Background: an optimization exercise with open tools, aiming at a short achievable clock period and few clock cycles. Do not read the settings as production practice.
Where RTL was checked, it was by simulation tests only, not by an equivalence proof against the original.
Not every run is shown, and edits may drop behaviour that the tests do not exercise.
The RTL of runs 2 to 4 was laid out without a check of its function.

**Run 1: sequential cells grouped by signal name**

The bar under the picture is 200 um long. Other sequential cells in the stronger grey, the rest of the logic in the fainter grey.
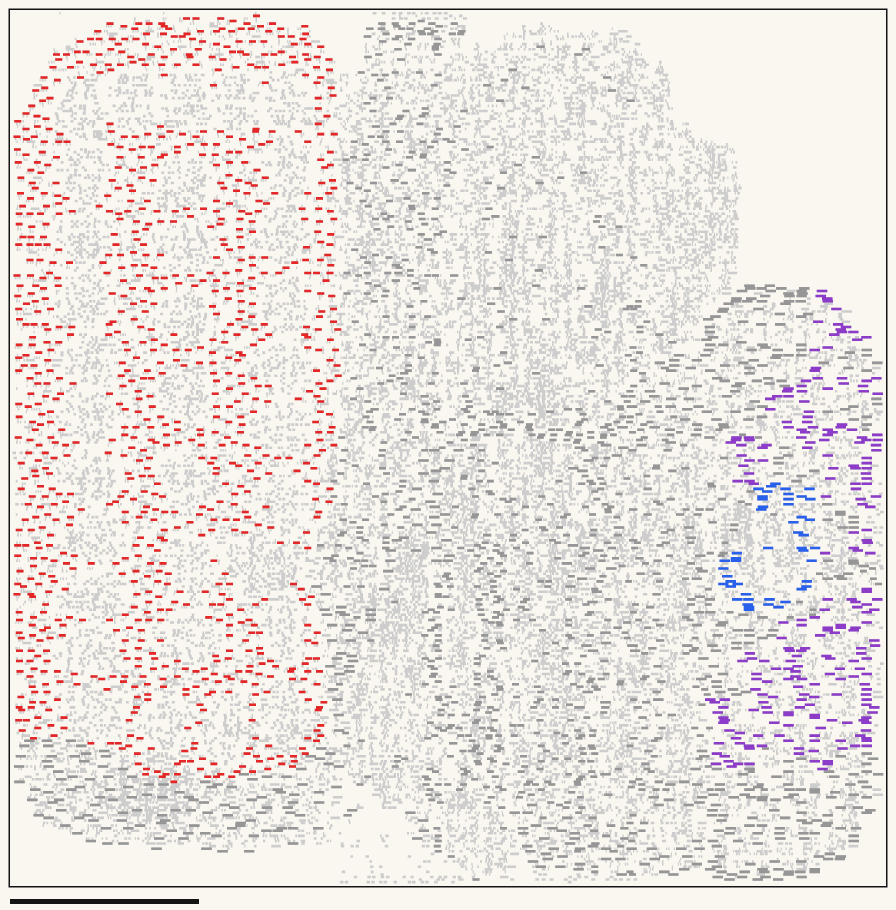
**Run 1: local utilization**

The die is cut into 23 by 23 equal tiles; dark purple is low, yellow is high, 0 to 100% covered.
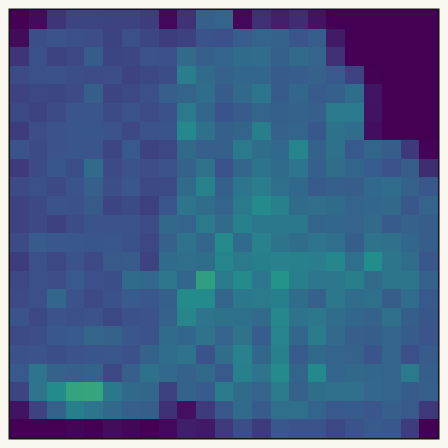
**Run 1: clock tree after CTS**

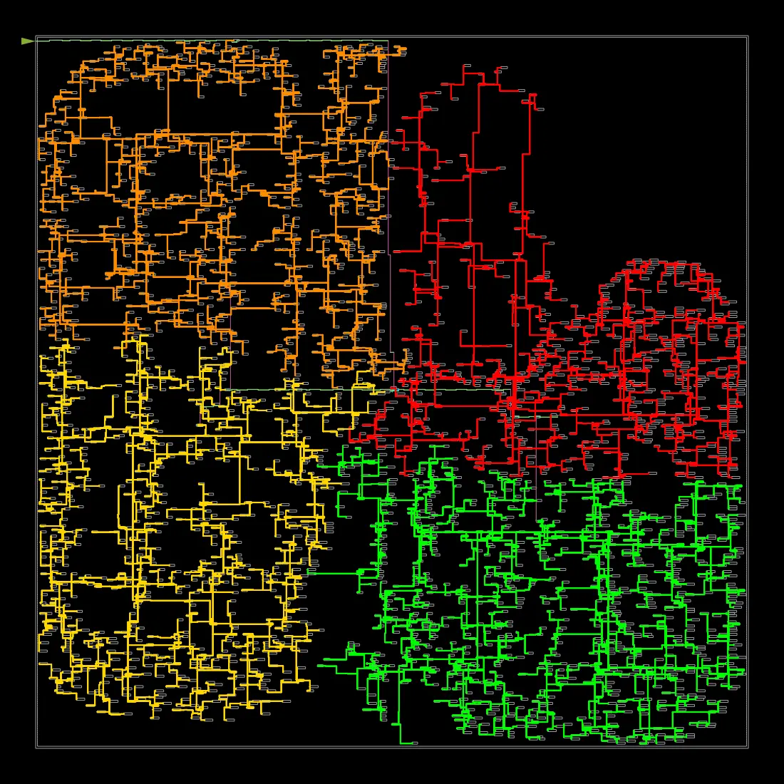
<file path="design/flow/constraint.sdc">
create_clock -name core_clock -period 10.0 [get_ports {clk}]
set_input_delay 2.0000 -clock core_clock [delete_from_list [all_inputs] [get_ports {clk}]]
set_output_delay 2.0000 -clock core_clock [all_outputs]
set_load 0.01 [all_outputs]
</file>
<file path="design/flow/flow/margin.txt">
7
</file>
<file path="design/flow/design.v">
`timescale 1ns / 1ps
module regs (
    input clk,
    input rst,
    input [31:0] SelA,
    input [31:0] SelB,
    input [31:0] SelC,
    input [31:0] SelE,
    input [4:0] AddrD,
    input RegWEn,
    input [31:0] DataD,
    output [31:0] DataA,
    output [31:0] DataB,
    output [31:0] DataC,
    output [31:0] DataE
);
  wire [31:0] rv[0:31];
  assign rv[0] = 32'h00000000;
  wire [31:0] ta[0:31];
  wire [31:0] tb[0:31];
  wire [31:0] tc[0:31];
  wire [31:0] te[0:31];
  assign ta[0] = 32'h00000000;
  assign tb[0] = 32'h00000000;
  assign tc[0] = 32'h00000000;
  assign te[0] = 32'h00000000;
  genvar i;
  generate
    for (i = 1; i < 32; i = i + 1) begin : g_reg
      reg [31:0] r;
      assign rv[i] = r;
      assign ta[i] = ta[i-1] | ({32{SelA[i]}} & r);
      assign tb[i] = tb[i-1] | ({32{SelB[i]}} & r);
      assign tc[i] = tc[i-1] | ({32{SelC[i]}} & r);
      assign te[i] = te[i-1] | ({32{SelE[i]}} & r);
      always @(posedge clk) begin
        if (rst) begin
          r <= (i == 1) ? 32'h00010ffc : ((i == 2 || i == 8) ? 32'h00010054 : 32'h00000000);
        end else if (RegWEn && AddrD == i) begin
          r <= DataD;
        end
      end
    end
  endgenerate
  assign DataA = ta[31];
  assign DataB = tb[31];
  assign DataC = tc[31];
  assign DataE = te[31];
endmodule
`timescale 1ns / 1ps
module alu (
    input [31:0] a_r,
    input [31:0] b_r,
    input [31:0] m,
    input fa,
    input fb,
    input [31:0] link,
    input sa_ab,
    input sa_mb,
    input sa_am,
    input sa_mm,
    input ss_ab,
    input ss_mb,
    input ss_am,
    input s_xor,
    input s_or,
    input s_and,
    input s_sll,
    input s_srl,
    input s_sra,
    input s_slt,
    input s_link,
    input lt,
    output [31:0] sum,
    output [31:0] res
);
  wire [31:0] a = fa ? m : a_r;
  wire [31:0] b = fb ? m : b_r;
  wire k_ab = !fa & !fb;
  wire k_mb = fa & !fb;
  wire k_am = !fa & fb;
  wire k_mm = fa & fb;
  wire [31:0] sum_ab = a_r + b_r;
  wire [31:0] sum_mb = m + b_r;
  wire [31:0] sum_am = a_r + m;
  wire [31:0] sum_mm = {m[30:0], 1'b0};
  wire [31:0] dif_ab = a_r - b_r;
  wire [31:0] dif_mb = m - b_r;
  wire [31:0] dif_am = a_r - m;
  assign sum = ({32{k_ab}} & sum_ab) | ({32{k_mb}} & sum_mb) | ({32{k_am}} & sum_am) |
               ({32{k_mm}} & sum_mm);
  wire [4:0] sh = b[4:0];
  wire [31:0] sll = a << sh;
  wire [31:0] srl = a >> sh;
  wire [31:0] sra = $signed(a) >>> sh;
  assign res = ({32{sa_ab}} & sum_ab) | ({32{sa_mb}} & sum_mb) | ({32{sa_am}} & sum_am) |
               ({32{sa_mm}} & sum_mm) | ({32{ss_ab}} & dif_ab) | ({32{ss_mb}} & dif_mb) |
               ({32{ss_am}} & dif_am) | ({32{s_xor}} & (a ^ b)) |
               ({32{s_or}} & (a | b)) | ({32{s_and}} & (a & b)) | ({32{s_sll}} & sll) |
               ({32{s_srl}} & srl) | ({32{s_sra}} & sra) | ({32{s_slt}} & {31'b0, lt}) |
               ({32{s_link}} & link);
endmodule
`timescale 1ns / 1ps
module datapath (
    input clk,
    input rst,
    input [31:0] inst,
    input [31:0] l_data,
    output [31:0] addr_inst,
    output reg [31:0] addr_data,
    output reg [31:0] s_data,
    output reg mem_rw,
    output reg [3:0] mem_be
);
  localparam [31:0] START = 32'h00010054;
  localparam IB = 3;
  localparam NB = 1 << IB;
  localparam TW = 6;
  localparam TL = IB + 2;
  localparam TH = TL + TW - 1;
  localparam ALT_ALL = 1;
  wire mis;               
  reg jv_q, jpt_q;
  reg [31:2] jr_q, jr1_q, jptgt_q;
  wire jfail = jv_q & !(jpt_q & (jr_q == jptgt_q));
  wire mis_d;             
  wire [31:2] redirect;   
  wire [31:2] redirect1;  
  wire stall;             
  wire split;             
  wire e_ldst_w;          
  wire use_alt;           
  reg [31:2] alt_e;       
  reg altf_e;             
  wire upd;               
  wire [IB-1:0] upd_idx;
  wire [TW-1:0] upd_tag;
  wire [31:2] upd_tgt;
  wire [1:0] upd_ctr;
  reg upd_q;
  reg [IB-1:0] uidx_q;
  reg [TW-1:0] utag_q;
  reg [31:2] utgt_q;
  reg [1:0] uctr_q;
  always @(posedge clk) begin
    if (rst) upd_q <= 1'b0;
    else upd_q <= upd;
    uidx_q <= upd_idx;
    utag_q <= upd_tag;
    utgt_q <= upd_tgt;
    uctr_q <= upd_ctr;
  end
  wire [31:2] utgt1_q = utgt_q + 30'd1;
  reg [31:2] pc_f;    
  reg [31:2] pcf1;    
  reg s1v;
  assign addr_inst = {pc_f, 2'b00};
  wire btb_v[0:NB-1];
  wire [TW-1:0] btb_tag[0:NB-1];
  wire [31:2] btb_tgt[0:NB-1];
  wire [31:2] btb_tgt1[0:NB-1];
  wire [1:0] btb_ctr[0:NB-1];
  genvar gi;
  generate
    for (gi = 0; gi < NB; gi = gi + 1) begin : g_btb
      reg v;
      reg [TW-1:0] tag;
      reg [31:2] tgt;
      reg [31:2] tgt1;
      reg [1:0] ctr;
      assign btb_v[gi] = v;
      assign btb_tag[gi] = tag;
      assign btb_tgt[gi] = tgt;
      assign btb_tgt1[gi] = tgt1;
      assign btb_ctr[gi] = ctr;
      always @(posedge clk) begin
        if (rst) v <= 1'b0;
        else if (upd_q && uidx_q == gi) v <= 1'b1;
        if (upd_q && uidx_q == gi) begin
          tag <= utag_q;
          tgt <= utgt_q;
          tgt1 <= utgt1_q;
          ctr <= uctr_q;
        end
      end
    end
  endgenerate
  wire [IB-1:0] fa_idx = pc_f[TL-1:2];
  wire fa_hit = btb_v[fa_idx] && (btb_tag[fa_idx] == pc_f[TH:TL]);
  wire [1:0] fa_ctr = fa_hit ? btb_ctr[fa_idx] : 2'b00;
  wire fa_pt = fa_hit & btb_ctr[fa_idx][1];
  wire [31:2] fa_tgt = btb_tgt[fa_idx];
  wire [31:2] fa_tgt1 = btb_tgt1[fa_idx];
  wire [IB-1:0] fb_idx = pcf1[TL-1:2];
  wire fb_hit = btb_v[fb_idx] && (btb_tag[fb_idx] == pcf1[TH:TL]);
  wire [1:0] fb_ctr = fb_hit ? btb_ctr[fb_idx] : 2'b00;
  wire fb_pt = fb_hit & btb_ctr[fb_idx][1];
  wire [31:2] fb_tgt = btb_tgt[fb_idx];
  wire [31:2] fb_tgt1 = btb_tgt1[fb_idx];
  wire [IB-1:0] ac_idx = alt_e[TL-1:2];
  wire ac_hit = btb_v[ac_idx] && (btb_tag[ac_idx] == alt_e[TH:TL]);
  wire [1:0] ac_ctr = ac_hit ? btb_ctr[ac_idx] : 2'b00;
  wire ac_pt = ac_hit & btb_ctr[ac_idx][1];
  wire [31:2] ac_tgt = btb_tgt[ac_idx];
  wire [31:2] ac_tgt1 = btb_tgt1[ac_idx];
  wire [31:2] alt_1 = alt_e + 30'd1;
  wire [31:2] alt_2 = alt_e + 30'd2;
  wire [31:2] alt_n = ac_pt ? ac_tgt : alt_1;
  wire [31:2] alt_n1 = ac_pt ? ac_tgt1 : alt_2;
  wire f_pair = s1v & !fa_pt;
  wire f_two = f_pair & !split;
  wire [31:2] pc_f2 = pcf1 + 30'd1;
  wire [31:2] pc_f3 = pcf1 + 30'd2;
  wire [31:2] seq_n = f_two ? (fb_pt ? fb_tgt : pc_f2) : (fa_pt ? fa_tgt : pcf1);
  wire [31:2] seq_n1 = f_two ? (fb_pt ? fb_tgt1 : pc_f3) : (fa_pt ? fa_tgt1 : pc_f2);
  wire [31:2] pc_n = mis ? (use_alt ? alt_n : redirect) : (stall ? pc_f : seq_n);
  wire [31:2] pc_n1 = mis ? (use_alt ? alt_n1 : redirect1) : (stall ? pcf1 : seq_n1);
  always @(posedge clk) begin
    if (rst) begin
      pc_f <= START[31:2];
      pcf1 <= START[31:2] + 30'd1;
    end else begin
      pc_f <= pc_n;
      pcf1 <= pc_n1;
    end
  end
  function automatic [31:0] onehot(input [4:0] r);
    onehot = 32'd1 << r;
  endfunction
  wire [31:0] oh_i1 = onehot(inst[19:15]);
  wire [31:0] oh_i2 = onehot(inst[24:20]);
  wire [31:0] oh_l1 = onehot(l_data[19:15]);
  wire [31:0] oh_l2 = onehot(l_data[24:20]);
  reg [31:0] s1_d, s2_d, s1b_d, s2b_d;
  reg v_d, f_d;
  reg [31:0] inst_d, inst1_d;
  reg [31:2] pc_d, pc1_d;
  reg pt_d, hit_d, pt1_d, hit1_d;
  reg [1:0] ctr_d, ctr1_d;
  reg [31:2] ptgt_d, ptgt1_d;
  always @(posedge clk) begin
    if (rst) begin
      v_d <= 1'b0;
      f_d <= 1'b0;
    end else if (mis) begin
      v_d <= use_alt;
      f_d <= 1'b0;
    end else if (!stall) begin
      v_d <= 1'b1;
      f_d <= split | f_pair;
    end
    if (mis_d) begin
      inst_d <= l_data;
      s1_d <= oh_l1;
      s2_d <= oh_l2;
      pc_d <= alt_e;
      pt_d <= ac_pt;
      hit_d <= ac_hit;
      ctr_d <= ac_ctr;
      ptgt_d <= ac_tgt;
    end else if (!stall) begin
      if (split) begin
        inst_d <= inst1_d;
        s1_d <= s1b_d;
        s2_d <= s2b_d;
        pc_d <= pc1_d;
        pt_d <= pt1_d;
        hit_d <= hit1_d;
        ctr_d <= ctr1_d;
        ptgt_d <= ptgt1_d;
      end else begin
        inst_d <= inst;
        s1_d <= oh_i1;
        s2_d <= oh_i2;
        pc_d <= pc_f;
        pt_d <= fa_pt;
        hit_d <= fa_hit;
        ctr_d <= fa_ctr;
        ptgt_d <= fa_tgt;
      end
    end
    if (!stall) begin
      if (split) begin
        inst1_d <= inst;
        s1b_d <= oh_i1;
        s2b_d <= oh_i2;
        pc1_d <= pc_f;
        pt1_d <= fa_pt;
        hit1_d <= fa_hit;
        ctr1_d <= fa_ctr;
        ptgt1_d <= fa_tgt;
      end else begin
        inst1_d <= l_data;
        s1b_d <= oh_l1;
        s2b_d <= oh_l2;
        pc1_d <= pcf1;
        pt1_d <= fb_pt;
        hit1_d <= fb_hit;
        ctr1_d <= fb_ctr;
        ptgt1_d <= fb_tgt;
      end
    end
  end
  wire [4:0] d_opc = inst_d[6:2];
  wire d_legal = (inst_d[1:0] == 2'b11);
  wire [4:0] d_rd = inst_d[11:7];
  wire [2:0] d_f3 = inst_d[14:12];
  wire [4:0] d_rs1 = inst_d[19:15];
  wire [4:0] d_rs2 = inst_d[24:20];
  wire d_alt = inst_d[30];
  wire d_op = d_legal & (d_opc == 5'b01100);
  wire d_opi = d_legal & (d_opc == 5'b00100);
  wire d_ld = d_legal & (d_opc == 5'b00000);
  wire d_st = d_legal & (d_opc == 5'b01000);
  wire d_br = d_legal & (d_opc == 5'b11000);
  wire d_jal = d_legal & (d_opc == 5'b11011);
  wire d_jalr = d_legal & (d_opc == 5'b11001);
  wire d_lui = d_legal & (d_opc == 5'b01101);
  wire d_auipc = d_legal & (d_opc == 5'b00101);
  wire d_ctrl = d_br | d_jal | d_jalr;
  wire d_ld_ok = (d_f3 == 3'b000) | (d_f3 == 3'b001) | (d_f3 == 3'b010) |
                 (d_f3 == 3'b100) | (d_f3 == 3'b101);
  wire d_st_ok = (d_f3 == 3'b000) | (d_f3 == 3'b001) | (d_f3 == 3'b010);
  wire d_writes = d_op | d_opi | (d_ld & d_ld_ok) | d_lui | d_auipc | d_jal |
                  (d_jalr & (d_f3 == 3'b000));
  wire d_wen = d_writes & (d_rd != 5'd0);
  wire d_use1 = d_op | d_opi | d_ld | d_st | d_br | d_jalr;
  wire d_use2 = d_op | d_st | d_br;
  wire [31:0] imm_i = {{20{inst_d[31]}}, inst_d[31:20]};
  wire [31:0] imm_s = {{20{inst_d[31]}}, inst_d[31:25], inst_d[11:7]};
  wire [31:0] imm_b = {{19{inst_d[31]}}, inst_d[31], inst_d[7], inst_d[30:25], inst_d[11:8], 1'b0};
  wire [31:0] imm_u = {inst_d[31:12], 12'b0};
  wire [31:0] imm_j = {{11{inst_d[31]}}, inst_d[31], inst_d[19:12], inst_d[20], inst_d[30:21], 1'b0};
  wire d1_br = (inst1_d[6:0] == 7'b1100011);
  wire [2:0] d1_f3 = inst1_d[14:12];
  wire [4:0] d1_rs1 = inst1_d[19:15];
  wire [4:0] d1_rs2 = inst1_d[24:20];
  wire [31:0] imm_b1 = {{19{inst1_d[31]}}, inst1_d[31], inst1_d[7], inst1_d[30:25], inst1_d[11:8], 1'b0};
  wire dep01 = d_wen & ((d_rd == d1_rs1) | (d_rd == d1_rs2));
  wire pair = f_d & !d_ctrl & !pt_d & d1_br & !dep01;
  assign split = v_d & f_d & !pair;
  wire m_wen;
  wire [4:0] m_rd_w;
  wire [31:0] m_wdata;
  wire [31:0] rf_a, rf_b, rf_c, rf_e;
  regs my_regs (
      .clk(clk),
      .rst(rst),
      .SelA(s1_d),
      .SelB(s2_d),
      .SelC(s1b_d),
      .SelE(s2b_d),
      .AddrD(m_rd_w),
      .RegWEn(m_wen),
      .DataD(m_wdata),
      .DataA(rf_a),
      .DataB(rf_b),
      .DataC(rf_c),
      .DataE(rf_e)
  );
  reg wen_m, ld_m;
  reg [4:0] rd_m;
  reg [31:0] res_m;
  wire m_alu = wen_m & !ld_m;
  function automatic [31:0] bypass(input [4:0] rs, input [31:0] rf);
    begin
      if (m_alu && rd_m == rs) bypass = res_m;
      else if (m_wen && m_rd_w == rs) bypass = m_wdata;
      else bypass = rf;
    end
  endfunction
  wire [31:0] d_v1 = bypass(d_rs1, rf_a);
  wire [31:0] d_v2 = bypass(d_rs2, rf_b);
  wire [31:0] d1_v1 = bypass(d1_rs1, rf_c);
  wire [31:0] d1_v2 = bypass(d1_rs2, rf_e);
  reg v_e;
  reg e_wen, e_ld;
  reg [4:0] e_rd;
  wire hz1 = v_e & e_wen & (e_rd == d_rs1) & d_use1;
  wire hz2 = v_e & e_wen & (e_rd == d_rs2) & d_use2;
  wire hzp = v_e & e_wen & (e_rd == d1_rs1);
  wire hzq = v_e & e_wen & (e_rd == d1_rs2);
  wire m_ldw = wen_m & ld_m;
  wire hm1 = m_ldw & (rd_m == d_rs1) & d_use1;
  wire hm2 = m_ldw & (rd_m == d_rs2) & d_use2;
  wire hmp = m_ldw & (rd_m == d1_rs1);
  wire hmq = m_ldw & (rd_m == d1_rs2);
  assign stall = v_d & ((e_ld & (hz1 | hz2 | (pair & (hzp | hzq)))) |
                        hm1 | hm2 | (pair & (hmp | hmq)));
  wire [31:2] d_pc1 = pc_d + 30'd1;
  wire [31:2] d_cpc = pair ? pc1_d : pc_d;
  wire [31:2] d_pc2 = pc_d + 30'd2;
  wire [31:2] d1_pc1 = pc1_d + 30'd1;
  wire [31:2] d1_pc2 = pc1_d + 30'd2;
  wire [31:2] d_cnxt = ({30{pair}} & d1_pc1) | ({30{!pair}} & d_pc1);
  wire [31:2] d_cnxt1 = ({30{pair}} & d1_pc2) | ({30{!pair}} & d_pc2);
  wire d_cpt = pair ? pt1_d : pt_d;
  wire [1:0] d_cctr = pair ? ctr1_d : ctr_d;
  wire [31:2] d_tb = pc_d + imm_b[31:2];
  wire [31:2] d_tj = pc_d + imm_j[31:2];
  wire [31:2] d_t1 = pc1_d + imm_b1[31:2];
  wire [31:1] d_tb1 = {pc_d, 1'b1} + {imm_b[31:2], 1'b1};
  wire [31:1] d_tj1 = {pc_d, 1'b1} + {imm_j[31:2], 1'b1};
  wire [31:1] d_t11 = {pc1_d, 1'b1} + {imm_b1[31:2], 1'b1};
  wire d_st1 = pair;
  wire d_stj = !pair & d_jal;
  wire d_stb = !pair & !d_jal;
  wire [31:2] d_ctgt = ({30{d_stb}} & d_tb) | ({30{d_stj}} & d_tj) | ({30{d_st1}} & d_t1);
  wire [31:2] d_altpc = d_cpt ? d_cnxt : d_ctgt;
  reg [31:0] a_e, b_e, b4_e, c_e, p_e, q_e, link_e;
  reg fa_e, fb_e, fc_e, fp_e, fq_e;
  reg sa_ab_e, sa_mb_e, sa_am_e, sa_mm_e, ss_ab_e, ss_mb_e, ss_am_e, s_xor_e, s_or_e, s_and_e, s_sll_e, s_srl_e, s_sra_e, s_slt_e, s_link_e;
  reg un_e, unb_e;
  reg e_st, e_ldst;
  reg [2:0] f3_e;
  reg c_br, c_jal, c_jalr, c_ctrl, c_misc, c_pt, c_hit;
  reg [1:0] c_ctr;
  reg [2:0] c_f3;
  reg [31:2] c_pc, c_nxt, c_ptgt;
  reg [31:2] tb_e, tj_e, t1_e, tb1_e, tj1_e, t11_e, c_nxt1;
  reg k_pq, k_mq, k_pm, k_mm;
  reg jk_e;
  reg c_jal_v, c_misc_v, c_x, c_ltsel, c_bj;
  reg sel_tb, sel_tj, sel_t1;
  wire d_go = v_d & !stall & !mis;
  wire d_altf = d_go & (pair | d_br | (d_jal & !pt_d)) & !e_ldst &
                (ALT_ALL ? 1'b1 : (d_cctr == 2'b01 || d_cctr == 2'b10));
  wire d_slt = (d_op | d_opi) & (d_f3 == 3'b010 || d_f3 == 3'b011);
  wire d_sadd = ((d_op & !d_alt) | d_opi) & (d_f3 == 3'b000) | d_lui | d_auipc;
  wire d_ssub = d_op & d_alt & (d_f3 == 3'b000);
  always @(posedge clk) begin
    if (rst) begin
      v_e <= 1'b0;
      e_wen <= 1'b0;
      e_ld <= 1'b0;
      e_ldst <= 1'b0;
      altf_e <= 1'b0;
      k_pq <= 1'b0;
      k_mq <= 1'b0;
      k_pm <= 1'b0;
      k_mm <= 1'b0;
      jk_e <= 1'b0;
      c_jal_v <= 1'b0;
      c_misc_v <= 1'b0;
    end else begin
      k_pq <= d_go & (pair | d_br) & !(pair ? hzp : hz1) & !(pair ? hzq : hz2);
      k_mq <= d_go & (pair | d_br) & (pair ? hzp : hz1) & !(pair ? hzq : hz2);
      k_pm <= d_go & (pair | d_br) & !(pair ? hzp : hz1) & (pair ? hzq : hz2);
      k_mm <= d_go & (pair | d_br) & (pair ? hzp : hz1) & (pair ? hzq : hz2);
      jk_e <= d_go & !pair & d_jalr;
      c_jal_v <= d_go & !pair & d_jal;
      c_misc_v <= d_go & !pair & !d_ctrl & pt_d;
      altf_e <= d_altf;
      v_e <= d_go;
      e_wen <= d_go & d_wen;
      e_ld <= d_go & d_ld;
      e_ldst <= d_go & (d_ld | (d_st & d_st_ok));
    end
    e_rd <= d_rd;
    a_e <= d_lui ? 32'h00000000 : (d_auipc ? {pc_d, 2'b00} : d_v1);
    b_e <= d_op ? d_v2 : (d_st ? imm_s : ((d_lui | d_auipc) ? imm_u : imm_i));
    b4_e <= imm_i + 32'd4;
    c_e <= d_opi ? imm_i : d_v2;
    p_e <= pair ? d1_v1 : d_v1;
    q_e <= pair ? d1_v2 : d_v2;
    link_e <= {d_pc1, 2'b00};
    fa_e <= hz1;
    fb_e <= hz2 & d_op;
    fc_e <= hz2;
    fp_e <= pair ? hzp : hz1;
    fq_e <= pair ? hzq : hz2;
    sa_ab_e <= d_sadd & !hz1 & !(hz2 & d_op);
    sa_mb_e <= d_sadd & hz1 & !(hz2 & d_op);
    sa_am_e <= d_sadd & !hz1 & (hz2 & d_op);
    sa_mm_e <= d_sadd & hz1 & (hz2 & d_op);
    ss_ab_e <= d_ssub & !hz1 & !hz2;
    ss_mb_e <= d_ssub & hz1 & !hz2;
    ss_am_e <= d_ssub & !hz1 & hz2;
    s_xor_e <= (d_op | d_opi) & (d_f3 == 3'b100);
    s_or_e <= (d_op | d_opi) & (d_f3 == 3'b110);
    s_and_e <= (d_op | d_opi) & (d_f3 == 3'b111);
    s_sll_e <= (d_op | d_opi) & (d_f3 == 3'b001);
    s_srl_e <= (d_op | d_opi) & (d_f3 == 3'b101) & !d_alt;
    s_sra_e <= (d_op | d_opi) & (d_f3 == 3'b101) & d_alt;
    s_slt_e <= d_slt;
    s_link_e <= d_jal | d_jalr;
    un_e <= d_f3[0];
    e_st <= d_st & d_st_ok;
    f3_e <= d_f3;
    c_br <= pair | d_br;
    c_x <= (pair ? d1_f3[0] : d_f3[0]) ^ d_cpt;
    c_ltsel <= pair ? d1_f3[2] : d_f3[2];
    c_bj <= pair | d_br | d_jal;
    c_jal <= !pair & d_jal;
    c_jalr <= !pair & d_jalr;
    c_ctrl <= pair | d_ctrl;
    c_misc <= !pair & !d_ctrl & pt_d;
    c_pt <= pair ? pt1_d : pt_d;
    c_hit <= pair ? hit1_d : hit_d;
    c_ctr <= pair ? ctr1_d : ctr_d;
    c_f3 <= pair ? d1_f3 : d_f3;
    unb_e <= pair ? d1_f3[1] : d_f3[1];
    c_pc <= d_cpc;
    c_nxt <= d_cnxt;
    tb_e <= d_tb;
    tb1_e <= d_tb1[31:2];
    tj1_e <= d_tj1[31:2];
    t11_e <= d_t11[31:2];
    c_nxt1 <= d_cnxt1;
    tj_e <= d_tj;
    t1_e <= d_t1;
    sel_t1 <= d_st1;
    sel_tj <= d_stj;
    sel_tb <= d_stb;
    alt_e <= d_altpc;
    c_ptgt <= pair ? ptgt1_d : ptgt_d;
  end
  wire [31:0] ec = fc_e ? res_m : c_e;
  wire [31:0] e_sum, e_res;
  wire [31:0] e_sum4 = ({32{!fa_e}} & (a_e + b4_e)) | ({32{fa_e}} & (res_m + b4_e));
  wire [31:2] c_tgt = ({30{sel_tb}} & tb_e) | ({30{sel_tj}} & tj_e) | ({30{sel_t1}} & t1_e);
  function automatic less(input [31:0] x, input [31:0] y, input un);
    reg lo;
    begin
      lo = x[30:0] < y[30:0];
      less = (x[31] ^ y[31]) ? (un ? y[31] : x[31]) : lo;
    end
  endfunction
  wire lt_ac = less(a_e, c_e, un_e);
  wire lt_mc = less(res_m, c_e, un_e);
  wire lt_am = less(a_e, res_m, un_e);
  wire e_lt = fa_e ? (!fc_e & lt_mc) : (fc_e ? lt_am : lt_ac);
  wire eq_pq = (p_e == q_e);
  wire eq_mq = (res_m == q_e);
  wire eq_pm = (p_e == res_m);
  wire bl_pq = less(p_e, q_e, unb_e);
  wire bl_mq = less(res_m, q_e, unb_e);
  wire bl_pm = less(p_e, res_m, unb_e);
  wire b_eq = fp_e ? (fq_e | eq_mq) : (fq_e ? eq_pm : eq_pq);
  wire b_lt = fp_e ? (!fq_e & bl_mq) : (fq_e ? bl_pm : bl_pq);
  alu my_alu (
      .a_r(a_e),
      .b_r(b_e),
      .m(res_m),
      .fa(fa_e),
      .fb(fb_e),
      .link(link_e),
      .sa_ab(sa_ab_e),
      .sa_mb(sa_mb_e),
      .sa_am(sa_am_e),
      .sa_mm(sa_mm_e),
      .ss_ab(ss_ab_e),
      .ss_mb(ss_mb_e),
      .ss_am(ss_am_e),
      .s_xor(s_xor_e),
      .s_or(s_or_e),
      .s_and(s_and_e),
      .s_sll(s_sll_e),
      .s_srl(s_srl_e),
      .s_sra(s_sra_e),
      .s_slt(s_slt_e),
      .s_link(s_link_e),
      .lt(e_lt),
      .sum(e_sum),
      .res(e_res)
  );
  wire br_cond = c_f3[2] ? b_lt : b_eq;
  wire br_taken = br_cond ^ c_f3[0];
  wire act_taken = c_br ? br_taken : (c_jal | c_jalr);
  wire bad = c_ptgt != c_tgt;
  wire mtk = !c_pt | bad;
  assign use_alt = altf_e & !(c_pt & bad) & !jfail;
  wire mis_bad = v_e & c_pt & bad & c_bj;
  wire cond_pq = c_ltsel ? bl_pq : eq_pq;
  wire cond_mq = c_ltsel ? bl_mq : eq_mq;
  wire cond_pm = c_ltsel ? bl_pm : eq_pm;
  wire cond_mm = !c_ltsel;
  wire mis_br = (k_pq & (cond_pq ^ c_x)) | (k_mq & (cond_mq ^ c_x)) | (k_pm & (cond_pm ^ c_x)) |
                (k_mm & (cond_mm ^ c_x));
  assign mis_d = mis_br | (c_jal_v & !c_pt) | mis_bad;
  assign mis = mis_d | c_misc_v | jfail;
  wire [31:2] c_tgt1 = ({30{sel_tb}} & tb1_e) | ({30{sel_tj}} & tj1_e) | ({30{sel_t1}} & t11_e);
  wire bad_ctl = bad & c_bj;
  assign redirect = jfail ? jr_q : (c_pt ? (bad_ctl ? c_pc : c_nxt) : c_tgt);
  assign redirect1 = jfail ? jr1_q : (c_pt ? (bad_ctl ? c_nxt : c_nxt1) : c_tgt1);
  assign upd = v_e & c_ctrl & (act_taken | c_hit) & !jfail;
  always @(posedge clk) begin
    if (rst) jv_q <= 1'b0;
    else jv_q <= jk_e & !jfail;
    jpt_q <= c_pt;
    jptgt_q <= c_ptgt;
    jr_q <= e_sum[31:2];
    jr1_q <= e_sum4[31:2];
  end
  assign upd_idx = c_pc[TL-1:2];
  assign upd_tag = c_pc[TH:TL];
  assign upd_tgt = c_jalr ? e_sum[31:2] : c_tgt;
  assign upd_ctr = act_taken ? (c_hit ? ((c_ctr == 2'b11) ? 2'b11 : c_ctr + 2'b01) : 2'b10) :
                               ((c_ctr == 2'b00) ? 2'b00 : c_ctr - 2'b01);
  assign e_ldst_w = e_ldst;
  reg [2:0] f3_m;
  always @(posedge clk) begin
    if (rst) begin
      wen_m <= 1'b0;
      ld_m <= 1'b0;
      mem_rw <= 1'b0;
      s1v <= 1'b0;
    end else begin
      wen_m <= e_wen & !jfail;
      ld_m <= e_ld & !jfail;
      mem_rw <= v_e & e_st & !jfail;
      s1v <= !e_ldst & !d_altf;
    end
    rd_m <= e_rd;
    f3_m <= f3_e;
    res_m <= e_res;
    addr_data <= e_ldst ? e_sum : (d_altf ? {d_altpc, 2'b00} : {pc_n1, 2'b00});
    s_data <= (f3_e[1:0] == 2'b00) ? {4{ec[7:0]}} : ((f3_e[1:0] == 2'b01) ? {2{ec[15:0]}} : ec);
    mem_be <= (f3_e[1:0] == 2'b00) ? (4'b0001 << e_sum[1:0]) :
              ((f3_e[1:0] == 2'b01) ? (e_sum[1] ? 4'b1100 : 4'b0011) : 4'b1111);
  end
  reg wen_w, ld_w;
  reg [4:0] rd_w;
  reg [2:0] f3_w;
  reg [1:0] off_w;
  reg [31:0] ld_w_raw, res_w;
  always @(posedge clk) begin
    if (rst) begin
      wen_w <= 1'b0;
      ld_w <= 1'b0;
    end else begin
      wen_w <= wen_m;
      ld_w <= ld_m;
    end
    rd_w <= rd_m;
    f3_w <= f3_m;
    off_w <= addr_data[1:0];
    ld_w_raw <= l_data;
    res_w <= res_m;
  end
  wire [31:0] l_sh = ld_w_raw >> {off_w, 3'b000};
  reg [31:0] l_al;
  always @(*) begin
    case (f3_w)
      3'b000: l_al = {{24{l_sh[7]}}, l_sh[7:0]};
      3'b001: l_al = {{16{l_sh[15]}}, l_sh[15:0]};
      3'b100: l_al = {24'b0, l_sh[7:0]};
      3'b101: l_al = {16'b0, l_sh[15:0]};
      default: l_al = ld_w_raw;
    endcase
  end
  assign m_wen = wen_w;
  assign m_rd_w = rd_w;
  assign m_wdata = ld_w ? l_al : res_w;
endmodule
</file>
<file path="design/flow/standard.sh">
#!/bin/bash
# synth_recipe.tcl (not shown) runs the flow's synth.tcl, then flattens the netlist and writes it again
# the make line also repeats each setting of config.mk as NAME=value (left out here)
make -C /OpenROAD-flow-scripts/flow DESIGN_CONFIG=/design/flow/config.mk WORK_HOME=/design/flow/orfs CLKGATE_MAP_FILE= SYNTH_SCRIPT=/design/flow/synth_recipe.tcl "${@:-finish}"
</file>
<file path="design/flow/config.mk">
export PLATFORM = sky130hd
export DESIGN_NAME = datapath
export DESIGN_NICKNAME = datapath
export VERILOG_FILES = /design/flow/design.v
export SDC_FILE = /design/flow/constraint.sdc
export NUM_CORES = 8
export LEC_CHECK = 0
export CAP_MARGIN = 20
export CELL_PAD_IN_SITES_DETAIL_PLACEMENT = 1
export CELL_PAD_IN_SITES_GLOBAL_PLACEMENT = 2
export CORE_MARGIN = 2
export CORE_UTILIZATION = 20
export GPL_ROUTABILITY_DRIVEN = 1
export PLACE_DENSITY = 0.4
export SLEW_MARGIN = 20
</file>
<file path="design/flow/flow/run.sh">
#!/bin/bash
set -euo pipefail
MARGIN=7
if [[ -f flow/margin.txt ]]; then MARGIN=$(cat flow/margin.txt); fi
EXTRA=()
if [[ -f flow/extra.txt ]]; then read -r -a EXTRA < flow/extra.txt; fi
bash standard.sh SETUP_SLACK_MARGIN=$MARGIN "${EXTRA[@]}" finish > standard.log 2>&1
</file>
==> flow_metrics.py, run 1 <==
metrics = {
    "timing": {
        "setup_slack_ps": 5610,
        "tightest_slew_ps": 1410,
        "max_freq_mhz": 228,
        "period_needed_ps": 4390,
        "hold_viol": 0,
        "setup_viol": 0,
        "rsz0062_at_grt": "true",
        "timing.hold.ws_ps": 325,
        "slew_headroom_pct": 4.81,
        "fin_crit_sh_pct": 43.9,
        "maxSlewViolCount": 0,
        "fin_setup_tns_ps": 0,
        "finClkSkew_ps": 99.7,
    },
    "placed_design": {
        "dp_slack_ps": 3550,
        "io_buffers": 164,
        "placed_cells": 30600,
        "place_hpwl_mm": 1090,
        "placed_area_sq_um": 189000,
    },
    "synthesis": {
        "async_flop_share_pct": 0,
        "syn_inst": 20100,
        "yosysWarningCount": 2,
        "muxShareOfSynthArea_pct": 5.14,
        "synth_top_family_by_area": "compound AO/OA/AOI/OAI gates",
        "synth-seq-area-share_pct": 38.3,
        "synth_compound_area_share_pct": 26.8,
        "yosys_register_bits": 2829,
        "synth_flop_cell": "dfxtp_1",
        "syn_area_per_cell_sq_um": 8.47,
        "ys_top_cells_by_area": "dfxtp_1 (23%), edfxtp_1 (15%), nand2_1 (7.4%), a21oi_1 (5.0%), ha_1 (4.1%)",
        "syn_area_sq_um": 170000,
        "yosys.area_share.adder_pct": 4.23,
        "synth_top_area_share_pct": 23.2,
        "synth_edf_count": 858,
        "synth_xor_area_share_pct": 3.94,
        "synthTopCellsByCount": "nand2_1 (3356), dfxtp_1 (1971), a21oi_1 (1708), clkbuf_1 (1507), nor2_1 (1235)",
        "yosysMostFrequentCell": "nand2_1",
        "synth-simple-area-share_pct": 16.5,
        "synth_cell_type_count": 103,
    },
    "worst_setup_path": {
        "path_buf_inv": 7,
        "reg2reg_slack_ps": 5610,
        "crit_end": "s2_d[6]",
        "worstSetupStartpoint": "sel_tb",
        "cp.arrival_ps": 5240,
        "worstPathMaxFanout": 7,
        "cp_slowest_cell": "a222oi_1",
        "cp_data_required_time_ps": 10850,
        "startpoint_type": "register",
        "cpPeakStageDelay_ps": 770,
        "reg2regPathDepth": 16,
        "cp-end-kind": "register",
        "cp_top_family": "compound AO/OA/AOI/OAI gates",
        "r2r_start": "sel_tb",
        "criticalPathCategory": "reg -> reg",
        "cpMostUsedCell": "buf_12",
    },
    "grt": {
        "met2_usage_pct": 59.4,
        "track_usage_pct": 38.1,
        "grt_max_degree": 144,
        "antenna_found_initial": 182,
        "busiest_layer": "met2",
        "grt_use_met1_pct": 44.6,
        "grt_pass1_vias": 194000,
        "grt_overflow": 0,
    },
    "clock_network": {
        "cts_sinks": 2829,
        "hold_buffers": 0,
        "htreeDepth": 5,
        "cts_buffer_depth": 4,
        "post-cts-setup-buffer-count": 1306,
        "clk_latency_ps": 1120,
        "clkTransAtPathRegs_ps": 60,
        "cts_tree": "yes",
        "clock-root-buffer": "clkbuf_16",
        "cts_resized": 4461,
    },
    "finish": {
        "stdcell_count": 33600,
        "layout-drive-gt1-share_pct": 31.7,
        "multi_input_cells": 15100,
        "num_antenna_cells": 187,
        "design_area_sq_um": 251000,
        "multi_input_area_sq_um": 116000,
        "dominant_cells": "multi-input combinational cells",
        "nNetsFinal": 22500,
        "layout_commonest_cell": "nand2_1",
        "largest_register_ffs": 992,
        "clock_area_share_pct": 5.24,
        "signal_buffers": 3152,
        "top_register": "my_regs.g.r",
        "seq_share_pct": 26.2,
        "multi_input_area_share_pct": 46.4,
        "clockBufferCount": 554,
        "layout_common_cells": "nand2_1 (3071), dfxtp_1 (1768), buf_4 (1646)",
        "layout.nonclk_buf_share_pct": 15.5,
        "regArea_sq_um": 65800,
        "fillers": 95200,
        "nonClockInverterCount": 449,
        "syn2layout_area_growth_pct": 47.3,
    },
    "worst_hold_path": {
        "min_to": "f3_w[1]",
        "hp-start": "f3_m[1]",
        "whs_path_depth": 0,
        "hp-class": "reg -> reg",
    },
    "flow_run": {
        "maxCapViolations": 0,
    },
    "floorplan": {
        "die_area_sq_um": 859000,
        "pin_count": 167,
        "fp.dieW_um": 927,
        "dieHeight_um": 927,
        "n_tap_cell": 11300,
        "rows": 339,
    },
    "route": {
        "dr.pass1.iters": 12,
        "drt-wirelength-per-cell_um": 51.6,
        "wl_met1_mm": 655,
        "drt-vias-per-instance": 6.14,
        "drt-total-wl_mm": 1740,
        "vias": 207000,
        "drt-initial-drc-count": 28600,
        "maxUsedRoutingLayer": "met5",
        "drtAntennaViolNets": 2,
        "dr_wl_met3_mm": 139,
        "dr_wl_met2_mm": 760,
        "post-route-drc-count": 0,
    },
    "run_status": {
        "status": "finished with violations",
        "violations": "antenna violations",
    },
}
Testbench counts for the RTL of run 1, summed over its fixed seeds: cycles 375,094.
## Picture notes: 'sequential cells grouped by signal name'
blue -> `g_btb.tag`  # flops 48
red -> `my_regs.g_reg.r`  # flops 992
purple -> `g_btb.tgt1`  # flops 240
not coloured = 1549
final core utilization: 29.5%

## Picture notes: 'local utilization'
mean over tiles = 28%
densest ninth of the die = centre
fullest tile = 59%
core footprint: 850000 sq um
initial core utilization: 20.0%

## Picture notes: 'clock tree after CTS'
FFs & Latches: 2829
clock buffer count from CTS: 388

==> inputs of run 2 (changes only) <==
--- a/design/flow/design.v
+++ b/design/flow/design.v
@@ -2,10 +2,10 @@
 module regs (
     input clk,
     input rst,
-    input [31:0] SelA,
-    input [31:0] SelB,
-    input [31:0] SelC,
-    input [31:0] SelE,
+    input [4:0] AddrA,
+    input [4:0] AddrB,
+    input [4:0] AddrC,
+    input [4:0] AddrE,
     input [4:0] AddrD,
     input RegWEn,
     input [31:0] DataD,
@@ -16,23 +16,15 @@
 );
   wire [31:0] rv[0:31];
   assign rv[0] = 32'h00000000;
-  wire [31:0] ta[0:31];
-  wire [31:0] tb[0:31];
-  wire [31:0] tc[0:31];
-  wire [31:0] te[0:31];
-  assign ta[0] = 32'h00000000;
-  assign tb[0] = 32'h00000000;
-  assign tc[0] = 32'h00000000;
-  assign te[0] = 32'h00000000;
+  assign DataA = rv[AddrA];
+  assign DataB = rv[AddrB];
+  assign DataC = rv[AddrC];
+  assign DataE = rv[AddrE];
   genvar i;
   generate
     for (i = 1; i < 32; i = i + 1) begin : g_reg
       reg [31:0] r;
       assign rv[i] = r;
-      assign ta[i] = ta[i-1] | ({32{SelA[i]}} & r);
-      assign tb[i] = tb[i-1] | ({32{SelB[i]}} & r);
-      assign tc[i] = tc[i-1] | ({32{SelC[i]}} & r);
-      assign te[i] = te[i-1] | ({32{SelE[i]}} & r);
       always @(posedge clk) begin
         if (rst) begin
           r <= (i == 1) ? 32'h00010ffc : ((i == 2 || i == 8) ? 32'h00010054 : 32'h00000000);
@@ -42,10 +34,6 @@
       end
     end
   endgenerate
-  assign DataA = ta[31];
-  assign DataB = tb[31];
-  assign DataC = tc[31];
-  assign DataE = te[31];
 endmodule
 `timescale 1ns / 1ps
 module alu (
@@ -55,13 +43,8 @@
     input fa,
     input fb,
     input [31:0] link,
-    input sa_ab,
-    input sa_mb,
-    input sa_am,
-    input sa_mm,
-    input ss_ab,
-    input ss_mb,
-    input ss_am,
+    input s_add,
+    input s_sub,
     input s_xor,
     input s_or,
     input s_and,
@@ -89,13 +72,12 @@
   wire [31:0] dif_am = a_r - m;
   assign sum = ({32{k_ab}} & sum_ab) | ({32{k_mb}} & sum_mb) | ({32{k_am}} & sum_am) |
                ({32{k_mm}} & sum_mm);
+  wire [31:0] diff = ({32{k_ab}} & dif_ab) | ({32{k_mb}} & dif_mb) | ({32{k_am}} & dif_am);
   wire [4:0] sh = b[4:0];
   wire [31:0] sll = a << sh;
   wire [31:0] srl = a >> sh;
   wire [31:0] sra = $signed(a) >>> sh;
-  assign res = ({32{sa_ab}} & sum_ab) | ({32{sa_mb}} & sum_mb) | ({32{sa_am}} & sum_am) |
-               ({32{sa_mm}} & sum_mm) | ({32{ss_ab}} & dif_ab) | ({32{ss_mb}} & dif_mb) |
-               ({32{ss_am}} & dif_am) | ({32{s_xor}} & (a ^ b)) |
+  assign res = ({32{s_add}} & sum) | ({32{s_sub}} & diff) | ({32{s_xor}} & (a ^ b)) |
                ({32{s_or}} & (a | b)) | ({32{s_and}} & (a & b)) | ({32{s_sll}} & sll) |
                ({32{s_srl}} & srl) | ({32{s_sra}} & sra) | ({32{s_slt}} & {31'b0, lt}) |
                ({32{s_link}} & link);
@@ -120,9 +102,6 @@
   localparam TH = TL + TW - 1;
   localparam ALT_ALL = 1;
   wire mis;               
-  reg jv_q, jpt_q;
-  reg [31:2] jr_q, jr1_q, jptgt_q;
-  wire jfail = jv_q & !(jpt_q & (jr_q == jptgt_q));
   wire mis_d;             
   wire [31:2] redirect;   
   wire [31:2] redirect1;  
@@ -224,14 +203,6 @@
       pcf1 <= pc_n1;
     end
   end
-  function automatic [31:0] onehot(input [4:0] r);
-    onehot = 32'd1 << r;
-  endfunction
-  wire [31:0] oh_i1 = onehot(inst[19:15]);
-  wire [31:0] oh_i2 = onehot(inst[24:20]);
-  wire [31:0] oh_l1 = onehot(l_data[19:15]);
-  wire [31:0] oh_l2 = onehot(l_data[24:20]);
-  reg [31:0] s1_d, s2_d, s1b_d, s2b_d;
   reg v_d, f_d;
   reg [31:0] inst_d, inst1_d;
   reg [31:2] pc_d, pc1_d;
@@ -251,8 +222,6 @@
     end
     if (mis_d) begin
       inst_d <= l_data;
-      s1_d <= oh_l1;
-      s2_d <= oh_l2;
       pc_d <= alt_e;
       pt_d <= ac_pt;
       hit_d <= ac_hit;
@@ -261,8 +230,6 @@
     end else if (!stall) begin
       if (split) begin
         inst_d <= inst1_d;
-        s1_d <= s1b_d;
-        s2_d <= s2b_d;
         pc_d <= pc1_d;
         pt_d <= pt1_d;
         hit_d <= hit1_d;
@@ -270,8 +237,6 @@
         ptgt_d <= ptgt1_d;
       end else begin
         inst_d <= inst;
-        s1_d <= oh_i1;
-        s2_d <= oh_i2;
         pc_d <= pc_f;
         pt_d <= fa_pt;
         hit_d <= fa_hit;
@@ -282,8 +247,6 @@
     if (!stall) begin
       if (split) begin
         inst1_d <= inst;
-        s1b_d <= oh_i1;
-        s2b_d <= oh_i2;
         pc1_d <= pc_f;
         pt1_d <= fa_pt;
         hit1_d <= fa_hit;
@@ -291,8 +254,6 @@
         ptgt1_d <= fa_tgt;
       end else begin
         inst1_d <= l_data;
-        s1b_d <= oh_l1;
-        s2b_d <= oh_l2;
         pc1_d <= pcf1;
         pt1_d <= fb_pt;
         hit1_d <= fb_hit;
@@ -346,10 +307,10 @@
   regs my_regs (
       .clk(clk),
       .rst(rst),
-      .SelA(s1_d),
-      .SelB(s2_d),
-      .SelC(s1b_d),
-      .SelE(s2b_d),
+      .AddrA(d_rs1),
+      .AddrB(d_rs2),
+      .AddrC(d1_rs1),
+      .AddrE(d1_rs2),
       .AddrD(m_rd_w),
       .RegWEn(m_wen),
       .DataD(m_wdata),
@@ -389,11 +350,8 @@
                         hm1 | hm2 | (pair & (hmp | hmq)));
   wire [31:2] d_pc1 = pc_d + 30'd1;
   wire [31:2] d_cpc = pair ? pc1_d : pc_d;
-  wire [31:2] d_pc2 = pc_d + 30'd2;
-  wire [31:2] d1_pc1 = pc1_d + 30'd1;
-  wire [31:2] d1_pc2 = pc1_d + 30'd2;
-  wire [31:2] d_cnxt = ({30{pair}} & d1_pc1) | ({30{!pair}} & d_pc1);
-  wire [31:2] d_cnxt1 = ({30{pair}} & d1_pc2) | ({30{!pair}} & d_pc2);
+  wire [31:2] d_cnxt = d_cpc + 30'd1;
+  wire [31:2] d_cnxt1 = d_cpc + 30'd2;
   wire d_cpt = pair ? pt1_d : pt_d;
   wire [1:0] d_cctr = pair ? ctr1_d : ctr_d;
   wire [31:2] d_tb = pc_d + imm_b[31:2];
@@ -407,9 +365,10 @@
   wire d_stb = !pair & !d_jal;
   wire [31:2] d_ctgt = ({30{d_stb}} & d_tb) | ({30{d_stj}} & d_tj) | ({30{d_st1}} & d_t1);
   wire [31:2] d_altpc = d_cpt ? d_cnxt : d_ctgt;
+  wire [31:0] d_jchk = {ptgt_d, 2'b00} - imm_i;
   reg [31:0] a_e, b_e, b4_e, c_e, p_e, q_e, link_e;
   reg fa_e, fb_e, fc_e, fp_e, fq_e;
-  reg sa_ab_e, sa_mb_e, sa_am_e, sa_mm_e, ss_ab_e, ss_mb_e, ss_am_e, s_xor_e, s_or_e, s_and_e, s_sll_e, s_srl_e, s_sra_e, s_slt_e, s_link_e;
+  reg s_add_e, s_sub_e, s_xor_e, s_or_e, s_and_e, s_sll_e, s_srl_e, s_sra_e, s_slt_e, s_link_e;
   reg un_e, unb_e;
   reg e_st, e_ldst;
   reg [2:0] f3_e;
@@ -419,15 +378,13 @@
   reg [31:2] c_pc, c_nxt, c_ptgt;
   reg [31:2] tb_e, tj_e, t1_e, tb1_e, tj1_e, t11_e, c_nxt1;
   reg k_pq, k_mq, k_pm, k_mm;
-  reg jk_e;
+  reg jk_p, jk_m;
   reg c_jal_v, c_misc_v, c_x, c_ltsel, c_bj;
   reg sel_tb, sel_tj, sel_t1;
   wire d_go = v_d & !stall & !mis;
   wire d_altf = d_go & (pair | d_br | (d_jal & !pt_d)) & !e_ldst &
                 (ALT_ALL ? 1'b1 : (d_cctr == 2'b01 || d_cctr == 2'b10));
   wire d_slt = (d_op | d_opi) & (d_f3 == 3'b010 || d_f3 == 3'b011);
-  wire d_sadd = ((d_op & !d_alt) | d_opi) & (d_f3 == 3'b000) | d_lui | d_auipc;
-  wire d_ssub = d_op & d_alt & (d_f3 == 3'b000);
   always @(posedge clk) begin
     if (rst) begin
       v_e <= 1'b0;
@@ -439,7 +396,8 @@
       k_mq <= 1'b0;
       k_pm <= 1'b0;
       k_mm <= 1'b0;
-      jk_e <= 1'b0;
+      jk_p <= 1'b0;
+      jk_m <= 1'b0;
       c_jal_v <= 1'b0;
       c_misc_v <= 1'b0;
     end else begin
@@ -447,7 +405,8 @@
       k_mq <= d_go & (pair | d_br) & (pair ? hzp : hz1) & !(pair ? hzq : hz2);
       k_pm <= d_go & (pair | d_br) & !(pair ? hzp : hz1) & (pair ? hzq : hz2);
       k_mm <= d_go & (pair | d_br) & (pair ? hzp : hz1) & (pair ? hzq : hz2);
-      jk_e <= d_go & !pair & d_jalr;
+      jk_p <= d_go & !pair & d_jalr & !hz1;
+      jk_m <= d_go & !pair & d_jalr & hz1;
       c_jal_v <= d_go & !pair & d_jal;
       c_misc_v <= d_go & !pair & !d_ctrl & pt_d;
       altf_e <= d_altf;
@@ -462,20 +421,15 @@
     b4_e <= imm_i + 32'd4;
     c_e <= d_opi ? imm_i : d_v2;
     p_e <= pair ? d1_v1 : d_v1;
-    q_e <= pair ? d1_v2 : d_v2;
+    q_e <= pair ? d1_v2 : (d_jalr ? d_jchk : d_v2);
     link_e <= {d_pc1, 2'b00};
     fa_e <= hz1;
     fb_e <= hz2 & d_op;
     fc_e <= hz2;
     fp_e <= pair ? hzp : hz1;
     fq_e <= pair ? hzq : hz2;
-    sa_ab_e <= d_sadd & !hz1 & !(hz2 & d_op);
-    sa_mb_e <= d_sadd & hz1 & !(hz2 & d_op);
-    sa_am_e <= d_sadd & !hz1 & (hz2 & d_op);
-    sa_mm_e <= d_sadd & hz1 & (hz2 & d_op);
-    ss_ab_e <= d_ssub & !hz1 & !hz2;
-    ss_mb_e <= d_ssub & hz1 & !hz2;
-    ss_am_e <= d_ssub & !hz1 & hz2;
+    s_add_e <= ((d_op & !d_alt) | d_opi) & (d_f3 == 3'b000) | d_lui | d_auipc;
+    s_sub_e <= d_op & d_alt & (d_f3 == 3'b000);
     s_xor_e <= (d_op | d_opi) & (d_f3 == 3'b100);
     s_or_e <= (d_op | d_opi) & (d_f3 == 3'b110);
     s_and_e <= (d_op | d_opi) & (d_f3 == 3'b111);
@@ -545,13 +499,8 @@
       .fa(fa_e),
       .fb(fb_e),
       .link(link_e),
-      .sa_ab(sa_ab_e),
-      .sa_mb(sa_mb_e),
-      .sa_am(sa_am_e),
-      .sa_mm(sa_mm_e),
-      .ss_ab(ss_ab_e),
-      .ss_mb(ss_mb_e),
-      .ss_am(ss_am_e),
+      .s_add(s_add_e),
+      .s_sub(s_sub_e),
       .s_xor(s_xor_e),
       .s_or(s_or_e),
       .s_and(s_and_e),
@@ -569,8 +518,9 @@
   wire act_taken = c_br ? br_taken : (c_jal | c_jalr);
   wire bad = c_ptgt != c_tgt;
   wire mtk = !c_pt | bad;
-  assign use_alt = altf_e & !(c_pt & bad) & !jfail;
+  assign use_alt = altf_e & !(c_pt & bad);
   wire mis_bad = v_e & c_pt & bad & c_bj;
+  wire jmis = (jk_p & !(c_pt & eq_pq)) | (jk_m & !(c_pt & eq_mq));
   wire cond_pq = c_ltsel ? bl_pq : eq_pq;
   wire cond_mq = c_ltsel ? bl_mq : eq_mq;
   wire cond_pm = c_ltsel ? bl_pm : eq_pm;
@@ -578,20 +528,20 @@
   wire mis_br = (k_pq & (cond_pq ^ c_x)) | (k_mq & (cond_mq ^ c_x)) | (k_pm & (cond_pm ^ c_x)) |
                 (k_mm & (cond_mm ^ c_x));
   assign mis_d = mis_br | (c_jal_v & !c_pt) | mis_bad;
-  assign mis = mis_d | c_misc_v | jfail;
+  assign mis = mis_d | jmis | c_misc_v | jredir_q;
   wire [31:2] c_tgt1 = ({30{sel_tb}} & tb1_e) | ({30{sel_tj}} & tj1_e) | ({30{sel_t1}} & t11_e);
-  wire bad_ctl = bad & c_bj;
-  assign redirect = jfail ? jr_q : (c_pt ? (bad_ctl ? c_pc : c_nxt) : c_tgt);
-  assign redirect1 = jfail ? jr1_q : (c_pt ? (bad_ctl ? c_nxt : c_nxt1) : c_tgt1);
-  assign upd = v_e & c_ctrl & (act_taken | c_hit) & !jfail;
+  reg jredir_q;
+  reg [31:2] jr_q, jr1_q;
   always @(posedge clk) begin
-    if (rst) jv_q <= 1'b0;
-    else jv_q <= jk_e & !jfail;
-    jpt_q <= c_pt;
-    jptgt_q <= c_ptgt;
+    if (rst) jredir_q <= 1'b0;
+    else jredir_q <= jmis;
     jr_q <= e_sum[31:2];
     jr1_q <= e_sum4[31:2];
   end
+  wire bad_ctl = bad & c_bj;
+  assign redirect = jredir_q ? jr_q : (c_pt ? (bad_ctl ? c_pc : c_nxt) : c_tgt);
+  assign redirect1 = jredir_q ? jr1_q : (c_pt ? (bad_ctl ? c_nxt : c_nxt1) : c_tgt1);
+  assign upd = v_e & c_ctrl & (act_taken | c_hit);
   assign upd_idx = c_pc[TL-1:2];
   assign upd_tag = c_pc[TH:TL];
   assign upd_tgt = c_jalr ? e_sum[31:2] : c_tgt;
@@ -606,9 +556,9 @@
       mem_rw <= 1'b0;
       s1v <= 1'b0;
     end else begin
-      wen_m <= e_wen & !jfail;
-      ld_m <= e_ld & !jfail;
-      mem_rw <= v_e & e_st & !jfail;
+      wen_m <= e_wen;
+      ld_m <= e_ld;
+      mem_rw <= v_e & e_st;
       s1v <= !e_ldst & !d_altf;
     end
     rd_m <= e_rd;
==> design/flow/flow/run.sh (replaced) <==
#!/bin/bash
set -euo pipefail
MARGIN=${MARGIN:-7}
if [[ -f flow/margin.txt ]]; then MARGIN=$(cat flow/margin.txt); fi
bash standard.sh SETUP_SLACK_MARGIN=$MARGIN finish > standard.log 2>&1
**Run 2: routed clock nets over the placement**

The bar under the picture is 200 um long.
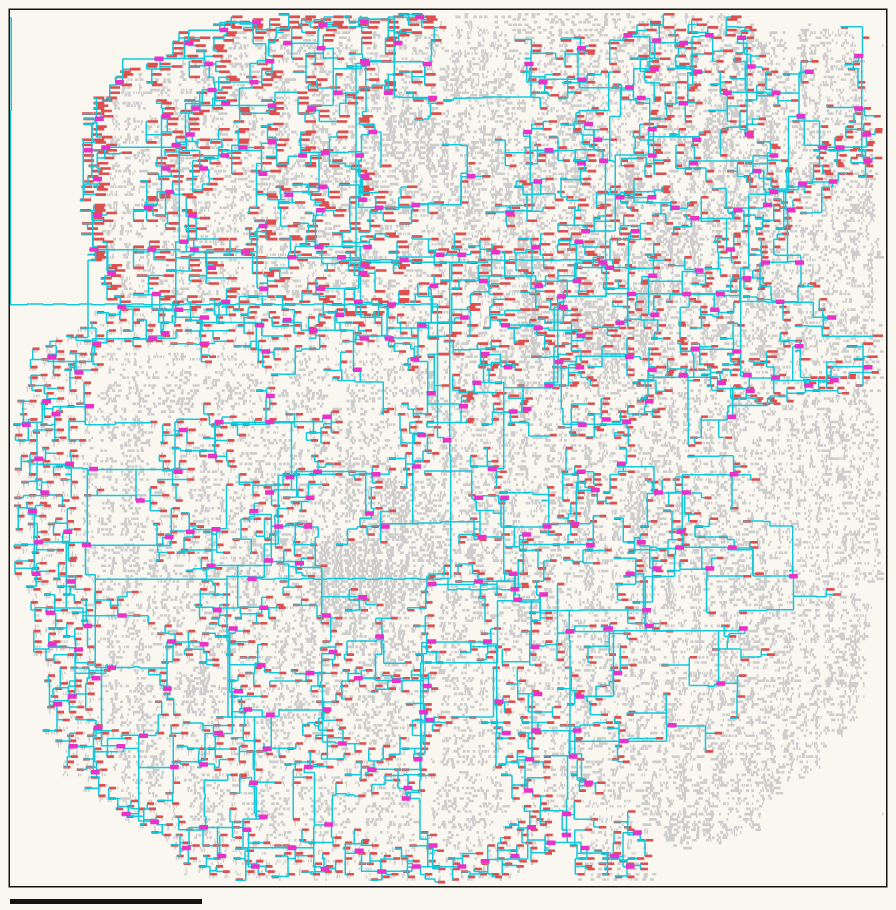
red -> flip-flops  # count 2670
cyan -> clock wires  # length 54.3 mm
magenta -> clock drivers  # count 369
flops lie = all over the die
routed clock nets = 370
clk_skew: 103 ps
Worst-Skew Late Latency: 1120 ps

**Run 2: clock tree after CTS**

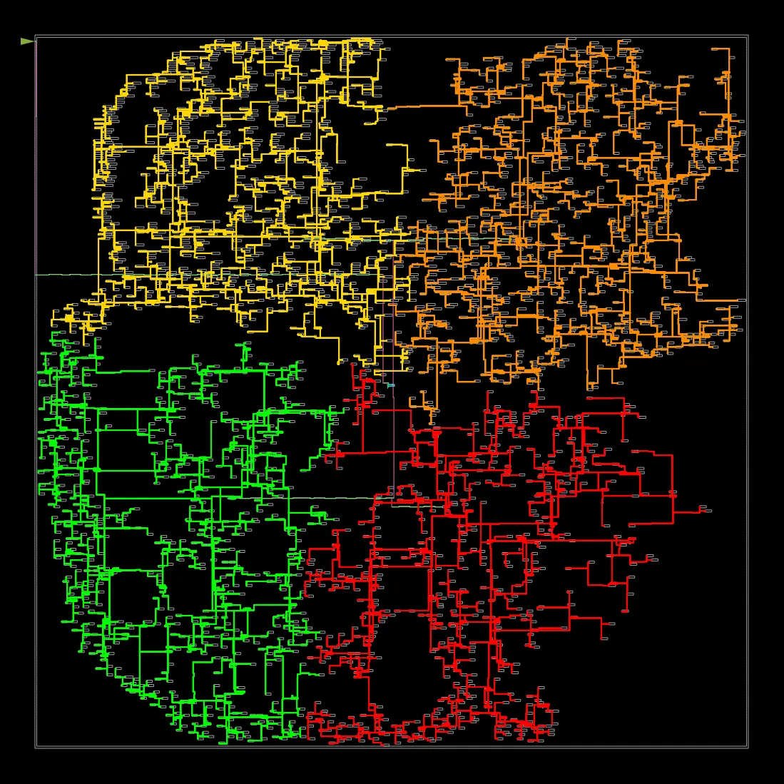
CTS Sinks: 2670
htree depth: 5

==> flow_metrics.py, run 2 <==
metrics = {
    "route": {
        "dr_wl_met3_mm": 191,
        "vias": 206000,
        "wl_met1_mm": 708,
        "drt-wirelength-per-cell_um": 52.4,
        "drt-initial-drc-count": 30800,
        "post-route-drc-count": 0,
        "maxUsedRoutingLayer": "met5",
        "drt-vias-per-instance": 6.21,
        "dr.pass1.iters": 14,
        "drtAntennaViolNets": 0,
        "dr_wl_met2_mm": 692,
        "drt-total-wl_mm": 1740,
    },
    "finish": {
        "fillers": 92200,
        "largest_register_ffs": 992,
        "clockBufferCount": 519,
        "nonClockInverterCount": 464,
        "dominant_cells": "multi-input combinational cells",
        "stdcell_count": 33200,
        "signal_buffers": 3212,
        "layout.nonclk_buf_share_pct": 16.0,
        "nNetsFinal": 22500,
        "multi_input_area_share_pct": 47.4,
        "layout-drive-gt1-share_pct": 32.4,
        "multi_input_area_sq_um": 116000,
        "layout_common_cells": "nand2_1 (3295), dfxtp_1 (1751), buf_4 (1593)",
        "design_area_sq_um": 245000,
        "layout_commonest_cell": "nand2_1",
        "num_antenna_cells": 146,
        "top_register": "my_regs.g.r",
        "clock_area_share_pct": 5.06,
        "design.seq.count": 2670,
        "top_regs": "my_regs.g.r (992), g_btb.tgt1 (240), g_btb.tgt (240)",
        "syn2layout_area_growth_pct": 48.9,
        "multi_input_cells": 15100,
    },
    "synthesis": {
        "synth-simple-area-share_pct": 16.8,
        "syn_inst": 19900,
        "ys_top_cells_by_area": "dfxtp_1 (24%), edfxtp_1 (13%), nand2_1 (8.2%), a21oi_1 (5.1%), a22oi_1 (5.1%)",
        "synthTopCellsByCount": "nand2_1 (3604), dfxtp_1 (1936), a21oi_1 (1683), clkbuf_1 (1427), nor2_1 (1258)",
        "yosysWarningCount": 2,
        "synth_top_family_by_area": "compound AO/OA/AOI/OAI gates",
        "synth_top_area_share_pct": 23.5,
        "synth-seq-area-share_pct": 36.9,
        "synth_xor_area_share_pct": 3.85,
        "yosys_register_bits": 2670,
        "muxShareOfSynthArea_pct": 4.75,
        "synth_edf_count": 734,
        "yosysTopAreaCell": "dfxtp_1",
        "yosysMostFrequentCell": "nand2_1",
        "async_flop_share_pct": 0,
        "yosys.area_share.adder_pct": 4.66,
        "syn_area_per_cell_sq_um": 8.26,
        "syn_area_sq_um": 165000,
        "synth_cell_type_count": 106,
        "synth_compound_area_share_pct": 27.8,
        "synth_flop_cell": "dfxtp_1",
    },
    "timing": {
        "period_needed_ps": 4600,
        "fin_setup_tns_ps": 0,
        "setup_slack_ps": 5400,
        "slew_headroom_pct": 9.19,
        "timing.hold.ws_ps": 324,
        "setup_viol": 0,
        "rsz0062_at_grt": "true",
        "max_freq_mhz": 217,
        "tightest_slew_ps": 1360,
        "maxSlewViolCount": 0,
        "hold_viol": 0,
        "fin_crit_sh_pct": 46.0,
    },
    "floorplan": {
        "core-area_sq_um": 822000,
        "dieHeight_um": 912,
        "fp.dieW_um": 912,
        "n_tap_cell": 10900,
        "rows": 333,
        "pin_count": 167,
        "start_util_pct": 20.1,
        "die_area_sq_um": 831000,
    },
    "clock_network": {
        "clkTransAtPathRegs_ps": 60,
        "post-cts-setup-buffer-count": 1522,
        "cts_resized": 5040,
        "cts_tree": "yes",
        "hold_buffers": 0,
        "clock-root-buffer": "clkbuf_16",
        "cts_buffer_depth": 4,
        "cts_inserted_buffers": 369,
    },
    "worst_hold_path": {
        "min_to": "f3_w[1]",
        "whs_path_depth": 0,
        "hp-start": "f3_m[1]",
        "hp-class": "reg -> reg",
    },
    "grt": {
        "track_usage_pct": 39.5,
        "antenna_found_initial": 242,
        "grt_pass1_vias": 191000,
        "met2_usage_pct": 55.8,
        "busiest_layer": "met2",
        "grt_first_pass_wirelength_mm": 2170,
        "grt_use_met1_pct": 50.8,
        "grt_max_degree": 147,
        "grt_overflow": 0,
    },
    "worst_setup_path": {
        "criticalPathCategory": "reg -> reg",
        "crit_end": "b_e[19]",
        "cp-end-kind": "register",
        "cp.arrival_ps": 5540,
        "reg2regPathDepth": 14,
        "worstSetupStartpoint": "inst_d[22]",
        "startpoint_type": "register",
        "r2r_start": "inst_d[22]",
        "cp_slowest_cell": "nand4_1",
        "worstPathMaxFanout": 10,
        "cp_top_family": "compound AO/OA/AOI/OAI gates",
        "path_buf_inv": 5,
        "cp_data_required_time_ps": 10940,
        "reg2reg_slack_ps": 5400,
        "cpPeakStageDelay_ps": 980,
    },
    "run_status": {
        "status": "finished clean",
    },
    "placed_design": {
        "dp_slack_ps": 3460,
        "gp_congestion": 0.945,
        "placed_cells": 30200,
        "place_hpwl_mm": 1120,
        "placed_area_sq_um": 184000,
        "io_buffers": 164,
    },
    "flow_run": {
        "maxCapViolations": 0,
    },
}
**Run 2: local utilization**

The die is cut into 23 by 23 equal tiles; dark purple is low, yellow is high, 0 to 100% covered.
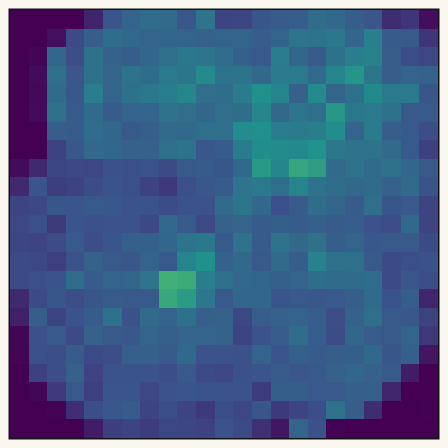
mean over tiles = 28%
fullest tile = 63%
nearly empty tiles = 7.4%

**Run 2: sequential cells grouped by signal name**

The bar under the picture is 200 um long. Other sequential cells in the stronger grey, the rest of the logic in the fainter grey.
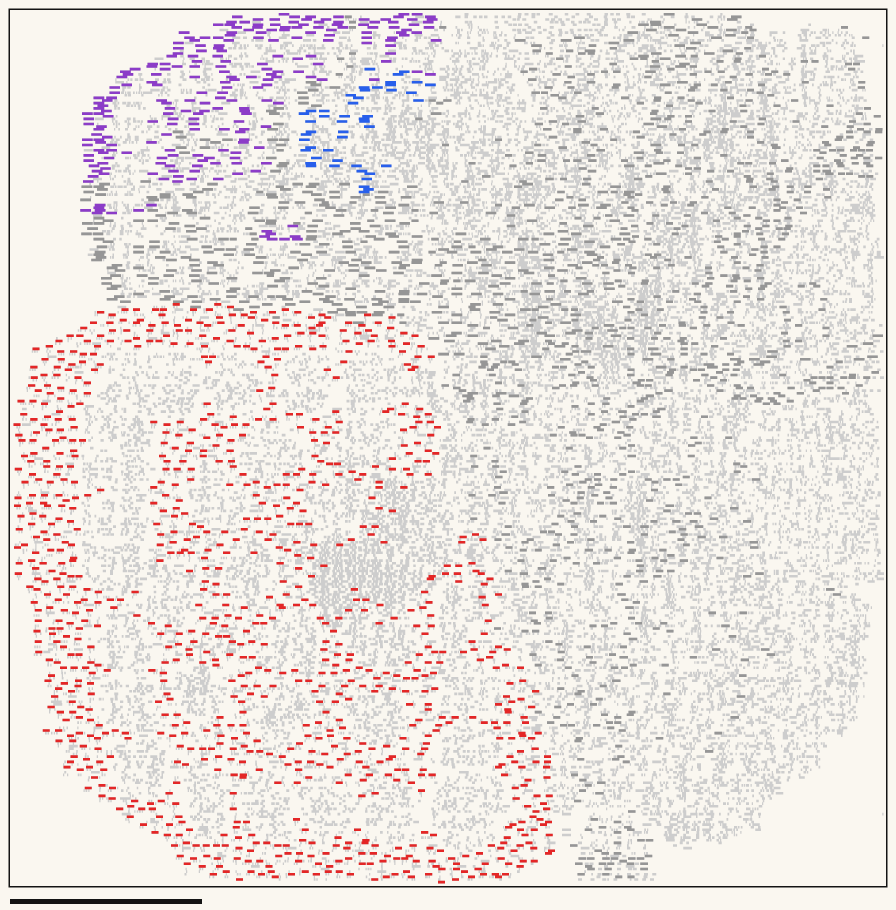
sequential share of cell area: 25.0%
register area: 61300 sq um
final core utilization: 29.9%

==> run 3: a larger rewrite; changed files in full <==
==> design/flow/design.v <==
`timescale 1ns / 1ps
module regs (
    input clk,
    input rst,
    input [4:0] AddrA,
    input [4:0] AddrB,
    input [4:0] AddrD,
    input RegWEn,
    input [31:0] DataD,
    output [31:0] DataA,
    output [31:0] DataB
);
  wire [31:0] rv[0:31];
  assign rv[0] = 32'h00000000;
  assign DataA = rv[AddrA];
  assign DataB = rv[AddrB];
  genvar i;
  generate
    for (i = 1; i < 32; i = i + 1) begin : g_reg
      reg [31:0] r;
      assign rv[i] = r;
      always @(posedge clk) begin
        if (rst) begin
          r <= (i == 1) ? 32'h00010ffc : ((i == 2 || i == 8) ? 32'h00010054 : 32'h00000000);
        end else if (RegWEn && AddrD == i) begin
          r <= DataD;
        end
      end
    end
  endgenerate
endmodule
`timescale 1ns / 1ps
module alu (
    input [31:0] a,
    input [31:0] b,
    input [31:0] c,
    input [31:0] link,
    input s_add,
    input s_sub,
    input s_xor,
    input s_or,
    input s_and,
    input s_sll,
    input s_srl,
    input s_sra,
    input s_slt,
    input s_link,
    input un,
    output [31:0] sum,
    output [31:0] res,
    output eq,
    output lt
);
  assign sum = a + b;
  wire [31:0] diff = a - b;
  wire [4:0] sh = b[4:0];
  wire [31:0] sll = a << sh;
  wire [31:0] srl = a >> sh;
  wire [31:0] sra = $signed(a) >>> sh;
  assign eq = (a == c);
  wire lt31 = a[30:0] < c[30:0];
  wire sdiff = a[31] ^ c[31];
  wire lt_u = sdiff ? c[31] : lt31;
  wire lt_s = sdiff ? a[31] : lt31;
  assign lt = un ? lt_u : lt_s;
  assign res = ({32{s_add}} & sum) | ({32{s_sub}} & diff) | ({32{s_xor}} & (a ^ b)) |
               ({32{s_or}} & (a | b)) | ({32{s_and}} & (a & b)) | ({32{s_sll}} & sll) |
               ({32{s_srl}} & srl) | ({32{s_sra}} & sra) | ({32{s_slt}} & {31'b0, lt}) |
               ({32{s_link}} & link);
endmodule
`timescale 1ns / 1ps
module datapath (
    input clk,
    input rst,
    input [31:0] inst,
    input [31:0] l_data,
    output [31:0] addr_inst,
    output reg [31:0] addr_data,
    output reg [31:0] s_data,
    output reg mem_rw,
    output reg [3:0] mem_be
);
  localparam [31:0] START = 32'h00010054;
  wire mis;               
  wire [31:2] redirect;   
  wire stall;             
  wire upd;               
  wire [3:0] upd_idx;
  wire [31:6] upd_tag;
  wire [31:2] upd_tgt;
  wire [1:0] upd_ctr;
  reg upd_q;
  reg [3:0] uidx_q;
  reg [31:6] utag_q;
  reg [31:2] utgt_q;
  reg [1:0] uctr_q;
  always @(posedge clk) begin
    if (rst) upd_q <= 1'b0;
    else upd_q <= upd;
    uidx_q <= upd_idx;
    utag_q <= upd_tag;
    utgt_q <= upd_tgt;
    uctr_q <= upd_ctr;
  end
  reg [31:2] pc_f;
  assign addr_inst = {pc_f, 2'b00};
  wire btb_v[0:15];
  wire [31:6] btb_tag[0:15];
  wire [31:2] btb_tgt[0:15];
  wire [1:0] btb_ctr[0:15];
  genvar gi;
  generate
    for (gi = 0; gi < 16; gi = gi + 1) begin : g_btb
      reg v;
      reg [31:6] tag;
      reg [31:2] tgt;
      reg [1:0] ctr;
      assign btb_v[gi] = v;
      assign btb_tag[gi] = tag;
      assign btb_tgt[gi] = tgt;
      assign btb_ctr[gi] = ctr;
      always @(posedge clk) begin
        if (rst) v <= 1'b0;
        else if (upd_q && uidx_q == gi) v <= 1'b1;
        if (upd_q && uidx_q == gi) begin
          tag <= utag_q;
          tgt <= utgt_q;
          ctr <= uctr_q;
        end
      end
    end
  endgenerate
  wire [3:0] f_idx = pc_f[5:2];
  wire f_hit = btb_v[f_idx] && (btb_tag[f_idx] == pc_f[31:6]);
  wire [1:0] f_ctr = f_hit ? btb_ctr[f_idx] : 2'b00;
  wire f_pt = f_hit & btb_ctr[f_idx][1];
  wire [31:2] f_tgt = btb_tgt[f_idx];
  wire [31:2] pc_f_inc = pc_f + 30'd1;
  reg [31:2] alt_e, alt1_e;
  reg altf_e;
  wire [3:0] a_idx = alt_e[5:2];
  wire a_hit = btb_v[a_idx] && (btb_tag[a_idx] == alt_e[31:6]);
  wire [1:0] a_ctr = a_hit ? btb_ctr[a_idx] : 2'b00;
  wire a_pt = a_hit & btb_ctr[a_idx][1];
  wire [31:2] a_tgt = btb_tgt[a_idx];
  always @(posedge clk) begin
    if (rst) pc_f <= START[31:2];
    else if (mis) pc_f <= altf_e ? (a_pt ? a_tgt : alt1_e) : redirect;
    else if (stall) pc_f <= pc_f;
    else if (f_pt) pc_f <= f_tgt;
    else pc_f <= pc_f_inc;
  end
  reg v_d;
  reg [31:0] inst_d;
  reg [31:2] pc_d;
  reg pt_d, hit_d;
  reg [1:0] ctr_d;
  reg [31:2] ptgt_d;
  always @(posedge clk) begin
    if (rst) v_d <= 1'b0;
    else if (mis) v_d <= altf_e;
    else if (!stall) v_d <= 1'b1;
    if (mis) begin
      inst_d <= l_data;
      pc_d <= alt_e;
      pt_d <= a_pt;
      hit_d <= a_hit;
      ctr_d <= a_ctr;
      ptgt_d <= a_tgt;
    end else if (!stall) begin
      inst_d <= inst;
      pc_d <= pc_f;
      pt_d <= f_pt;
      hit_d <= f_hit;
      ctr_d <= f_ctr;
      ptgt_d <= f_tgt;
    end
  end
  wire [4:0] d_opc = inst_d[6:2];
  wire d_legal = (inst_d[1:0] == 2'b11);
  wire [4:0] d_rd = inst_d[11:7];
  wire [2:0] d_f3 = inst_d[14:12];
  wire [4:0] d_rs1 = inst_d[19:15];
  wire [4:0] d_rs2 = inst_d[24:20];
  wire d_alt = inst_d[30];
  wire d_op = d_legal & (d_opc == 5'b01100);
  wire d_opi = d_legal & (d_opc == 5'b00100);
  wire d_ld = d_legal & (d_opc == 5'b00000);
  wire d_st = d_legal & (d_opc == 5'b01000);
  wire d_br = d_legal & (d_opc == 5'b11000);
  wire d_jal = d_legal & (d_opc == 5'b11011);
  wire d_jalr = d_legal & (d_opc == 5'b11001);
  wire d_lui = d_legal & (d_opc == 5'b01101);
  wire d_auipc = d_legal & (d_opc == 5'b00101);
  wire d_ld_ok = (d_f3 == 3'b000) | (d_f3 == 3'b001) | (d_f3 == 3'b010) |
                 (d_f3 == 3'b100) | (d_f3 == 3'b101);
  wire d_st_ok = (d_f3 == 3'b000) | (d_f3 == 3'b001) | (d_f3 == 3'b010);
  wire d_writes = d_op | d_opi | (d_ld & d_ld_ok) | d_lui | d_auipc | d_jal |
                  (d_jalr & (d_f3 == 3'b000));
  wire d_wen = d_writes & (d_rd != 5'd0);
  wire d_use1 = d_op | d_opi | d_ld | d_st | d_br | d_jalr;
  wire d_use2 = d_op | d_st | d_br;
  wire [31:0] imm_i = {{20{inst_d[31]}}, inst_d[31:20]};
  wire [31:0] imm_s = {{20{inst_d[31]}}, inst_d[31:25], inst_d[11:7]};
  wire [31:0] imm_b = {{19{inst_d[31]}}, inst_d[31], inst_d[7], inst_d[30:25], inst_d[11:8], 1'b0};
  wire [31:0] imm_u = {inst_d[31:12], 12'b0};
  wire [31:0] imm_j = {{11{inst_d[31]}}, inst_d[31], inst_d[19:12], inst_d[20], inst_d[30:21], 1'b0};
  wire m_wen;
  wire [4:0] m_rd_w;
  wire [31:0] m_wdata;
  wire [31:0] rf_a, rf_b;
  regs my_regs (
      .clk(clk),
      .rst(rst),
      .AddrA(d_rs1),
      .AddrB(d_rs2),
      .AddrD(m_rd_w),
      .RegWEn(m_wen),
      .DataD(m_wdata),
      .DataA(rf_a),
      .DataB(rf_b)
  );
  wire [31:0] d_v1 = (m_wen && m_rd_w == d_rs1) ? m_wdata : rf_a;
  wire [31:0] d_v2 = (m_wen && m_rd_w == d_rs2) ? m_wdata : rf_b;
  reg v_e;
  reg e_wen, e_ld;
  reg [4:0] e_rd;
  wire hz1 = v_e & e_wen & (e_rd == d_rs1) & d_use1;
  wire hz2 = v_e & e_wen & (e_rd == d_rs2) & d_use2;
  assign stall = v_d & e_ld & (hz1 | hz2);
  wire [31:2] d_pc1 = pc_d + 30'd1;
  wire [31:0] d_boff = d_jal ? imm_j : imm_b;
  wire [31:2] d_btgt = pc_d + d_boff[31:2];
  wire [31:0] d_jchk = {ptgt_d, 2'b00} - imm_i;
  reg [31:0] a_e, b_e, c_e, link_e;
  reg fa_e, fb_e, fc_e;
  reg s_add_e, s_sub_e, s_xor_e, s_or_e, s_and_e, s_sll_e, s_srl_e, s_sra_e, s_slt_e, s_link_e;
  reg un_e;
  reg e_st, e_br, e_jal_like, e_jalr, e_ctrl, e_misc_mis, pt_e, hit_e;
  reg [1:0] ctr_e;
  reg [2:0] f3_e;
  reg [31:2] pc_e, btgt_e;
  reg e_ldst;
  wire [31:2] d_altpc = pt_d ? d_pc1 : d_btgt;
  wire d_go = v_d & !stall & !mis;
  wire d_slt = (d_op | d_opi) & (d_f3 == 3'b010 || d_f3 == 3'b011);
  always @(posedge clk) begin
    if (rst) begin
      v_e <= 1'b0;
      e_wen <= 1'b0;
      e_ld <= 1'b0;
      e_ldst <= 1'b0;
      altf_e <= 1'b0;
    end else begin
      e_ldst <= d_go & (d_ld | d_st);
      altf_e <= d_go & (d_br | d_jal) & !e_ldst;
      v_e <= d_go;
      e_wen <= d_go & d_wen;
      e_ld <= d_go & d_ld;
    end
    e_rd <= d_rd;
    a_e <= d_lui ? 32'h00000000 : (d_auipc ? {pc_d, 2'b00} : d_v1);
    b_e <= d_op ? d_v2 : (d_st ? imm_s : ((d_lui | d_auipc) ? imm_u : imm_i));
    c_e <= d_jalr ? d_jchk : (d_opi ? imm_i : d_v2);
    link_e <= {d_pc1, 2'b00};
    fa_e <= hz1;
    fb_e <= hz2 & d_op;
    fc_e <= hz2;
    s_add_e <= ((d_op & !d_alt) | d_opi) & (d_f3 == 3'b000) | d_lui | d_auipc;
    s_sub_e <= d_op & d_alt & (d_f3 == 3'b000);
    s_xor_e <= (d_op | d_opi) & (d_f3 == 3'b100);
    s_or_e <= (d_op | d_opi) & (d_f3 == 3'b110);
    s_and_e <= (d_op | d_opi) & (d_f3 == 3'b111);
    s_sll_e <= (d_op | d_opi) & (d_f3 == 3'b001);
    s_srl_e <= (d_op | d_opi) & (d_f3 == 3'b101) & !d_alt;
    s_sra_e <= (d_op | d_opi) & (d_f3 == 3'b101) & d_alt;
    s_slt_e <= d_slt;
    s_link_e <= d_jal | d_jalr;
    un_e <= d_br ? d_f3[1] : d_f3[0];
    e_st <= d_st & d_st_ok;
    e_br <= d_br;
    e_jal_like <= d_jal;
    e_jalr <= d_jalr;
    e_ctrl <= d_br | d_jal | d_jalr;
    e_misc_mis <= (d_jal & !pt_d) | (!(d_br | d_jal | d_jalr) & pt_d);
    pt_e <= pt_d;
    hit_e <= hit_d;
    ctr_e <= ctr_d;
    f3_e <= d_f3;
    pc_e <= pc_d;
    alt_e <= d_altpc;
    alt1_e <= d_altpc + 30'd1;
    btgt_e <= d_btgt;
  end
  reg [31:0] res_m;
  wire [31:0] ea = fa_e ? res_m : a_e;
  wire [31:0] eb = fb_e ? res_m : b_e;
  wire [31:0] ec = fc_e ? res_m : c_e;
  wire [31:0] e_sum, e_res;
  wire e_eq, e_lt;
  alu my_alu (
      .a(ea),
      .b(eb),
      .c(ec),
      .link(link_e),
      .s_add(s_add_e),
      .s_sub(s_sub_e),
      .s_xor(s_xor_e),
      .s_or(s_or_e),
      .s_and(s_and_e),
      .s_sll(s_sll_e),
      .s_srl(s_srl_e),
      .s_sra(s_sra_e),
      .s_slt(s_slt_e),
      .s_link(s_link_e),
      .un(un_e),
      .sum(e_sum),
      .res(e_res),
      .eq(e_eq),
      .lt(e_lt)
  );
  wire br_taken = f3_e[2] ? (e_lt ^ f3_e[0]) : (e_eq ^ f3_e[0]);
  wire act_taken = e_br ? br_taken : (e_jal_like | e_jalr);
  assign mis = v_e & ((e_br & (br_taken ^ pt_e)) | (e_jalr & !(pt_e & e_eq)) | e_misc_mis);
  assign redirect = e_jalr ? e_sum[31:2] : alt_e;
  assign upd = v_e & e_ctrl & (act_taken | hit_e);
  assign upd_idx = pc_e[5:2];
  assign upd_tag = pc_e[31:6];
  assign upd_tgt = e_jalr ? e_sum[31:2] : btgt_e;
  assign upd_ctr = act_taken ? (hit_e ? ((ctr_e == 2'b11) ? 2'b11 : ctr_e + 2'b01) : 2'b10) :
                               ((ctr_e == 2'b00) ? 2'b00 : ctr_e - 2'b01);
  reg wen_m, ld_m;
  reg [4:0] rd_m;
  reg [2:0] f3_m;
  always @(posedge clk) begin
    if (rst) begin
      wen_m <= 1'b0;
      ld_m <= 1'b0;
      mem_rw <= 1'b0;
    end else begin
      wen_m <= e_wen;
      ld_m <= e_ld;
      mem_rw <= v_e & e_st;
    end
    rd_m <= e_rd;
    f3_m <= f3_e;
    res_m <= e_res;
    addr_data <= e_ldst ? e_sum : {d_altpc, 2'b00};
    s_data <= (f3_e[1:0] == 2'b00) ? {4{ec[7:0]}} : ((f3_e[1:0] == 2'b01) ? {2{ec[15:0]}} : ec);
    mem_be <= (f3_e[1:0] == 2'b00) ? (4'b0001 << e_sum[1:0]) :
              ((f3_e[1:0] == 2'b01) ? (e_sum[1] ? 4'b1100 : 4'b0011) : 4'b1111);
  end
  wire [31:0] l_sh = l_data >> {addr_data[1:0], 3'b000};
  reg [31:0] l_al;
  always @(*) begin
    case (f3_m)
      3'b000: l_al = {{24{l_sh[7]}}, l_sh[7:0]};
      3'b001: l_al = {{16{l_sh[15]}}, l_sh[15:0]};
      3'b100: l_al = {24'b0, l_sh[7:0]};
      3'b101: l_al = {16'b0, l_sh[15:0]};
      default: l_al = l_data;
    endcase
  end
  assign m_wen = wen_m;
  assign m_rd_w = rd_m;
  assign m_wdata = ld_m ? l_al : res_m;
endmodule
==> design/flow/config.mk <==
export PLATFORM = sky130hd
export DESIGN_NAME = datapath
export DESIGN_NICKNAME = datapath
export VERILOG_FILES = /design/flow/design.v
export SDC_FILE = /design/flow/constraint.sdc
export NUM_CORES = 8
export LEC_CHECK = 0
export CAP_MARGIN = 20
export CORE_MARGIN = 2
export CORE_UTILIZATION = 35
export PLACE_DENSITY = 0.6
export SLEW_MARGIN = 20
==> flow_metrics.py, run 3 <==
metrics = {
    "synthesis": {
        "yosys_register_bits": 2518,
        "synth_top_area_share_pct": 25.1,
        "syn_area_per_cell_sq_um": 9.33,
        "synth_xor_area_share_pct": 1.40,
        "syn_area_sq_um": 123000,
        "synth_edf_count": 1023,
        "synth-seq-area-share_pct": 49.5,
        "synth_top_family_by_area": "compound AO/OA/AOI/OAI gates",
        "yosysMostFrequentCell": "nand2_1",
        "ys_top_cells_by_area": "edfxtp_1 (25%), dfxtp_1 (24%), nand2_1 (6.8%), a21oi_1 (5.2%), a221oi_1 (3.7%)",
        "async_flop_share_pct": 0,
        "yosysTopAreaCell": "edfxtp_1",
        "synth-simple-area-share_pct": 14.7,
        "yosysWarningCount": 2,
        "synthTopCellsByCount": "nand2_1 (2221), dfxtp_1 (1495), a21oi_1 (1275), edfxtp_1 (1023), clkbuf_1 (937)",
        "synth_cell_type_count": 101,
        "muxShareOfSynthArea_pct": 3.58,
        "synth_compound_area_share_pct": 24.4,
        "yosys.area_share.adder_pct": 2.05,
        "synth_flop_cell": "dfxtp_1",
        "syn_inst": 13100,
    },
    "placed_design": {
        "place_hpwl_mm": 426,
        "dp_slack_ps": 4190,
        "placed_area_sq_um": 131000,
        "gp_congestion": 1.04,
        "io_buffers": 164,
        "placed_cells": 17100,
    },
    "grt": {
        "met2_usage_pct": 56.2,
        "grt_max_degree": 109,
        "grt_use_met1_pct": 49.8,
        "track_usage_pct": 45.4,
        "grt_overflow": 1,
        "busiest_layer": "met2",
        "grtUsageMet3_pct": 32.5,
    },
    "floorplan": {
        "start_util_pct": 35.1,
        "dieHeight_um": 596,
        "rows": 217,
        "pin_count": 167,
        "fp.dieW_um": 596,
    },
    "clock_network": {
        "post-cts-setup-buffer-count": 816,
        "cts_sinks": 2518,
        "cts_resized": 2700,
        "htreeDepth": 5,
        "hold_buffers": 0,
        "cts_inserted_buffers": 284,
        "clock-root-buffer": "clkbuf_16",
        "cts_buffer_depth": 4,
    },
    "run_status": {
        "haltStage": "global routing",
        "status": "did not finish",
        "error": "[ERROR GRT-0232] Routing congestion too high. Check the congestion heatmap in the GUI.",
    },
}
==> run 4: too many edits to list; what changed since run 3 <==
design/flow/design.v: 367 -> 904 lines; modules unchanged: 0
  ShiftReg: new, 26 lines
  controller: new, 198 lines
  regs: edited, 30 -> 32 lines
  ImmGen: new, 44 lines
  BranchComp: new, 32 lines
  BranchController: new, 50 lines
  alu: edited, 38 -> 49 lines
  DataSel: new, 20 lines
  Forward: new, 23 lines
  writeback: new, 16 lines
  datapath: edited, 296 -> 403 lines
==> module alu as of run 4 <==
module alu (
    input [31:0] op1,
    input [31:0] op2,
    input [3:0] ALUSel,
    output reg [31:0] res
);
  wire [31:0] srlres;
  wire [31:0] srlmask;
  assign srlres = op1 >> op2[4:0];
  assign srlmask = 32'hffffffff >> op2[4:0];
  always @(*) begin
    case (ALUSel)
      4'h0: begin
        res = op1 + op2;
      end
      4'h1: begin
        res = op1 - op2;
      end
      4'h2: begin
        res = op1 ^ op2;
      end
      4'h3: begin
        res = op1 | op2;
      end
      4'h4: begin
        res = op1 & op2;
      end
      4'h5: begin
        res = op1 << op2[4:0];
      end
      4'h6: begin
        res = srlres;
      end
      4'h7: begin
        res = srlres | ({32{op1[31]}} & (~srlmask));
      end
      4'h8: begin
        res = op2;
      end
      4'h9: begin
        res = {32{(~($signed(op1) >= $signed(op2)))}} & 32'h1;
      end
      4'ha: begin
        res = {32{(~(op1 >= op2))}} & 32'h1;
      end
      default: res = 32'h11111111;
    endcase
  end
endmodule
==> module Forward as of run 4 <==
module Forward (
    input [4:0] Addr,
    input [4:0] AddrD4,
    input RDValid4,
    input [4:0] AddrD5,
    input RDValid5,
    input WBSel4,
    input WBSel5,
    input [31:0] DataALU4,
    input [31:0] DataALU5,
    input [31:0] DataMem4,
    input [31:0] DataMem5,
    input [31:0] DataIn,
    output [31:0] DataOut
);
  wire [1:0] ForwardSel;
  assign ForwardSel[1] = (Addr == AddrD5) & (RDValid5 == 1'b1);   
  assign ForwardSel[0] = (Addr == AddrD4) & (RDValid4 == 1'b1);   
  wire [31:0] DataForward4 = (WBSel4 == 1'b1) ? DataALU4 : DataMem4;
  wire [31:0] DataForward5 = (WBSel5 == 1'b1) ? DataALU5 : DataMem5;
  wire [31:0] DataForward = (ForwardSel[0]) ? DataForward4 : DataForward5;
  assign DataOut = (Addr == 5'b00000) ? 5'b00000 : ((ForwardSel[0] | ForwardSel[1]) ? DataForward : DataIn);
endmodule
==> module ShiftReg as of run 4 <==
module ShiftReg #(
    parameter STEP  = 4,
    parameter WIDTH = 1,
    parameter RST   = 1'b0
) (
    input clk,
    input rst,
    input [WIDTH-1:0] in,
    output [WIDTH-1:0] out
);
  integer i;
  reg [WIDTH-1:0] Info[STEP-1:0];
  assign out = Info[0];
  always @(posedge clk) begin
    if (rst == 1'b1) begin
      for (i = 0; i < STEP; i = i + 1) begin
        Info[i] <= RST;
      end
    end else begin
      for (i = 0; i < STEP - 1; i = i + 1) begin
        Info[i] <= Info[i+1];
      end
      Info[STEP-1] <= in;
    end
  end
endmodule
==> module BranchController as of run 4 <==
module BranchController (
    input [3:0] isB,
    input BrEQ,
    input BrLT,
    input PCSel_In,
    output reg PCSel_Out,
    output reg Clear
);
  always @(*) begin
    if (isB[3] == 1'b0) begin
      PCSel_Out = 1'b0;
      Clear = 1'b1;
    end else begin
      case (isB[2:0])
        3'b011: begin
          PCSel_Out = 1'b1;
          Clear = 1'b0;
        end
        3'b010: begin
          PCSel_Out = PCSel_In;
          Clear = 1'b1;
        end
        3'b000: begin
          PCSel_Out = (BrEQ) ? 1'b1 : 1'b0;
          Clear = (BrEQ) ? 1'b0 : 1'b1;
        end
        3'b001: begin
          PCSel_Out = (BrEQ) ? 1'b0 : 1'b1;
          Clear = (BrEQ) ? 1'b1 : 1'b0;
        end
        3'b100: begin
          PCSel_Out = (BrLT) ? 1'b1 : 1'b0;
          Clear = (BrLT) ? 1'b0 : 1'b1;
        end
        3'b101: begin
          PCSel_Out = (BrLT) ? 1'b0 : 1'b1;
          Clear = (BrLT) ? 1'b1 : 1'b0;
        end
        3'b110: begin
          PCSel_Out = (BrLT) ? 1'b1 : 1'b0;
          Clear = (BrLT) ? 1'b0 : 1'b1;
        end
        3'b111: begin
          PCSel_Out = (BrLT) ? 1'b0 : 1'b1;
          Clear = (BrLT) ? 1'b1 : 1'b0;
        end
      endcase
    end
  end
endmodule
==> module writeback as of run 4 <==
module writeback (
    input [31:0] rd,
    input [31:0] mem,
    input [31:0] pc,
    input [1:0] WBSel,
    output reg [31:0] wb
);
  always @(*) begin
    case (WBSel)
      2'b01: wb = rd;
      2'b00: wb = mem;
      2'b10: wb = pc + 32'h00000004;
      default: wb = rd;
    endcase
  end
endmodule
==> module BranchComp as of run 4 <==
module BranchComp (
    input [31:0] DataA,
    input [31:0] DataB,
    input BrUn,
    output reg BrEQ,
    output reg BrLT
);
  always @(*) begin
    if (DataA == DataB) begin
      BrEQ = 1'b1;
      BrLT = 1'b0;
    end else begin
      BrEQ = 1'b0;
      case (BrUn)
        1'b1: begin
          if (DataA < DataB) begin
            BrLT = 1'b1;
          end else begin
            BrLT = 1'b0;
          end
        end
        1'b0: begin
          if ($signed(DataA) < $signed(DataB)) begin
            BrLT = 1'b1;
          end else begin
            BrLT = 1'b0;
          end
        end
      endcase
    end
  end
endmodule
==> module controller as of run 4 <==
module controller (
    input [31:0] inst,
    output reg [3:0] isB,
    output reg PCSel,
    output reg [2:0] ImmSel,
    output reg BrUn,
    output reg ASel,
    output reg BSel,
    output reg [3:0] ALUSel,
    output reg MemRW,
    output reg RegWen,
    output reg [1:0] WBSel,
    output reg RDValid
);
  wire [4:0] opcode = inst[6:2];
  wire [2:0] funct3 = inst[14:12];
  wire funct7 = inst[30];
  always @(*) begin
    if (inst[1:0] == 2'b11) begin
      isB[3] = 1'b1;
      case (opcode)
        5'b01100: begin
          isB[2:0] = 3'b010;
          PCSel = 1'b0;
          ImmSel = 3'b000;
          BrUn = 1'b0;
          ASel = 1'b0;
          BSel = 1'b0;
          case (funct3)
            3'b000: ALUSel = (funct7 == 1'b1) ? 4'h1 : 4'h0;
            3'b111: ALUSel = 4'h4;
            3'b110: ALUSel = 4'h3;
            3'b100: ALUSel = 4'h2;
            3'b001: ALUSel = 4'h5;
            3'b010: ALUSel = 4'h9;
            3'b011: ALUSel = 4'ha;
            3'b101: ALUSel = (funct7 == 1'b1) ? 4'h7 : 4'h6;
          endcase
          MemRW  = 1'b0;
          RegWen = 1;
          WBSel  = 2'b01;
          RDValid = 1;
        end
        5'b00100: begin
          isB[2:0] = 3'b010;
          PCSel = 1'b0;
          ImmSel = 3'b000;
          BrUn = 1'b0;
          ASel = 1'b0;
          BSel = 1'b1;
          case (funct3)
            3'b000: ALUSel = 4'h0;
            3'b111: ALUSel = 4'h4;
            3'b110: ALUSel = 4'h3;
            3'b100: ALUSel = 4'h2;
            3'b001: ALUSel = 4'h5;
            3'b010: ALUSel = 4'h9;
            3'b011: ALUSel = 4'ha;
            3'b101: ALUSel = (funct7 == 1'b1) ? 4'h7 : 4'h6;
          endcase
          MemRW  = 1'b0;
          RegWen = 1;
          WBSel  = 2'b01;
          RDValid = 1;
        end
        5'b11000: begin
          isB[2:0] = funct3;
          PCSel = 1'b0;
          ImmSel = 3'b010;
          case (funct3)
            3'b110, 3'b111: BrUn = 1'b1;
            default: BrUn = 1'b0;
          endcase
          ASel   = 1'b1;
          BSel   = 1'b1;
          ALUSel = 4'h0;
          MemRW  = 1'b0;
          RegWen = 0;
          WBSel  = 2'b01;
          RDValid = 0;
        end
        5'b00000: begin
          isB[2:0]    = 3'b010;
          PCSel  = 1'b0;
          ImmSel = 3'b000;
          BrUn   = 1'b0;
          ASel   = 1'b0;
          BSel   = 1'b1;
          ALUSel = 4'h0;
          MemRW  = 1'b0;
          case (funct3)
            3'b000, 3'b001, 3'b010, 3'b100, 3'b101: RegWen = 1;
            default: RegWen = 0;
          endcase
          WBSel = 2'b00;
          RDValid = 1;
        end
        5'b01000: begin
          isB[2:0]    = 3'b010;
          PCSel  = 1'b0;
          ImmSel = 3'b001;
          BrUn   = 1'b0;
          ASel   = 1'b0;
          BSel   = 1'b1;
          ALUSel = 4'h0;
          case (funct3)
            3'b000, 3'b001, 3'b010: MemRW = 1'b1;
            default: MemRW = 1'b0;
          endcase
          RegWen = 0;
          WBSel  = 2'b00;
          RDValid = 0;
        end
        5'b11001: begin
          isB[2:0]    = 3'b011;
          PCSel  = 1'b1;
          ImmSel = 3'b000;
          BrUn   = 1'b0;
          ASel   = 1'b0;
          BSel   = 1'b1;
          ALUSel = 4'h0;
          MemRW  = 1'b0;
          case (funct3)
            3'b000: RegWen = 1;
            default: RegWen = 0;
          endcase
          WBSel = 2'b10;
          RDValid = 1;
        end
        5'b11011: begin
          isB[2:0]    = 3'b011;
          PCSel  = 1'b1;
          ImmSel = 3'b011;
          BrUn   = 1'b0;
          ASel   = 1'b1;
          BSel   = 1'b1;
          ALUSel = 4'h0;
          MemRW  = 1'b0;
          RegWen = 1;
          WBSel  = 2'b10;
          RDValid = 1;
        end
        5'b01101: begin
          isB    = 3'b010;
          PCSel  = 1'b0;
          ImmSel = 3'b100;   
          BrUn   = 1'b0;
          ASel   = 1'b1;
          BSel   = 1'b1;
          ALUSel = 4'h8;
          MemRW  = 1'b0;
          RegWen = 1;
          WBSel  = 2'b01;
          RDValid = 1;
        end
        5'b00101: begin
          isB    = 3'b010;
          PCSel  = 1'b0;
          ImmSel = 3'b100;   
          BrUn   = 1'b0;
          ASel   = 1'b1;
          BSel   = 1'b1;
          ALUSel = 4'h0;
          MemRW  = 1'b0;
          RegWen = 1;
          WBSel  = 2'b01;
          RDValid = 1;
        end
        default: begin
          isB[2:0]    = 3'b010;
          PCSel  = 1'b0;
          ImmSel = 3'b000;
          BrUn   = 1'b0;
          ASel   = 1'b1;
          BSel   = 1'b1;
          ALUSel = 4'h0;
          MemRW  = 1'b0;
          RegWen = 0;
          WBSel  = 2'b01;
          RDValid = 0;
        end
      endcase
    end else begin
      isB[3]    = 1'b0;
      isB[2:0] = 3'b010;
      PCSel  = 1'b0;
      ImmSel = 3'b000;
      BrUn   = 1'b0;
      ASel   = 1'b1;
      BSel   = 1'b1;
      ALUSel = 4'h0;
      MemRW  = 1'b0;
      RegWen = 0;
      WBSel  = 2'b01;
      RDValid = 1'b0;
    end
  end
endmodule
==> module ImmGen as of run 4 <==
module ImmGen (
    input [24:0] inst_imm,
    input [2:0] ImmSel,
    output reg [31:0] imm
);
  always @(*) begin
    case (ImmSel)
      3'b000: begin
          imm[11:0]  = inst_imm[24:13];
          imm[31:12] = {(32 - 12) {imm[11]}};
      end
      3'b001: begin
        imm[11:5]  = inst_imm[24:18];
        imm[4:0]   = inst_imm[4:0];
        imm[31:12] = {(32 - 12) {imm[11]}};
      end
      3'b010: begin
        imm[12] = inst_imm[24];
        imm[11] = inst_imm[0];
        imm[10:5] = inst_imm[23:18];
        imm[4:1] = inst_imm[4:1];
        imm[0] = 1'b0;
        imm[31:13] = {(32 - 13) {imm[12]}};
      end
      3'b011: begin
        imm[20] = inst_imm[24];
        imm[19:12] = inst_imm[12:5];
        imm[11] = inst_imm[13];
        imm[10:1] = inst_imm[23:14];
        imm[0] = 1'b0;
        imm[31:21] = {(32 - 21) {imm[20]}};
      end
      3'b100: begin
        imm[31:12] = inst_imm[24:5];
        imm[11:0]  = 12'h000;
      end
      3'b101: begin
        imm[31:12] = inst_imm[24:5];
        imm[11:0]  = 12'h000;
      end
      default: imm[31:0] = 32'h00000000;
    endcase
  end
endmodule
==> module DataSel as of run 4 <==
module DataSel (
    input  [31:0] DataIn,
    input  [ 1:0] Offset,
    input  [ 2:0] DataSel,
    output reg [31:0] DataOut
);
  localparam [31:0] ByteSel = 32'h000000ff;
  localparam [31:0] HalfSel = 32'h0000ffff;
  wire [31:0] Shifted = DataIn >> {Offset, 3'b000};
  always @(*) begin
    case (DataSel)
      3'b000:  DataOut = ((Shifted & ByteSel) | ({32{Shifted[7]}}) & (~ByteSel));
      3'b001:  DataOut = ((Shifted & HalfSel) | ({32{Shifted[15]}}) & (~HalfSel));
      3'b010:  DataOut = DataIn;
      3'b100: DataOut = Shifted & ByteSel;
      3'b101: DataOut = Shifted & HalfSel;
      default: DataOut = 32'h00000000;
    endcase
  end
endmodule
==> design/flow/run.sh (new file) <==
#!/bin/bash
# synth_recipe.tcl (not shown) runs the flow's synth.tcl, then flattens the netlist and writes it again
# the make line also repeats each setting of config.mk as NAME=value (left out here)
make -C /OpenROAD-flow-scripts/flow DESIGN_CONFIG=/design/flow/config.mk WORK_HOME=/design/flow/orfs CLKGATE_MAP_FILE= SYNTH_SCRIPT=/design/flow/synth_recipe.tcl finish
--- a/design/flow/config.mk
+++ b/design/flow/config.mk
@@ -8,5 +8,5 @@
 export CAP_MARGIN = 20
 export CORE_MARGIN = 2
-export CORE_UTILIZATION = 35
+export CORE_UTILIZATION = 40
 export PLACE_DENSITY = 0.6
 export SLEW_MARGIN = 20
removed: design/flow/flow/run.sh
removed: design/flow/flow/margin.txt
removed: design/flow/standard.sh
**Run 4: clock tree after CTS**

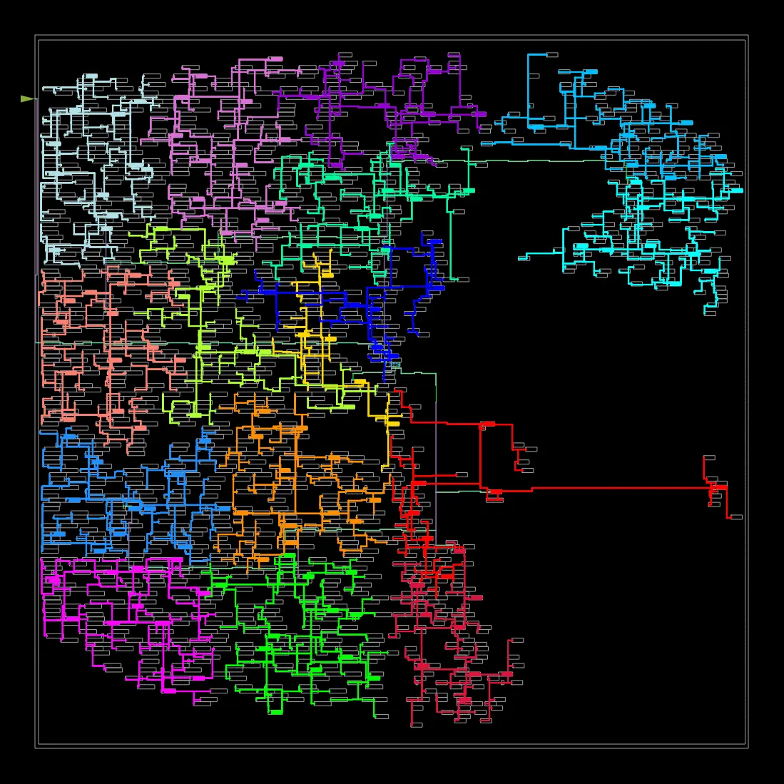
htree depth: 4
FFs & Latches: 1489
CTS Sinks: 1489
root buffer cell: clkbuf_16
clock buffer count from CTS: 161

**Run 4: the metal 4 layer**

Supply wires on this layer in grey. Cells faint in the background.
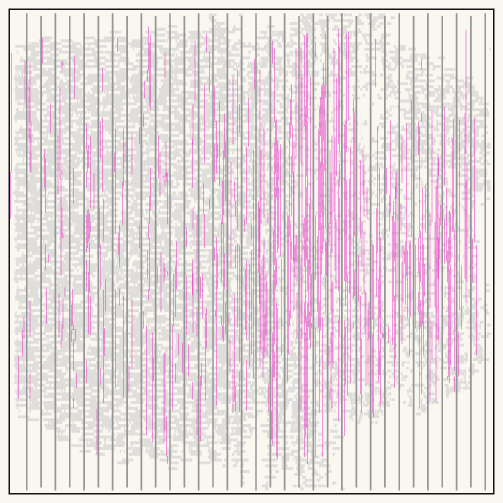
longest straight run = 248 um
wire length on this layer = 26.1 mm
nets with wire on the layer = 281
share of all routed wire = 7.4%
main direction = vertical

==> flow_metrics.py, run 4 <==
metrics = {
    "run_status": {
        "status": "finished clean",
    },
    "worst_hold_path": {
        "hp-class": "reg -> reg",
        "min_to": "wb_sel_sr.Info[1][0]",
        "hp-start": "wb_sel_sr.Info[2][0]",
    },
    "worst_setup_path": {
        "cp_top_family": "compound AO/OA/AOI/OAI gates",
        "r2r_start": "addr_data[1]",
        "cpMostUsedCell": "a21oi_1",
        "reg2reg_slack_ps": 2180,
        "startpoint_type": "primary input",
        "cp.arrival_ps": 8960,
        "criticalPathCategory": "in -> reg",
        "worst-path-stages": 21,
        "crit_end": "mem_be[1]",
        "worstSetupStartpoint": "l_data[25]",
        "cpPeakStageDelay_ps": 810,
        "cp_slowest_cell": "o41ai_1",
        "cp_data_required_time_ps": 10700,
        "crit_chain": "clkdlybuf4s50_1 > mux2_2 > a221oi_1 > a21oi_1 > and2_1 > o21ai_0 > a2bb2oi_1 > buf_4 > inv_1 > ha_1 > inv_1 > a21oi_1 > a2111oi_0 > o41ai_1 > and3_1 > nor3_1 > or4b_2 > a21oi_1 > a211oi_2 > o221a_2 > a221oi_1",
        "r2r-end": "mem_be[1]",
        "worstPathMaxFanout": 10,
        "path_buf_inv": 4,
        "cp-end-kind": "register",
        "reg2regPathDepth": 21,
    },
    "route": {
        "dr_wl_met2_mm": 164,
        "dr_wl_met3_mm": 33.7,
        "dr.pass1.iters": 8,
        "drt-total-wl_mm": 352,
        "drt-wirelength-per-cell_um": 35.4,
        "drt-initial-drc-count": 8307,
        "drt-vias-per-instance": 6.42,
        "drtAntennaViolNets": 0,
        "wl_met1_mm": 128,
        "maxUsedRoutingLayer": "met5",
        "post-route-drc-count": 0,
    },
    "floorplan": {
        "n_tap_cell": 2688,
        "pin_count": 167,
        "fp.dieW_um": 457,
        "dieHeight_um": 457,
        "rows": 166,
        "core-area_sq_um": 205000,
        "die_area_sq_um": 209000,
        "start_util_pct": 40.2,
    },
    "finish": {
        "layout.nonclk_buf_share_pct": 3.96,
        "clockBufferCount": 229,
        "top_regs": "my_regs.registers (1024), pc_alu_sr.Info (62), pc_wb_sr.Info (62)",
        "dominant_cells": "registers",
        "layout_common_cells": "nor2_1 (1468), edfxtp_1 (992), mux4_2 (642)",
        "layout_commonest_cell": "nor2_1",
        "stdcell_count": 9937,
        "multi_input_cells": 4913,
        "multi_input_area_share_pct": 43.1,
        "syn2layout_area_growth_pct": 12.1,
        "clock_area_share_pct": 5.63,
        "num_antenna_cells": 6,
        "design_area_sq_um": 92200,
        "nonClockInverterCount": 128,
        "multi_input_area_sq_um": 39800,
        "layout-drive-gt1-share_pct": 19.3,
        "nNetsFinal": 7308,
        "top_register": "my_regs.registers",
        "signal_buffers": 416,
        "largest_register_ffs": 1024,
        "fillers": 18700,
    },
    "timing": {
        "setup_viol": 0,
        "maxSlewViolCount": 0,
        "timing.hold.ws_ps": 395,
        "tightest_slew_ps": 1210,
        "fin_crit_sh_pct": 82.6,
        "max_freq_mhz": 121,
        "finClkSkew_ps": 68.0,
        "rsz0062_at_grt": "false",
        "period_needed_ps": 8260,
        "hold_viol": 0,
        "slew_headroom_pct": 19.0,
        "setup_slack_ps": 1740,
        "fin_setup_tns_ps": 0,
    },
    "synthesis": {
        "synth_xor_area_share_pct": 0.969,
        "yosysTopAreaCell": "edfxtp_1",
        "synthTopCellsByCount": "nor2_1 (1472), edfxtp_1 (992), mux4_2 (642), dfxtp_1 (497), clkbuf_1 (484)",
        "syn_area_sq_um": 82300,
        "synth_top_family_by_area": "multiplexers",
        "async_flop_share_pct": 0,
        "muxShareOfSynthArea_pct": 20.7,
        "synth-seq-area-share_pct": 48.3,
        "synth_compound_area_share_pct": 10.2,
        "synth_flop_cell": "edfxtp_1",
        "synth_cell_type_count": 128,
        "yosysMostFrequentCell": "nor2_1",
        "yosys.area_share.adder_pct": 2.04,
        "ys_top_cells_by_area": "edfxtp_1 (36%), mux4_2 (18%), dfxtp_1 (12%), nor2_1 (6.7%), mux2i_1 (2.4%)",
        "syn_area_per_cell_sq_um": 11.5,
        "synth_top_area_share_pct": 36.2,
        "synth_edf_count": 992,
        "syn_inst": 7179,
        "yosys_register_bits": 1489,
        "synth-simple-area-share_pct": 13.9,
        "yosysWarningCount": 39,
    },
    "placed_design": {
        "placed_cells": 9634,
        "placed_area_sq_um": 87000,
        "dp_slack_ps": 1020,
        "io_buffers": 165,
        "place_hpwl_mm": 243,
        "gp_congestion": 1.05,
    },
    "flow_run": {
        "maxCapViolations": 0,
    },
    "grt": {
        "grt_first_pass_wirelength_mm": 488,
        "grt_max_degree": 190,
        "grt_overflow": 0,
        "antenna_found_initial": 22,
        "grtUsageMet3_pct": 6.86,
        "grt_pass1_vias": 62000,
        "busiest_layer": "met2",
        "track_usage_pct": 33.0,
        "grt_use_met1_pct": 41.4,
        "met2_usage_pct": 52.4,
    },
    "clock_network": {
        "hold_buffers": 0,
        "clkTransAtPathRegs_ps": 60,
        "cts_buffer_depth": 3,
        "cts_resized": 0,
        "cts_tree": "yes",
        "post-cts-setup-buffer-count": 0,
        "clk_latency_ps": 830,
    },
}
**Run 4: sequential cells grouped by signal name**

The bar under the picture is 100 um long. Other sequential cells in the stronger grey, the rest of the logic in the fainter grey.
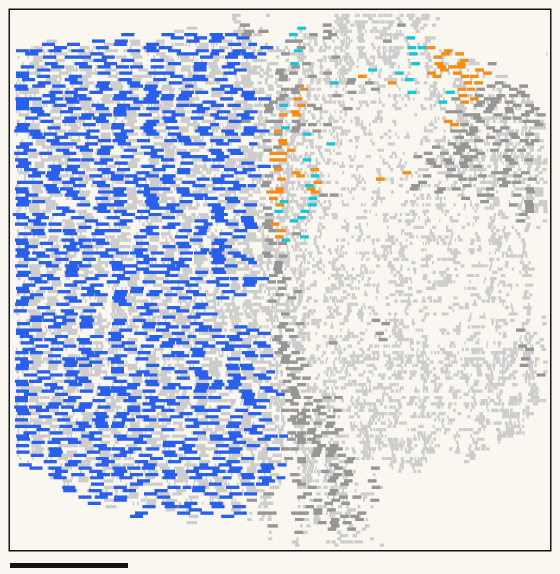
orange -> `pc_wb_sr.Info`  # flops 62
cyan -> `alu_out_wb`  # flops 32, where north
blue -> `my_regs.registers`  # flops 1024
register area: 39800 sq um
final core utilization: 45.1%
sequential share of cell area: 43.1%

**Run 4: local utilization**

The die is cut into 23 by 23 equal tiles; dark purple is low, yellow is high, 0 to 100% covered.
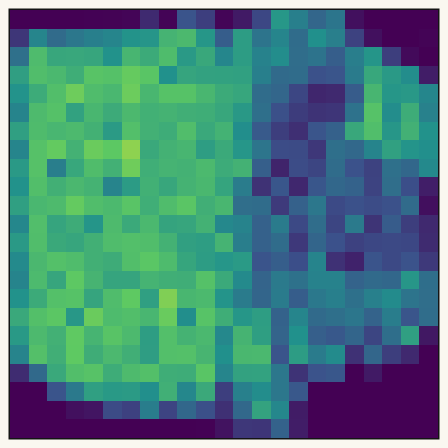
emptiest ninth of the die = south-east
densest ninth of the die = west
nearly empty tiles = 11%
mean over tiles = 43%

--- run 5: outline of the changes from run 4 ---
design/flow/design.v: 904 -> 860 lines; modules unchanged: 0
  controller: edited, 198 -> 83 lines
  regs: edited, 32 -> 53 lines
  alu: edited, 49 -> 40 lines
  datapath: edited, 403 -> 680 lines
  removed: ShiftReg, ImmGen, BranchComp, BranchController, DataSel, Forward, writeback
==> module regs as of run 5 <==
module regs (
    input clk,
    input rst,
    input [31:0] SelA,
    input [31:0] SelB,
    input [31:0] SelC,
    input [31:0] SelE,
    input [4:0] AddrD,
    input RegWEn,
    input [31:0] DataD,
    input [4:0] AddrD2,
    input RegWEn2,
    input [31:0] DataD2,
    output [31:0] DataA,
    output [31:0] DataB,
    output [31:0] DataC,
    output [31:0] DataE
);
  wire [31:0] rv[0:31];
  assign rv[0] = 32'h00000000;
  wire [31:0] ta[0:31];
  wire [31:0] tb[0:31];
  wire [31:0] tc[0:31];
  wire [31:0] te[0:31];
  assign ta[0] = 32'h00000000;
  assign tb[0] = 32'h00000000;
  assign tc[0] = 32'h00000000;
  assign te[0] = 32'h00000000;
  genvar i;
  generate
    for (i = 1; i < 32; i = i + 1) begin : g_reg
      reg [31:0] r;
      assign rv[i] = r;
      assign ta[i] = ta[i-1] | ({32{SelA[i]}} & r);
      assign tb[i] = tb[i-1] | ({32{SelB[i]}} & r);
      assign tc[i] = tc[i-1] | ({32{SelC[i]}} & r);
      assign te[i] = te[i-1] | ({32{SelE[i]}} & r);
      always @(posedge clk) begin
        if (rst) begin
          r <= (i == 1) ? 32'h00010ffc : ((i == 2 || i == 8) ? 32'h00010054 : 32'h00000000);
        end else if (RegWEn2 && AddrD2 == i) begin
          r <= DataD2;
        end else if (RegWEn && AddrD == i) begin
          r <= DataD;
        end
      end
    end
  endgenerate
  assign DataA = ta[31];
  assign DataB = tb[31];
  assign DataC = tc[31];
  assign DataE = te[31];
endmodule
==> module controller as of run 5 <==
module controller (
    input [31:0] inst,
    input [31:2] pc,
    input [31:0] v1,   
    input [31:0] v2,   
    output [4:0] rd,
    output [4:0] rs1,
    output [4:0] rs2,
    output [2:0] f3,
    output op,
    output opi,
    output ld,
    output st,
    output st_ok,
    output br,
    output jal,
    output jalr,
    output ctrl,
    output simple,   
    output wen,
    output use1,
    output use2,
    output [31:0] a,
    output [31:0] b,
    output [31:0] b4,
    output [31:0] c,
    output [31:0] link,
    output s_add,
    output s_sub,
    output s_xor,
    output s_or,
    output s_and,
    output s_sll,
    output s_srl,
    output s_sra,
    output s_slt,
    output s_link
);
  wire [4:0] opc = inst[6:2];
  wire legal = (inst[1:0] == 2'b11);
  wire alt = inst[30];
  assign rd = inst[11:7];
  assign f3 = inst[14:12];
  assign rs1 = inst[19:15];
  assign rs2 = inst[24:20];
  assign op = legal & (opc == 5'b01100);
  assign opi = legal & (opc == 5'b00100);
  assign ld = legal & (opc == 5'b00000);
  assign st = legal & (opc == 5'b01000);
  assign br = legal & (opc == 5'b11000);
  assign jal = legal & (opc == 5'b11011);
  assign jalr = legal & (opc == 5'b11001);
  wire lui = legal & (opc == 5'b01101);
  wire auipc = legal & (opc == 5'b00101);
  assign ctrl = br | jal | jalr;
  assign simple = op | opi | lui | auipc;
  wire ld_ok = (f3 == 3'b000) | (f3 == 3'b001) | (f3 == 3'b010) |
               (f3 == 3'b100) | (f3 == 3'b101);
  assign st_ok = (f3 == 3'b000) | (f3 == 3'b001) | (f3 == 3'b010);
  wire writes = op | opi | (ld & ld_ok) | lui | auipc | jal | (jalr & (f3 == 3'b000));
  assign wen = writes & (rd != 5'd0);
  assign use1 = op | opi | ld | st | br | jalr;
  assign use2 = op | st | br;
  wire [31:0] imm_i = {{20{inst[31]}}, inst[31:20]};
  wire [31:0] imm_s = {{20{inst[31]}}, inst[31:25], inst[11:7]};
  wire [31:0] imm_u = {inst[31:12], 12'b0};
  assign a = lui ? 32'h00000000 : (auipc ? {pc, 2'b00} : v1);
  assign b = op ? v2 : (st ? imm_s : ((lui | auipc) ? imm_u : imm_i));
  assign b4 = imm_i + 32'd4;
  assign c = opi ? imm_i : v2;
  assign link = {pc + 30'd1, 2'b00};
  wire opx = op | opi;
  assign s_add = ((op & !alt) | opi) & (f3 == 3'b000) | lui | auipc;
  assign s_sub = op & alt & (f3 == 3'b000);
  assign s_xor = opx & (f3 == 3'b100);
  assign s_or = opx & (f3 == 3'b110);
  assign s_and = opx & (f3 == 3'b111);
  assign s_sll = opx & (f3 == 3'b001);
  assign s_srl = opx & (f3 == 3'b101) & !alt;
  assign s_sra = opx & (f3 == 3'b101) & alt;
  assign s_slt = opx & (f3 == 3'b010 || f3 == 3'b011);
  assign s_link = jal | jalr;
endmodule
==> module alu as of run 5 <==
module alu (
    input [31:0] a_r,
    input [31:0] b_r,
    input [31:0] m1,
    input [31:0] m2,
    input ar,
    input a1,
    input a2,
    input br,
    input b1,
    input b2,
    input [31:0] link,
    input s_add,
    input s_sub,
    input s_xor,
    input s_or,
    input s_and,
    input s_sll,
    input s_srl,
    input s_sra,
    input s_slt,
    input s_link,
    input un,
    output [31:0] sum,
    output [31:0] res
);
  wire [31:0] a = ({32{ar}} & a_r) | ({32{a1}} & m1) | ({32{a2}} & m2);
  wire [31:0] b = ({32{br}} & b_r) | ({32{b1}} & m1) | ({32{b2}} & m2);
  assign sum = a + b;
  wire [31:0] diff = a - b;
  wire lt = (a[31] ^ b[31]) ? (un ? b[31] : a[31]) : diff[31];
  wire [4:0] sh = b[4:0];
  wire [31:0] sll = a << sh;
  wire [31:0] srl = a >> sh;
  wire [31:0] sra = $signed(a) >>> sh;
  assign res = ({32{s_add}} & sum) | ({32{s_sub}} & diff) | ({32{s_xor}} & (a ^ b)) |
               ({32{s_or}} & (a | b)) | ({32{s_and}} & (a & b)) | ({32{s_sll}} & sll) |
               ({32{s_srl}} & srl) | ({32{s_sra}} & sra) | ({32{s_slt}} & {31'b0, lt}) |
               ({32{s_link}} & link);
endmodule
==> design/flow/flow/run.sh (new file) <==
#!/bin/bash
set -euo pipefail
MARGIN=7
if [[ -f flow/margin.txt ]]; then MARGIN=$(cat flow/margin.txt); fi
EXTRA=()
if [[ -f flow/extra.txt ]]; then read -r -a EXTRA < flow/extra.txt; fi
bash standard.sh SETUP_SLACK_MARGIN=$MARGIN "${EXTRA[@]}" finish > standard.log 2>&1
==> design/flow/flow/margin.txt (new file) <==
7
==> design/flow/standard.sh (new file) <==
#!/bin/bash
# synth_recipe.tcl (not shown) runs the flow's synth.tcl, then flattens the netlist and writes it again
# the make line also repeats each setting of config.mk as NAME=value (left out here)
make -C /OpenROAD-flow-scripts/flow DESIGN_CONFIG=/design/flow/config.mk WORK_HOME=/design/flow/orfs CLKGATE_MAP_FILE= SYNTH_SCRIPT=/design/flow/synth_recipe.tcl "${@:-finish}"
--- a/design/flow/config.mk
+++ b/design/flow/config.mk
@@ -7,6 +7,9 @@
 export LEC_CHECK = 0
 export CAP_MARGIN = 20
+export CELL_PAD_IN_SITES_DETAIL_PLACEMENT = 1
+export CELL_PAD_IN_SITES_GLOBAL_PLACEMENT = 2
 export CORE_MARGIN = 2
-export CORE_UTILIZATION = 40
-export PLACE_DENSITY = 0.6
+export CORE_UTILIZATION = 20
+export GPL_ROUTABILITY_DRIVEN = 1
+export PLACE_DENSITY = 0.4
 export SLEW_MARGIN = 20
removed: design/flow/run.sh
**Run 5: routed clock nets over the placement**

The bar under the picture is 200 um long.
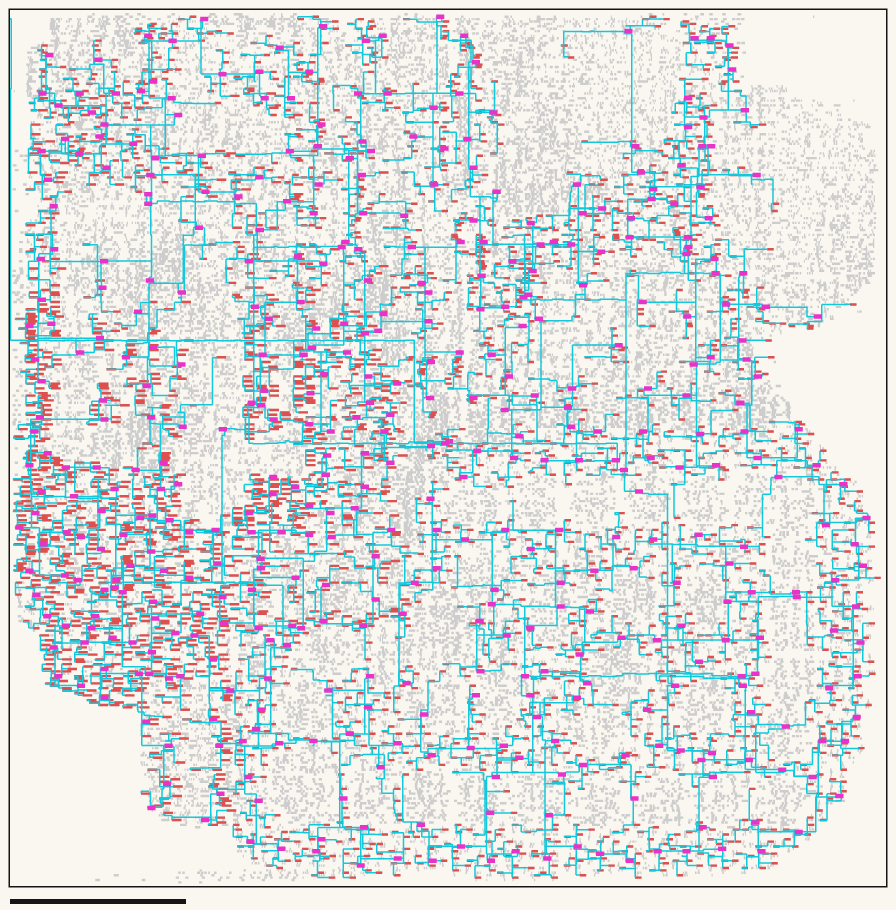
red -> flip-flops  # count 3188
magenta -> clock drivers  # count 455
cyan -> clock wires  # length 65.1 mm
flops lie = all over the die
routed clock nets = 456
clk_skew: 148 ps
Worst-Skew Late Latency: 1160 ps

**Run 5: sequential cells grouped by signal name**

The bar under the picture is 200 um long. Other sequential cells in the stronger grey, the rest of the logic in the fainter grey.
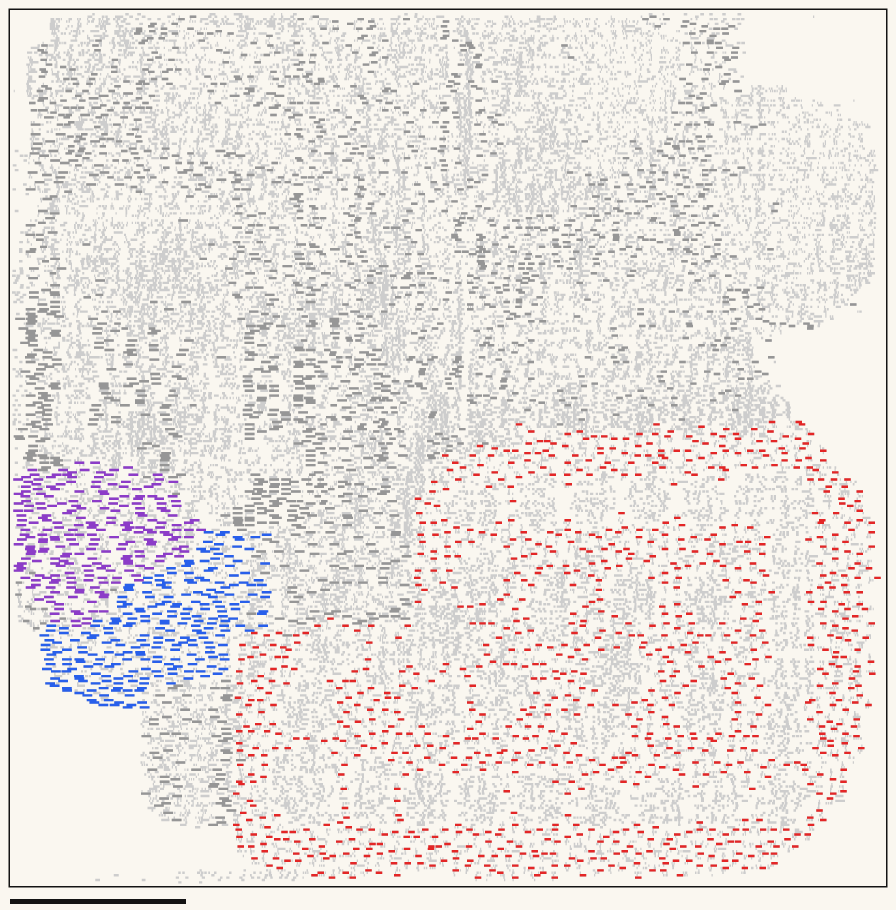
final core utilization: 30.6%
sequential share of cell area: 25.2%
register area: 75500 sq um

==> flow_metrics.py, run 5 <==
metrics = {
    "synthesis": {
        "syn_area_per_cell_sq_um": 8.29,
        "synth-seq-area-share_pct": 38.3,
        "synth_xor_area_share_pct": 3.41,
        "yosysTopAreaCell": "dfxtp_1",
        "ys_top_cells_by_area": "dfxtp_1 (21%), edfxtp_1 (17%), nand2_1 (5.2%), nor2_1 (4.7%), o21ai_0 (4.5%)",
        "synthTopCellsByCount": "nand2_1 (2693), nor2_1 (2474), dfxtp_1 (2074), clkbuf_1 (2028), o21ai_0 (1761)",
        "synth_compound_area_share_pct": 29.8,
        "synth-simple-area-share_pct": 16.6,
        "yosysWarningCount": 2,
        "synth_top_area_share_pct": 21.2,
        "yosysMostFrequentCell": "nand2_1",
        "synth_top_family_by_area": "compound AO/OA/AOI/OAI gates",
        "syn_inst": 23600,
        "muxShareOfSynthArea_pct": 3.15,
        "syn_area_sq_um": 196000,
        "synth_flop_cell": "dfxtp_1",
    },
    "finish": {
        "largest_register_ffs": 992,
        "clockBufferCount": 619,
        "layout.nonclk_buf_share_pct": 18.0,
        "layout-drive-gt1-share_pct": 33.0,
        "nNetsFinal": 26500,
        "stdcell_count": 39700,
        "multi_input_area_sq_um": 135000,
        "top_register": "my_regs.g.r",
        "layout_commonest_cell": "nand2_1",
        "signal_buffers": 4164,
    },
    "worst_setup_path": {
        "cp-end-kind": "register",
        "cp_slowest_cell": "nand4_1",
        "cpPeakStageDelay_ps": 620,
        "criticalPathCategory": "reg -> reg",
        "crit_chain": "ha_4 > fa_2 > a21o_1 > buf_4 > a211o_1 > a21oi_1 > xnor2_1 > xnor2_1 > nand4_1 > nor4_2 > nand4_1 > nor4_4 > and4_1 > nand4_1",
        "reg2reg_slack_ps": 5070,
        "r2r_start": "inst1_d[9]",
        "path_buf_inv": 1,
        "reg2regPathDepth": 14,
        "r2r-end": "bad_1",
        "cp_top_family": "simple AND/OR/NAND/NOR gates",
        "cp_data_required_time_ps": 10960,
        "crit_end": "bad_1",
        "startpoint_type": "register",
        "cp.arrival_ps": 5900,
        "worstPathMaxFanout": 3,
    },
    "grt": {
        "busiest_layer": "met2",
        "grt_overflow": 0,
        "grt_max_degree": 141,
        "antenna_found_initial": 320,
        "grt_first_pass_wirelength_mm": 2560,
        "grt_pass1_vias": 228000,
        "track_usage_pct": 39.4,
        "grtUsageMet3_pct": 13.7,
    },
    "route": {
        "drt-initial-drc-count": 40500,
        "drt-vias-per-instance": 6.34,
        "wl_met1_mm": 843,
        "dr_wl_met3_mm": 223,
        "drtAntennaViolNets": 12,
        "dr.pass1.iters": 12,
        "maxUsedRoutingLayer": "met5",
        "drt-total-wl_mm": 2060,
    },
    "worst_hold_path": {
        "hp-class": "reg -> reg",
        "min_to": "jptgt_q[20]",
    },
    "timing": {
        "rsz0062_at_grt": "true",
        "hold_viol": 0,
        "tightest_slew_ps": 1280,
        "max_freq_mhz": 203,
        "period_needed_ps": 4930,
        "maxSlewViolCount": 0,
        "timing.hold.ws_ps": 323,
        "slew_headroom_pct": 14.6,
        "setup_slack_ps": 5070,
        "setup_viol": 0,
    },
    "flow_run": {
        "maxCapViolations": 0,
    },
    "placed_design": {
        "place_hpwl_mm": 1240,
        "gp_congestion": 0.923,
        "io_buffers": 164,
        "placed_cells": 35600,
        "placed_area_sq_um": 219000,
    },
    "clock_network": {
        "hold_buffers": 0,
        "clkTransAtPathRegs_ps": 60,
        "cts_sinks": 3188,
        "clock-root-buffer": "clkbuf_16",
        "post-cts-setup-buffer-count": 1945,
    },
    "run_status": {
        "violations": "antenna violations",
        "status": "finished with violations",
    },
    "floorplan": {
        "pin_count": 167,
        "rows": 363,
        "fp.dieW_um": 994,
        "start_util_pct": 20.1,
        "core-area_sq_um": 976000,
        "dieHeight_um": 994,
        "n_tap_cell": 13000,
    },
}
Testbench counts for the RTL of run 5, summed over its fixed seeds: cycles 284,146.
**Run 5: the metal 4 layer**

Supply wires on this layer in grey. Cells faint in the background.
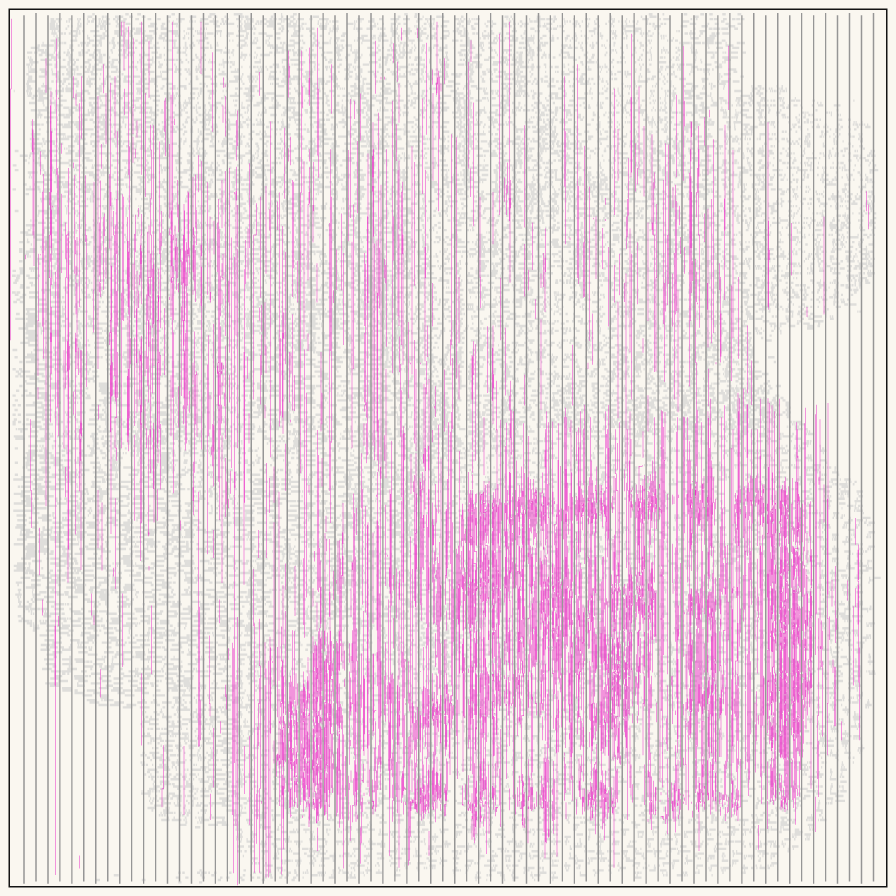
nets with wire on the layer = 1591
wire length on this layer = 163 mm
longest straight run = 684 um

**Run 5: clock tree after CTS**

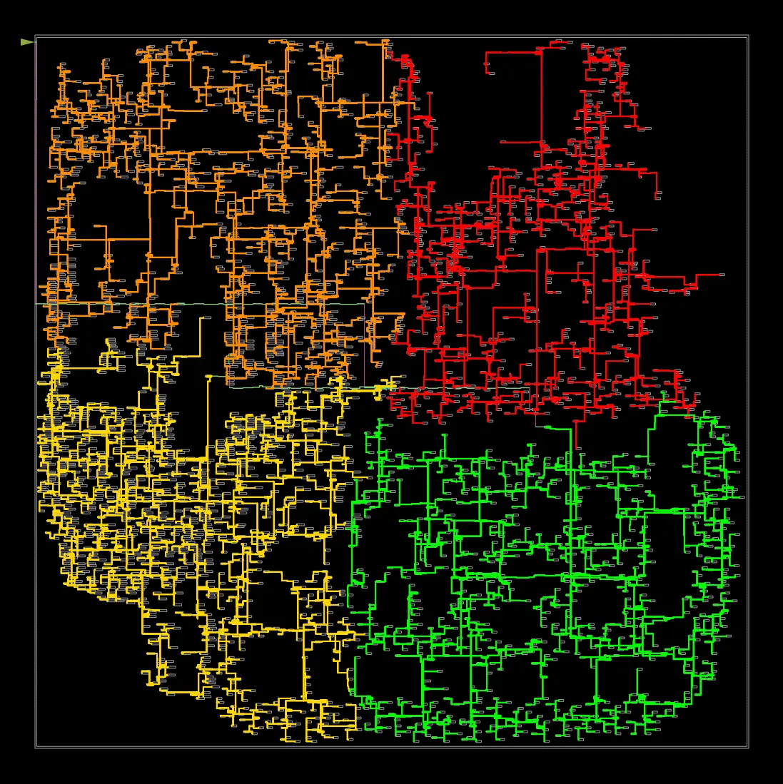
clock buffer count from CTS: 455
FFs & Latches: 3188

-- afterwards: timing with drivers on the ports --
No port has a modelled driver above. Below, the same layouts with a new extraction and two added sets of constraints.
Step 1: set_driving_cell puts a clkbuf_16 on clk and a buf_2 on each other input, an assumption about the parent block.
Step 2 times the ports against the registers' clock, not the clock port: input delays grow and output delays shrink by t, the midpoint of the rising clock arrivals with the driver on.
Three values: no drivers, after step 1, after step 2; two values: the first two.
run | shift t [ns] | setup slack, ns | clock arrival spread, ns | worst slew at a driven data input, ns | pins driven straight from the clock port
run 1 | 1.217 | 5.614 / 5.614 / 5.262 | 0.107 / 0.108 | 0.10 | 1
run 2 | 1.217 | 5.400 / 5.400 / 5.400 | 0.118 / 0.118 | 0.11 | 1
run 4 | 0.877 | 1.735 / 1.790 / 0.914 | 0.069 / 0.069 | 0.07 | 1
run 5 | 1.254 | 5.066 / 5.066 / 4.231 | 0.149 / 0.150 | 0.36 | 1
The setup slack of run 5, which loses most, moves by 0.000 ns with the drivers and by -0.835 ns with both steps.
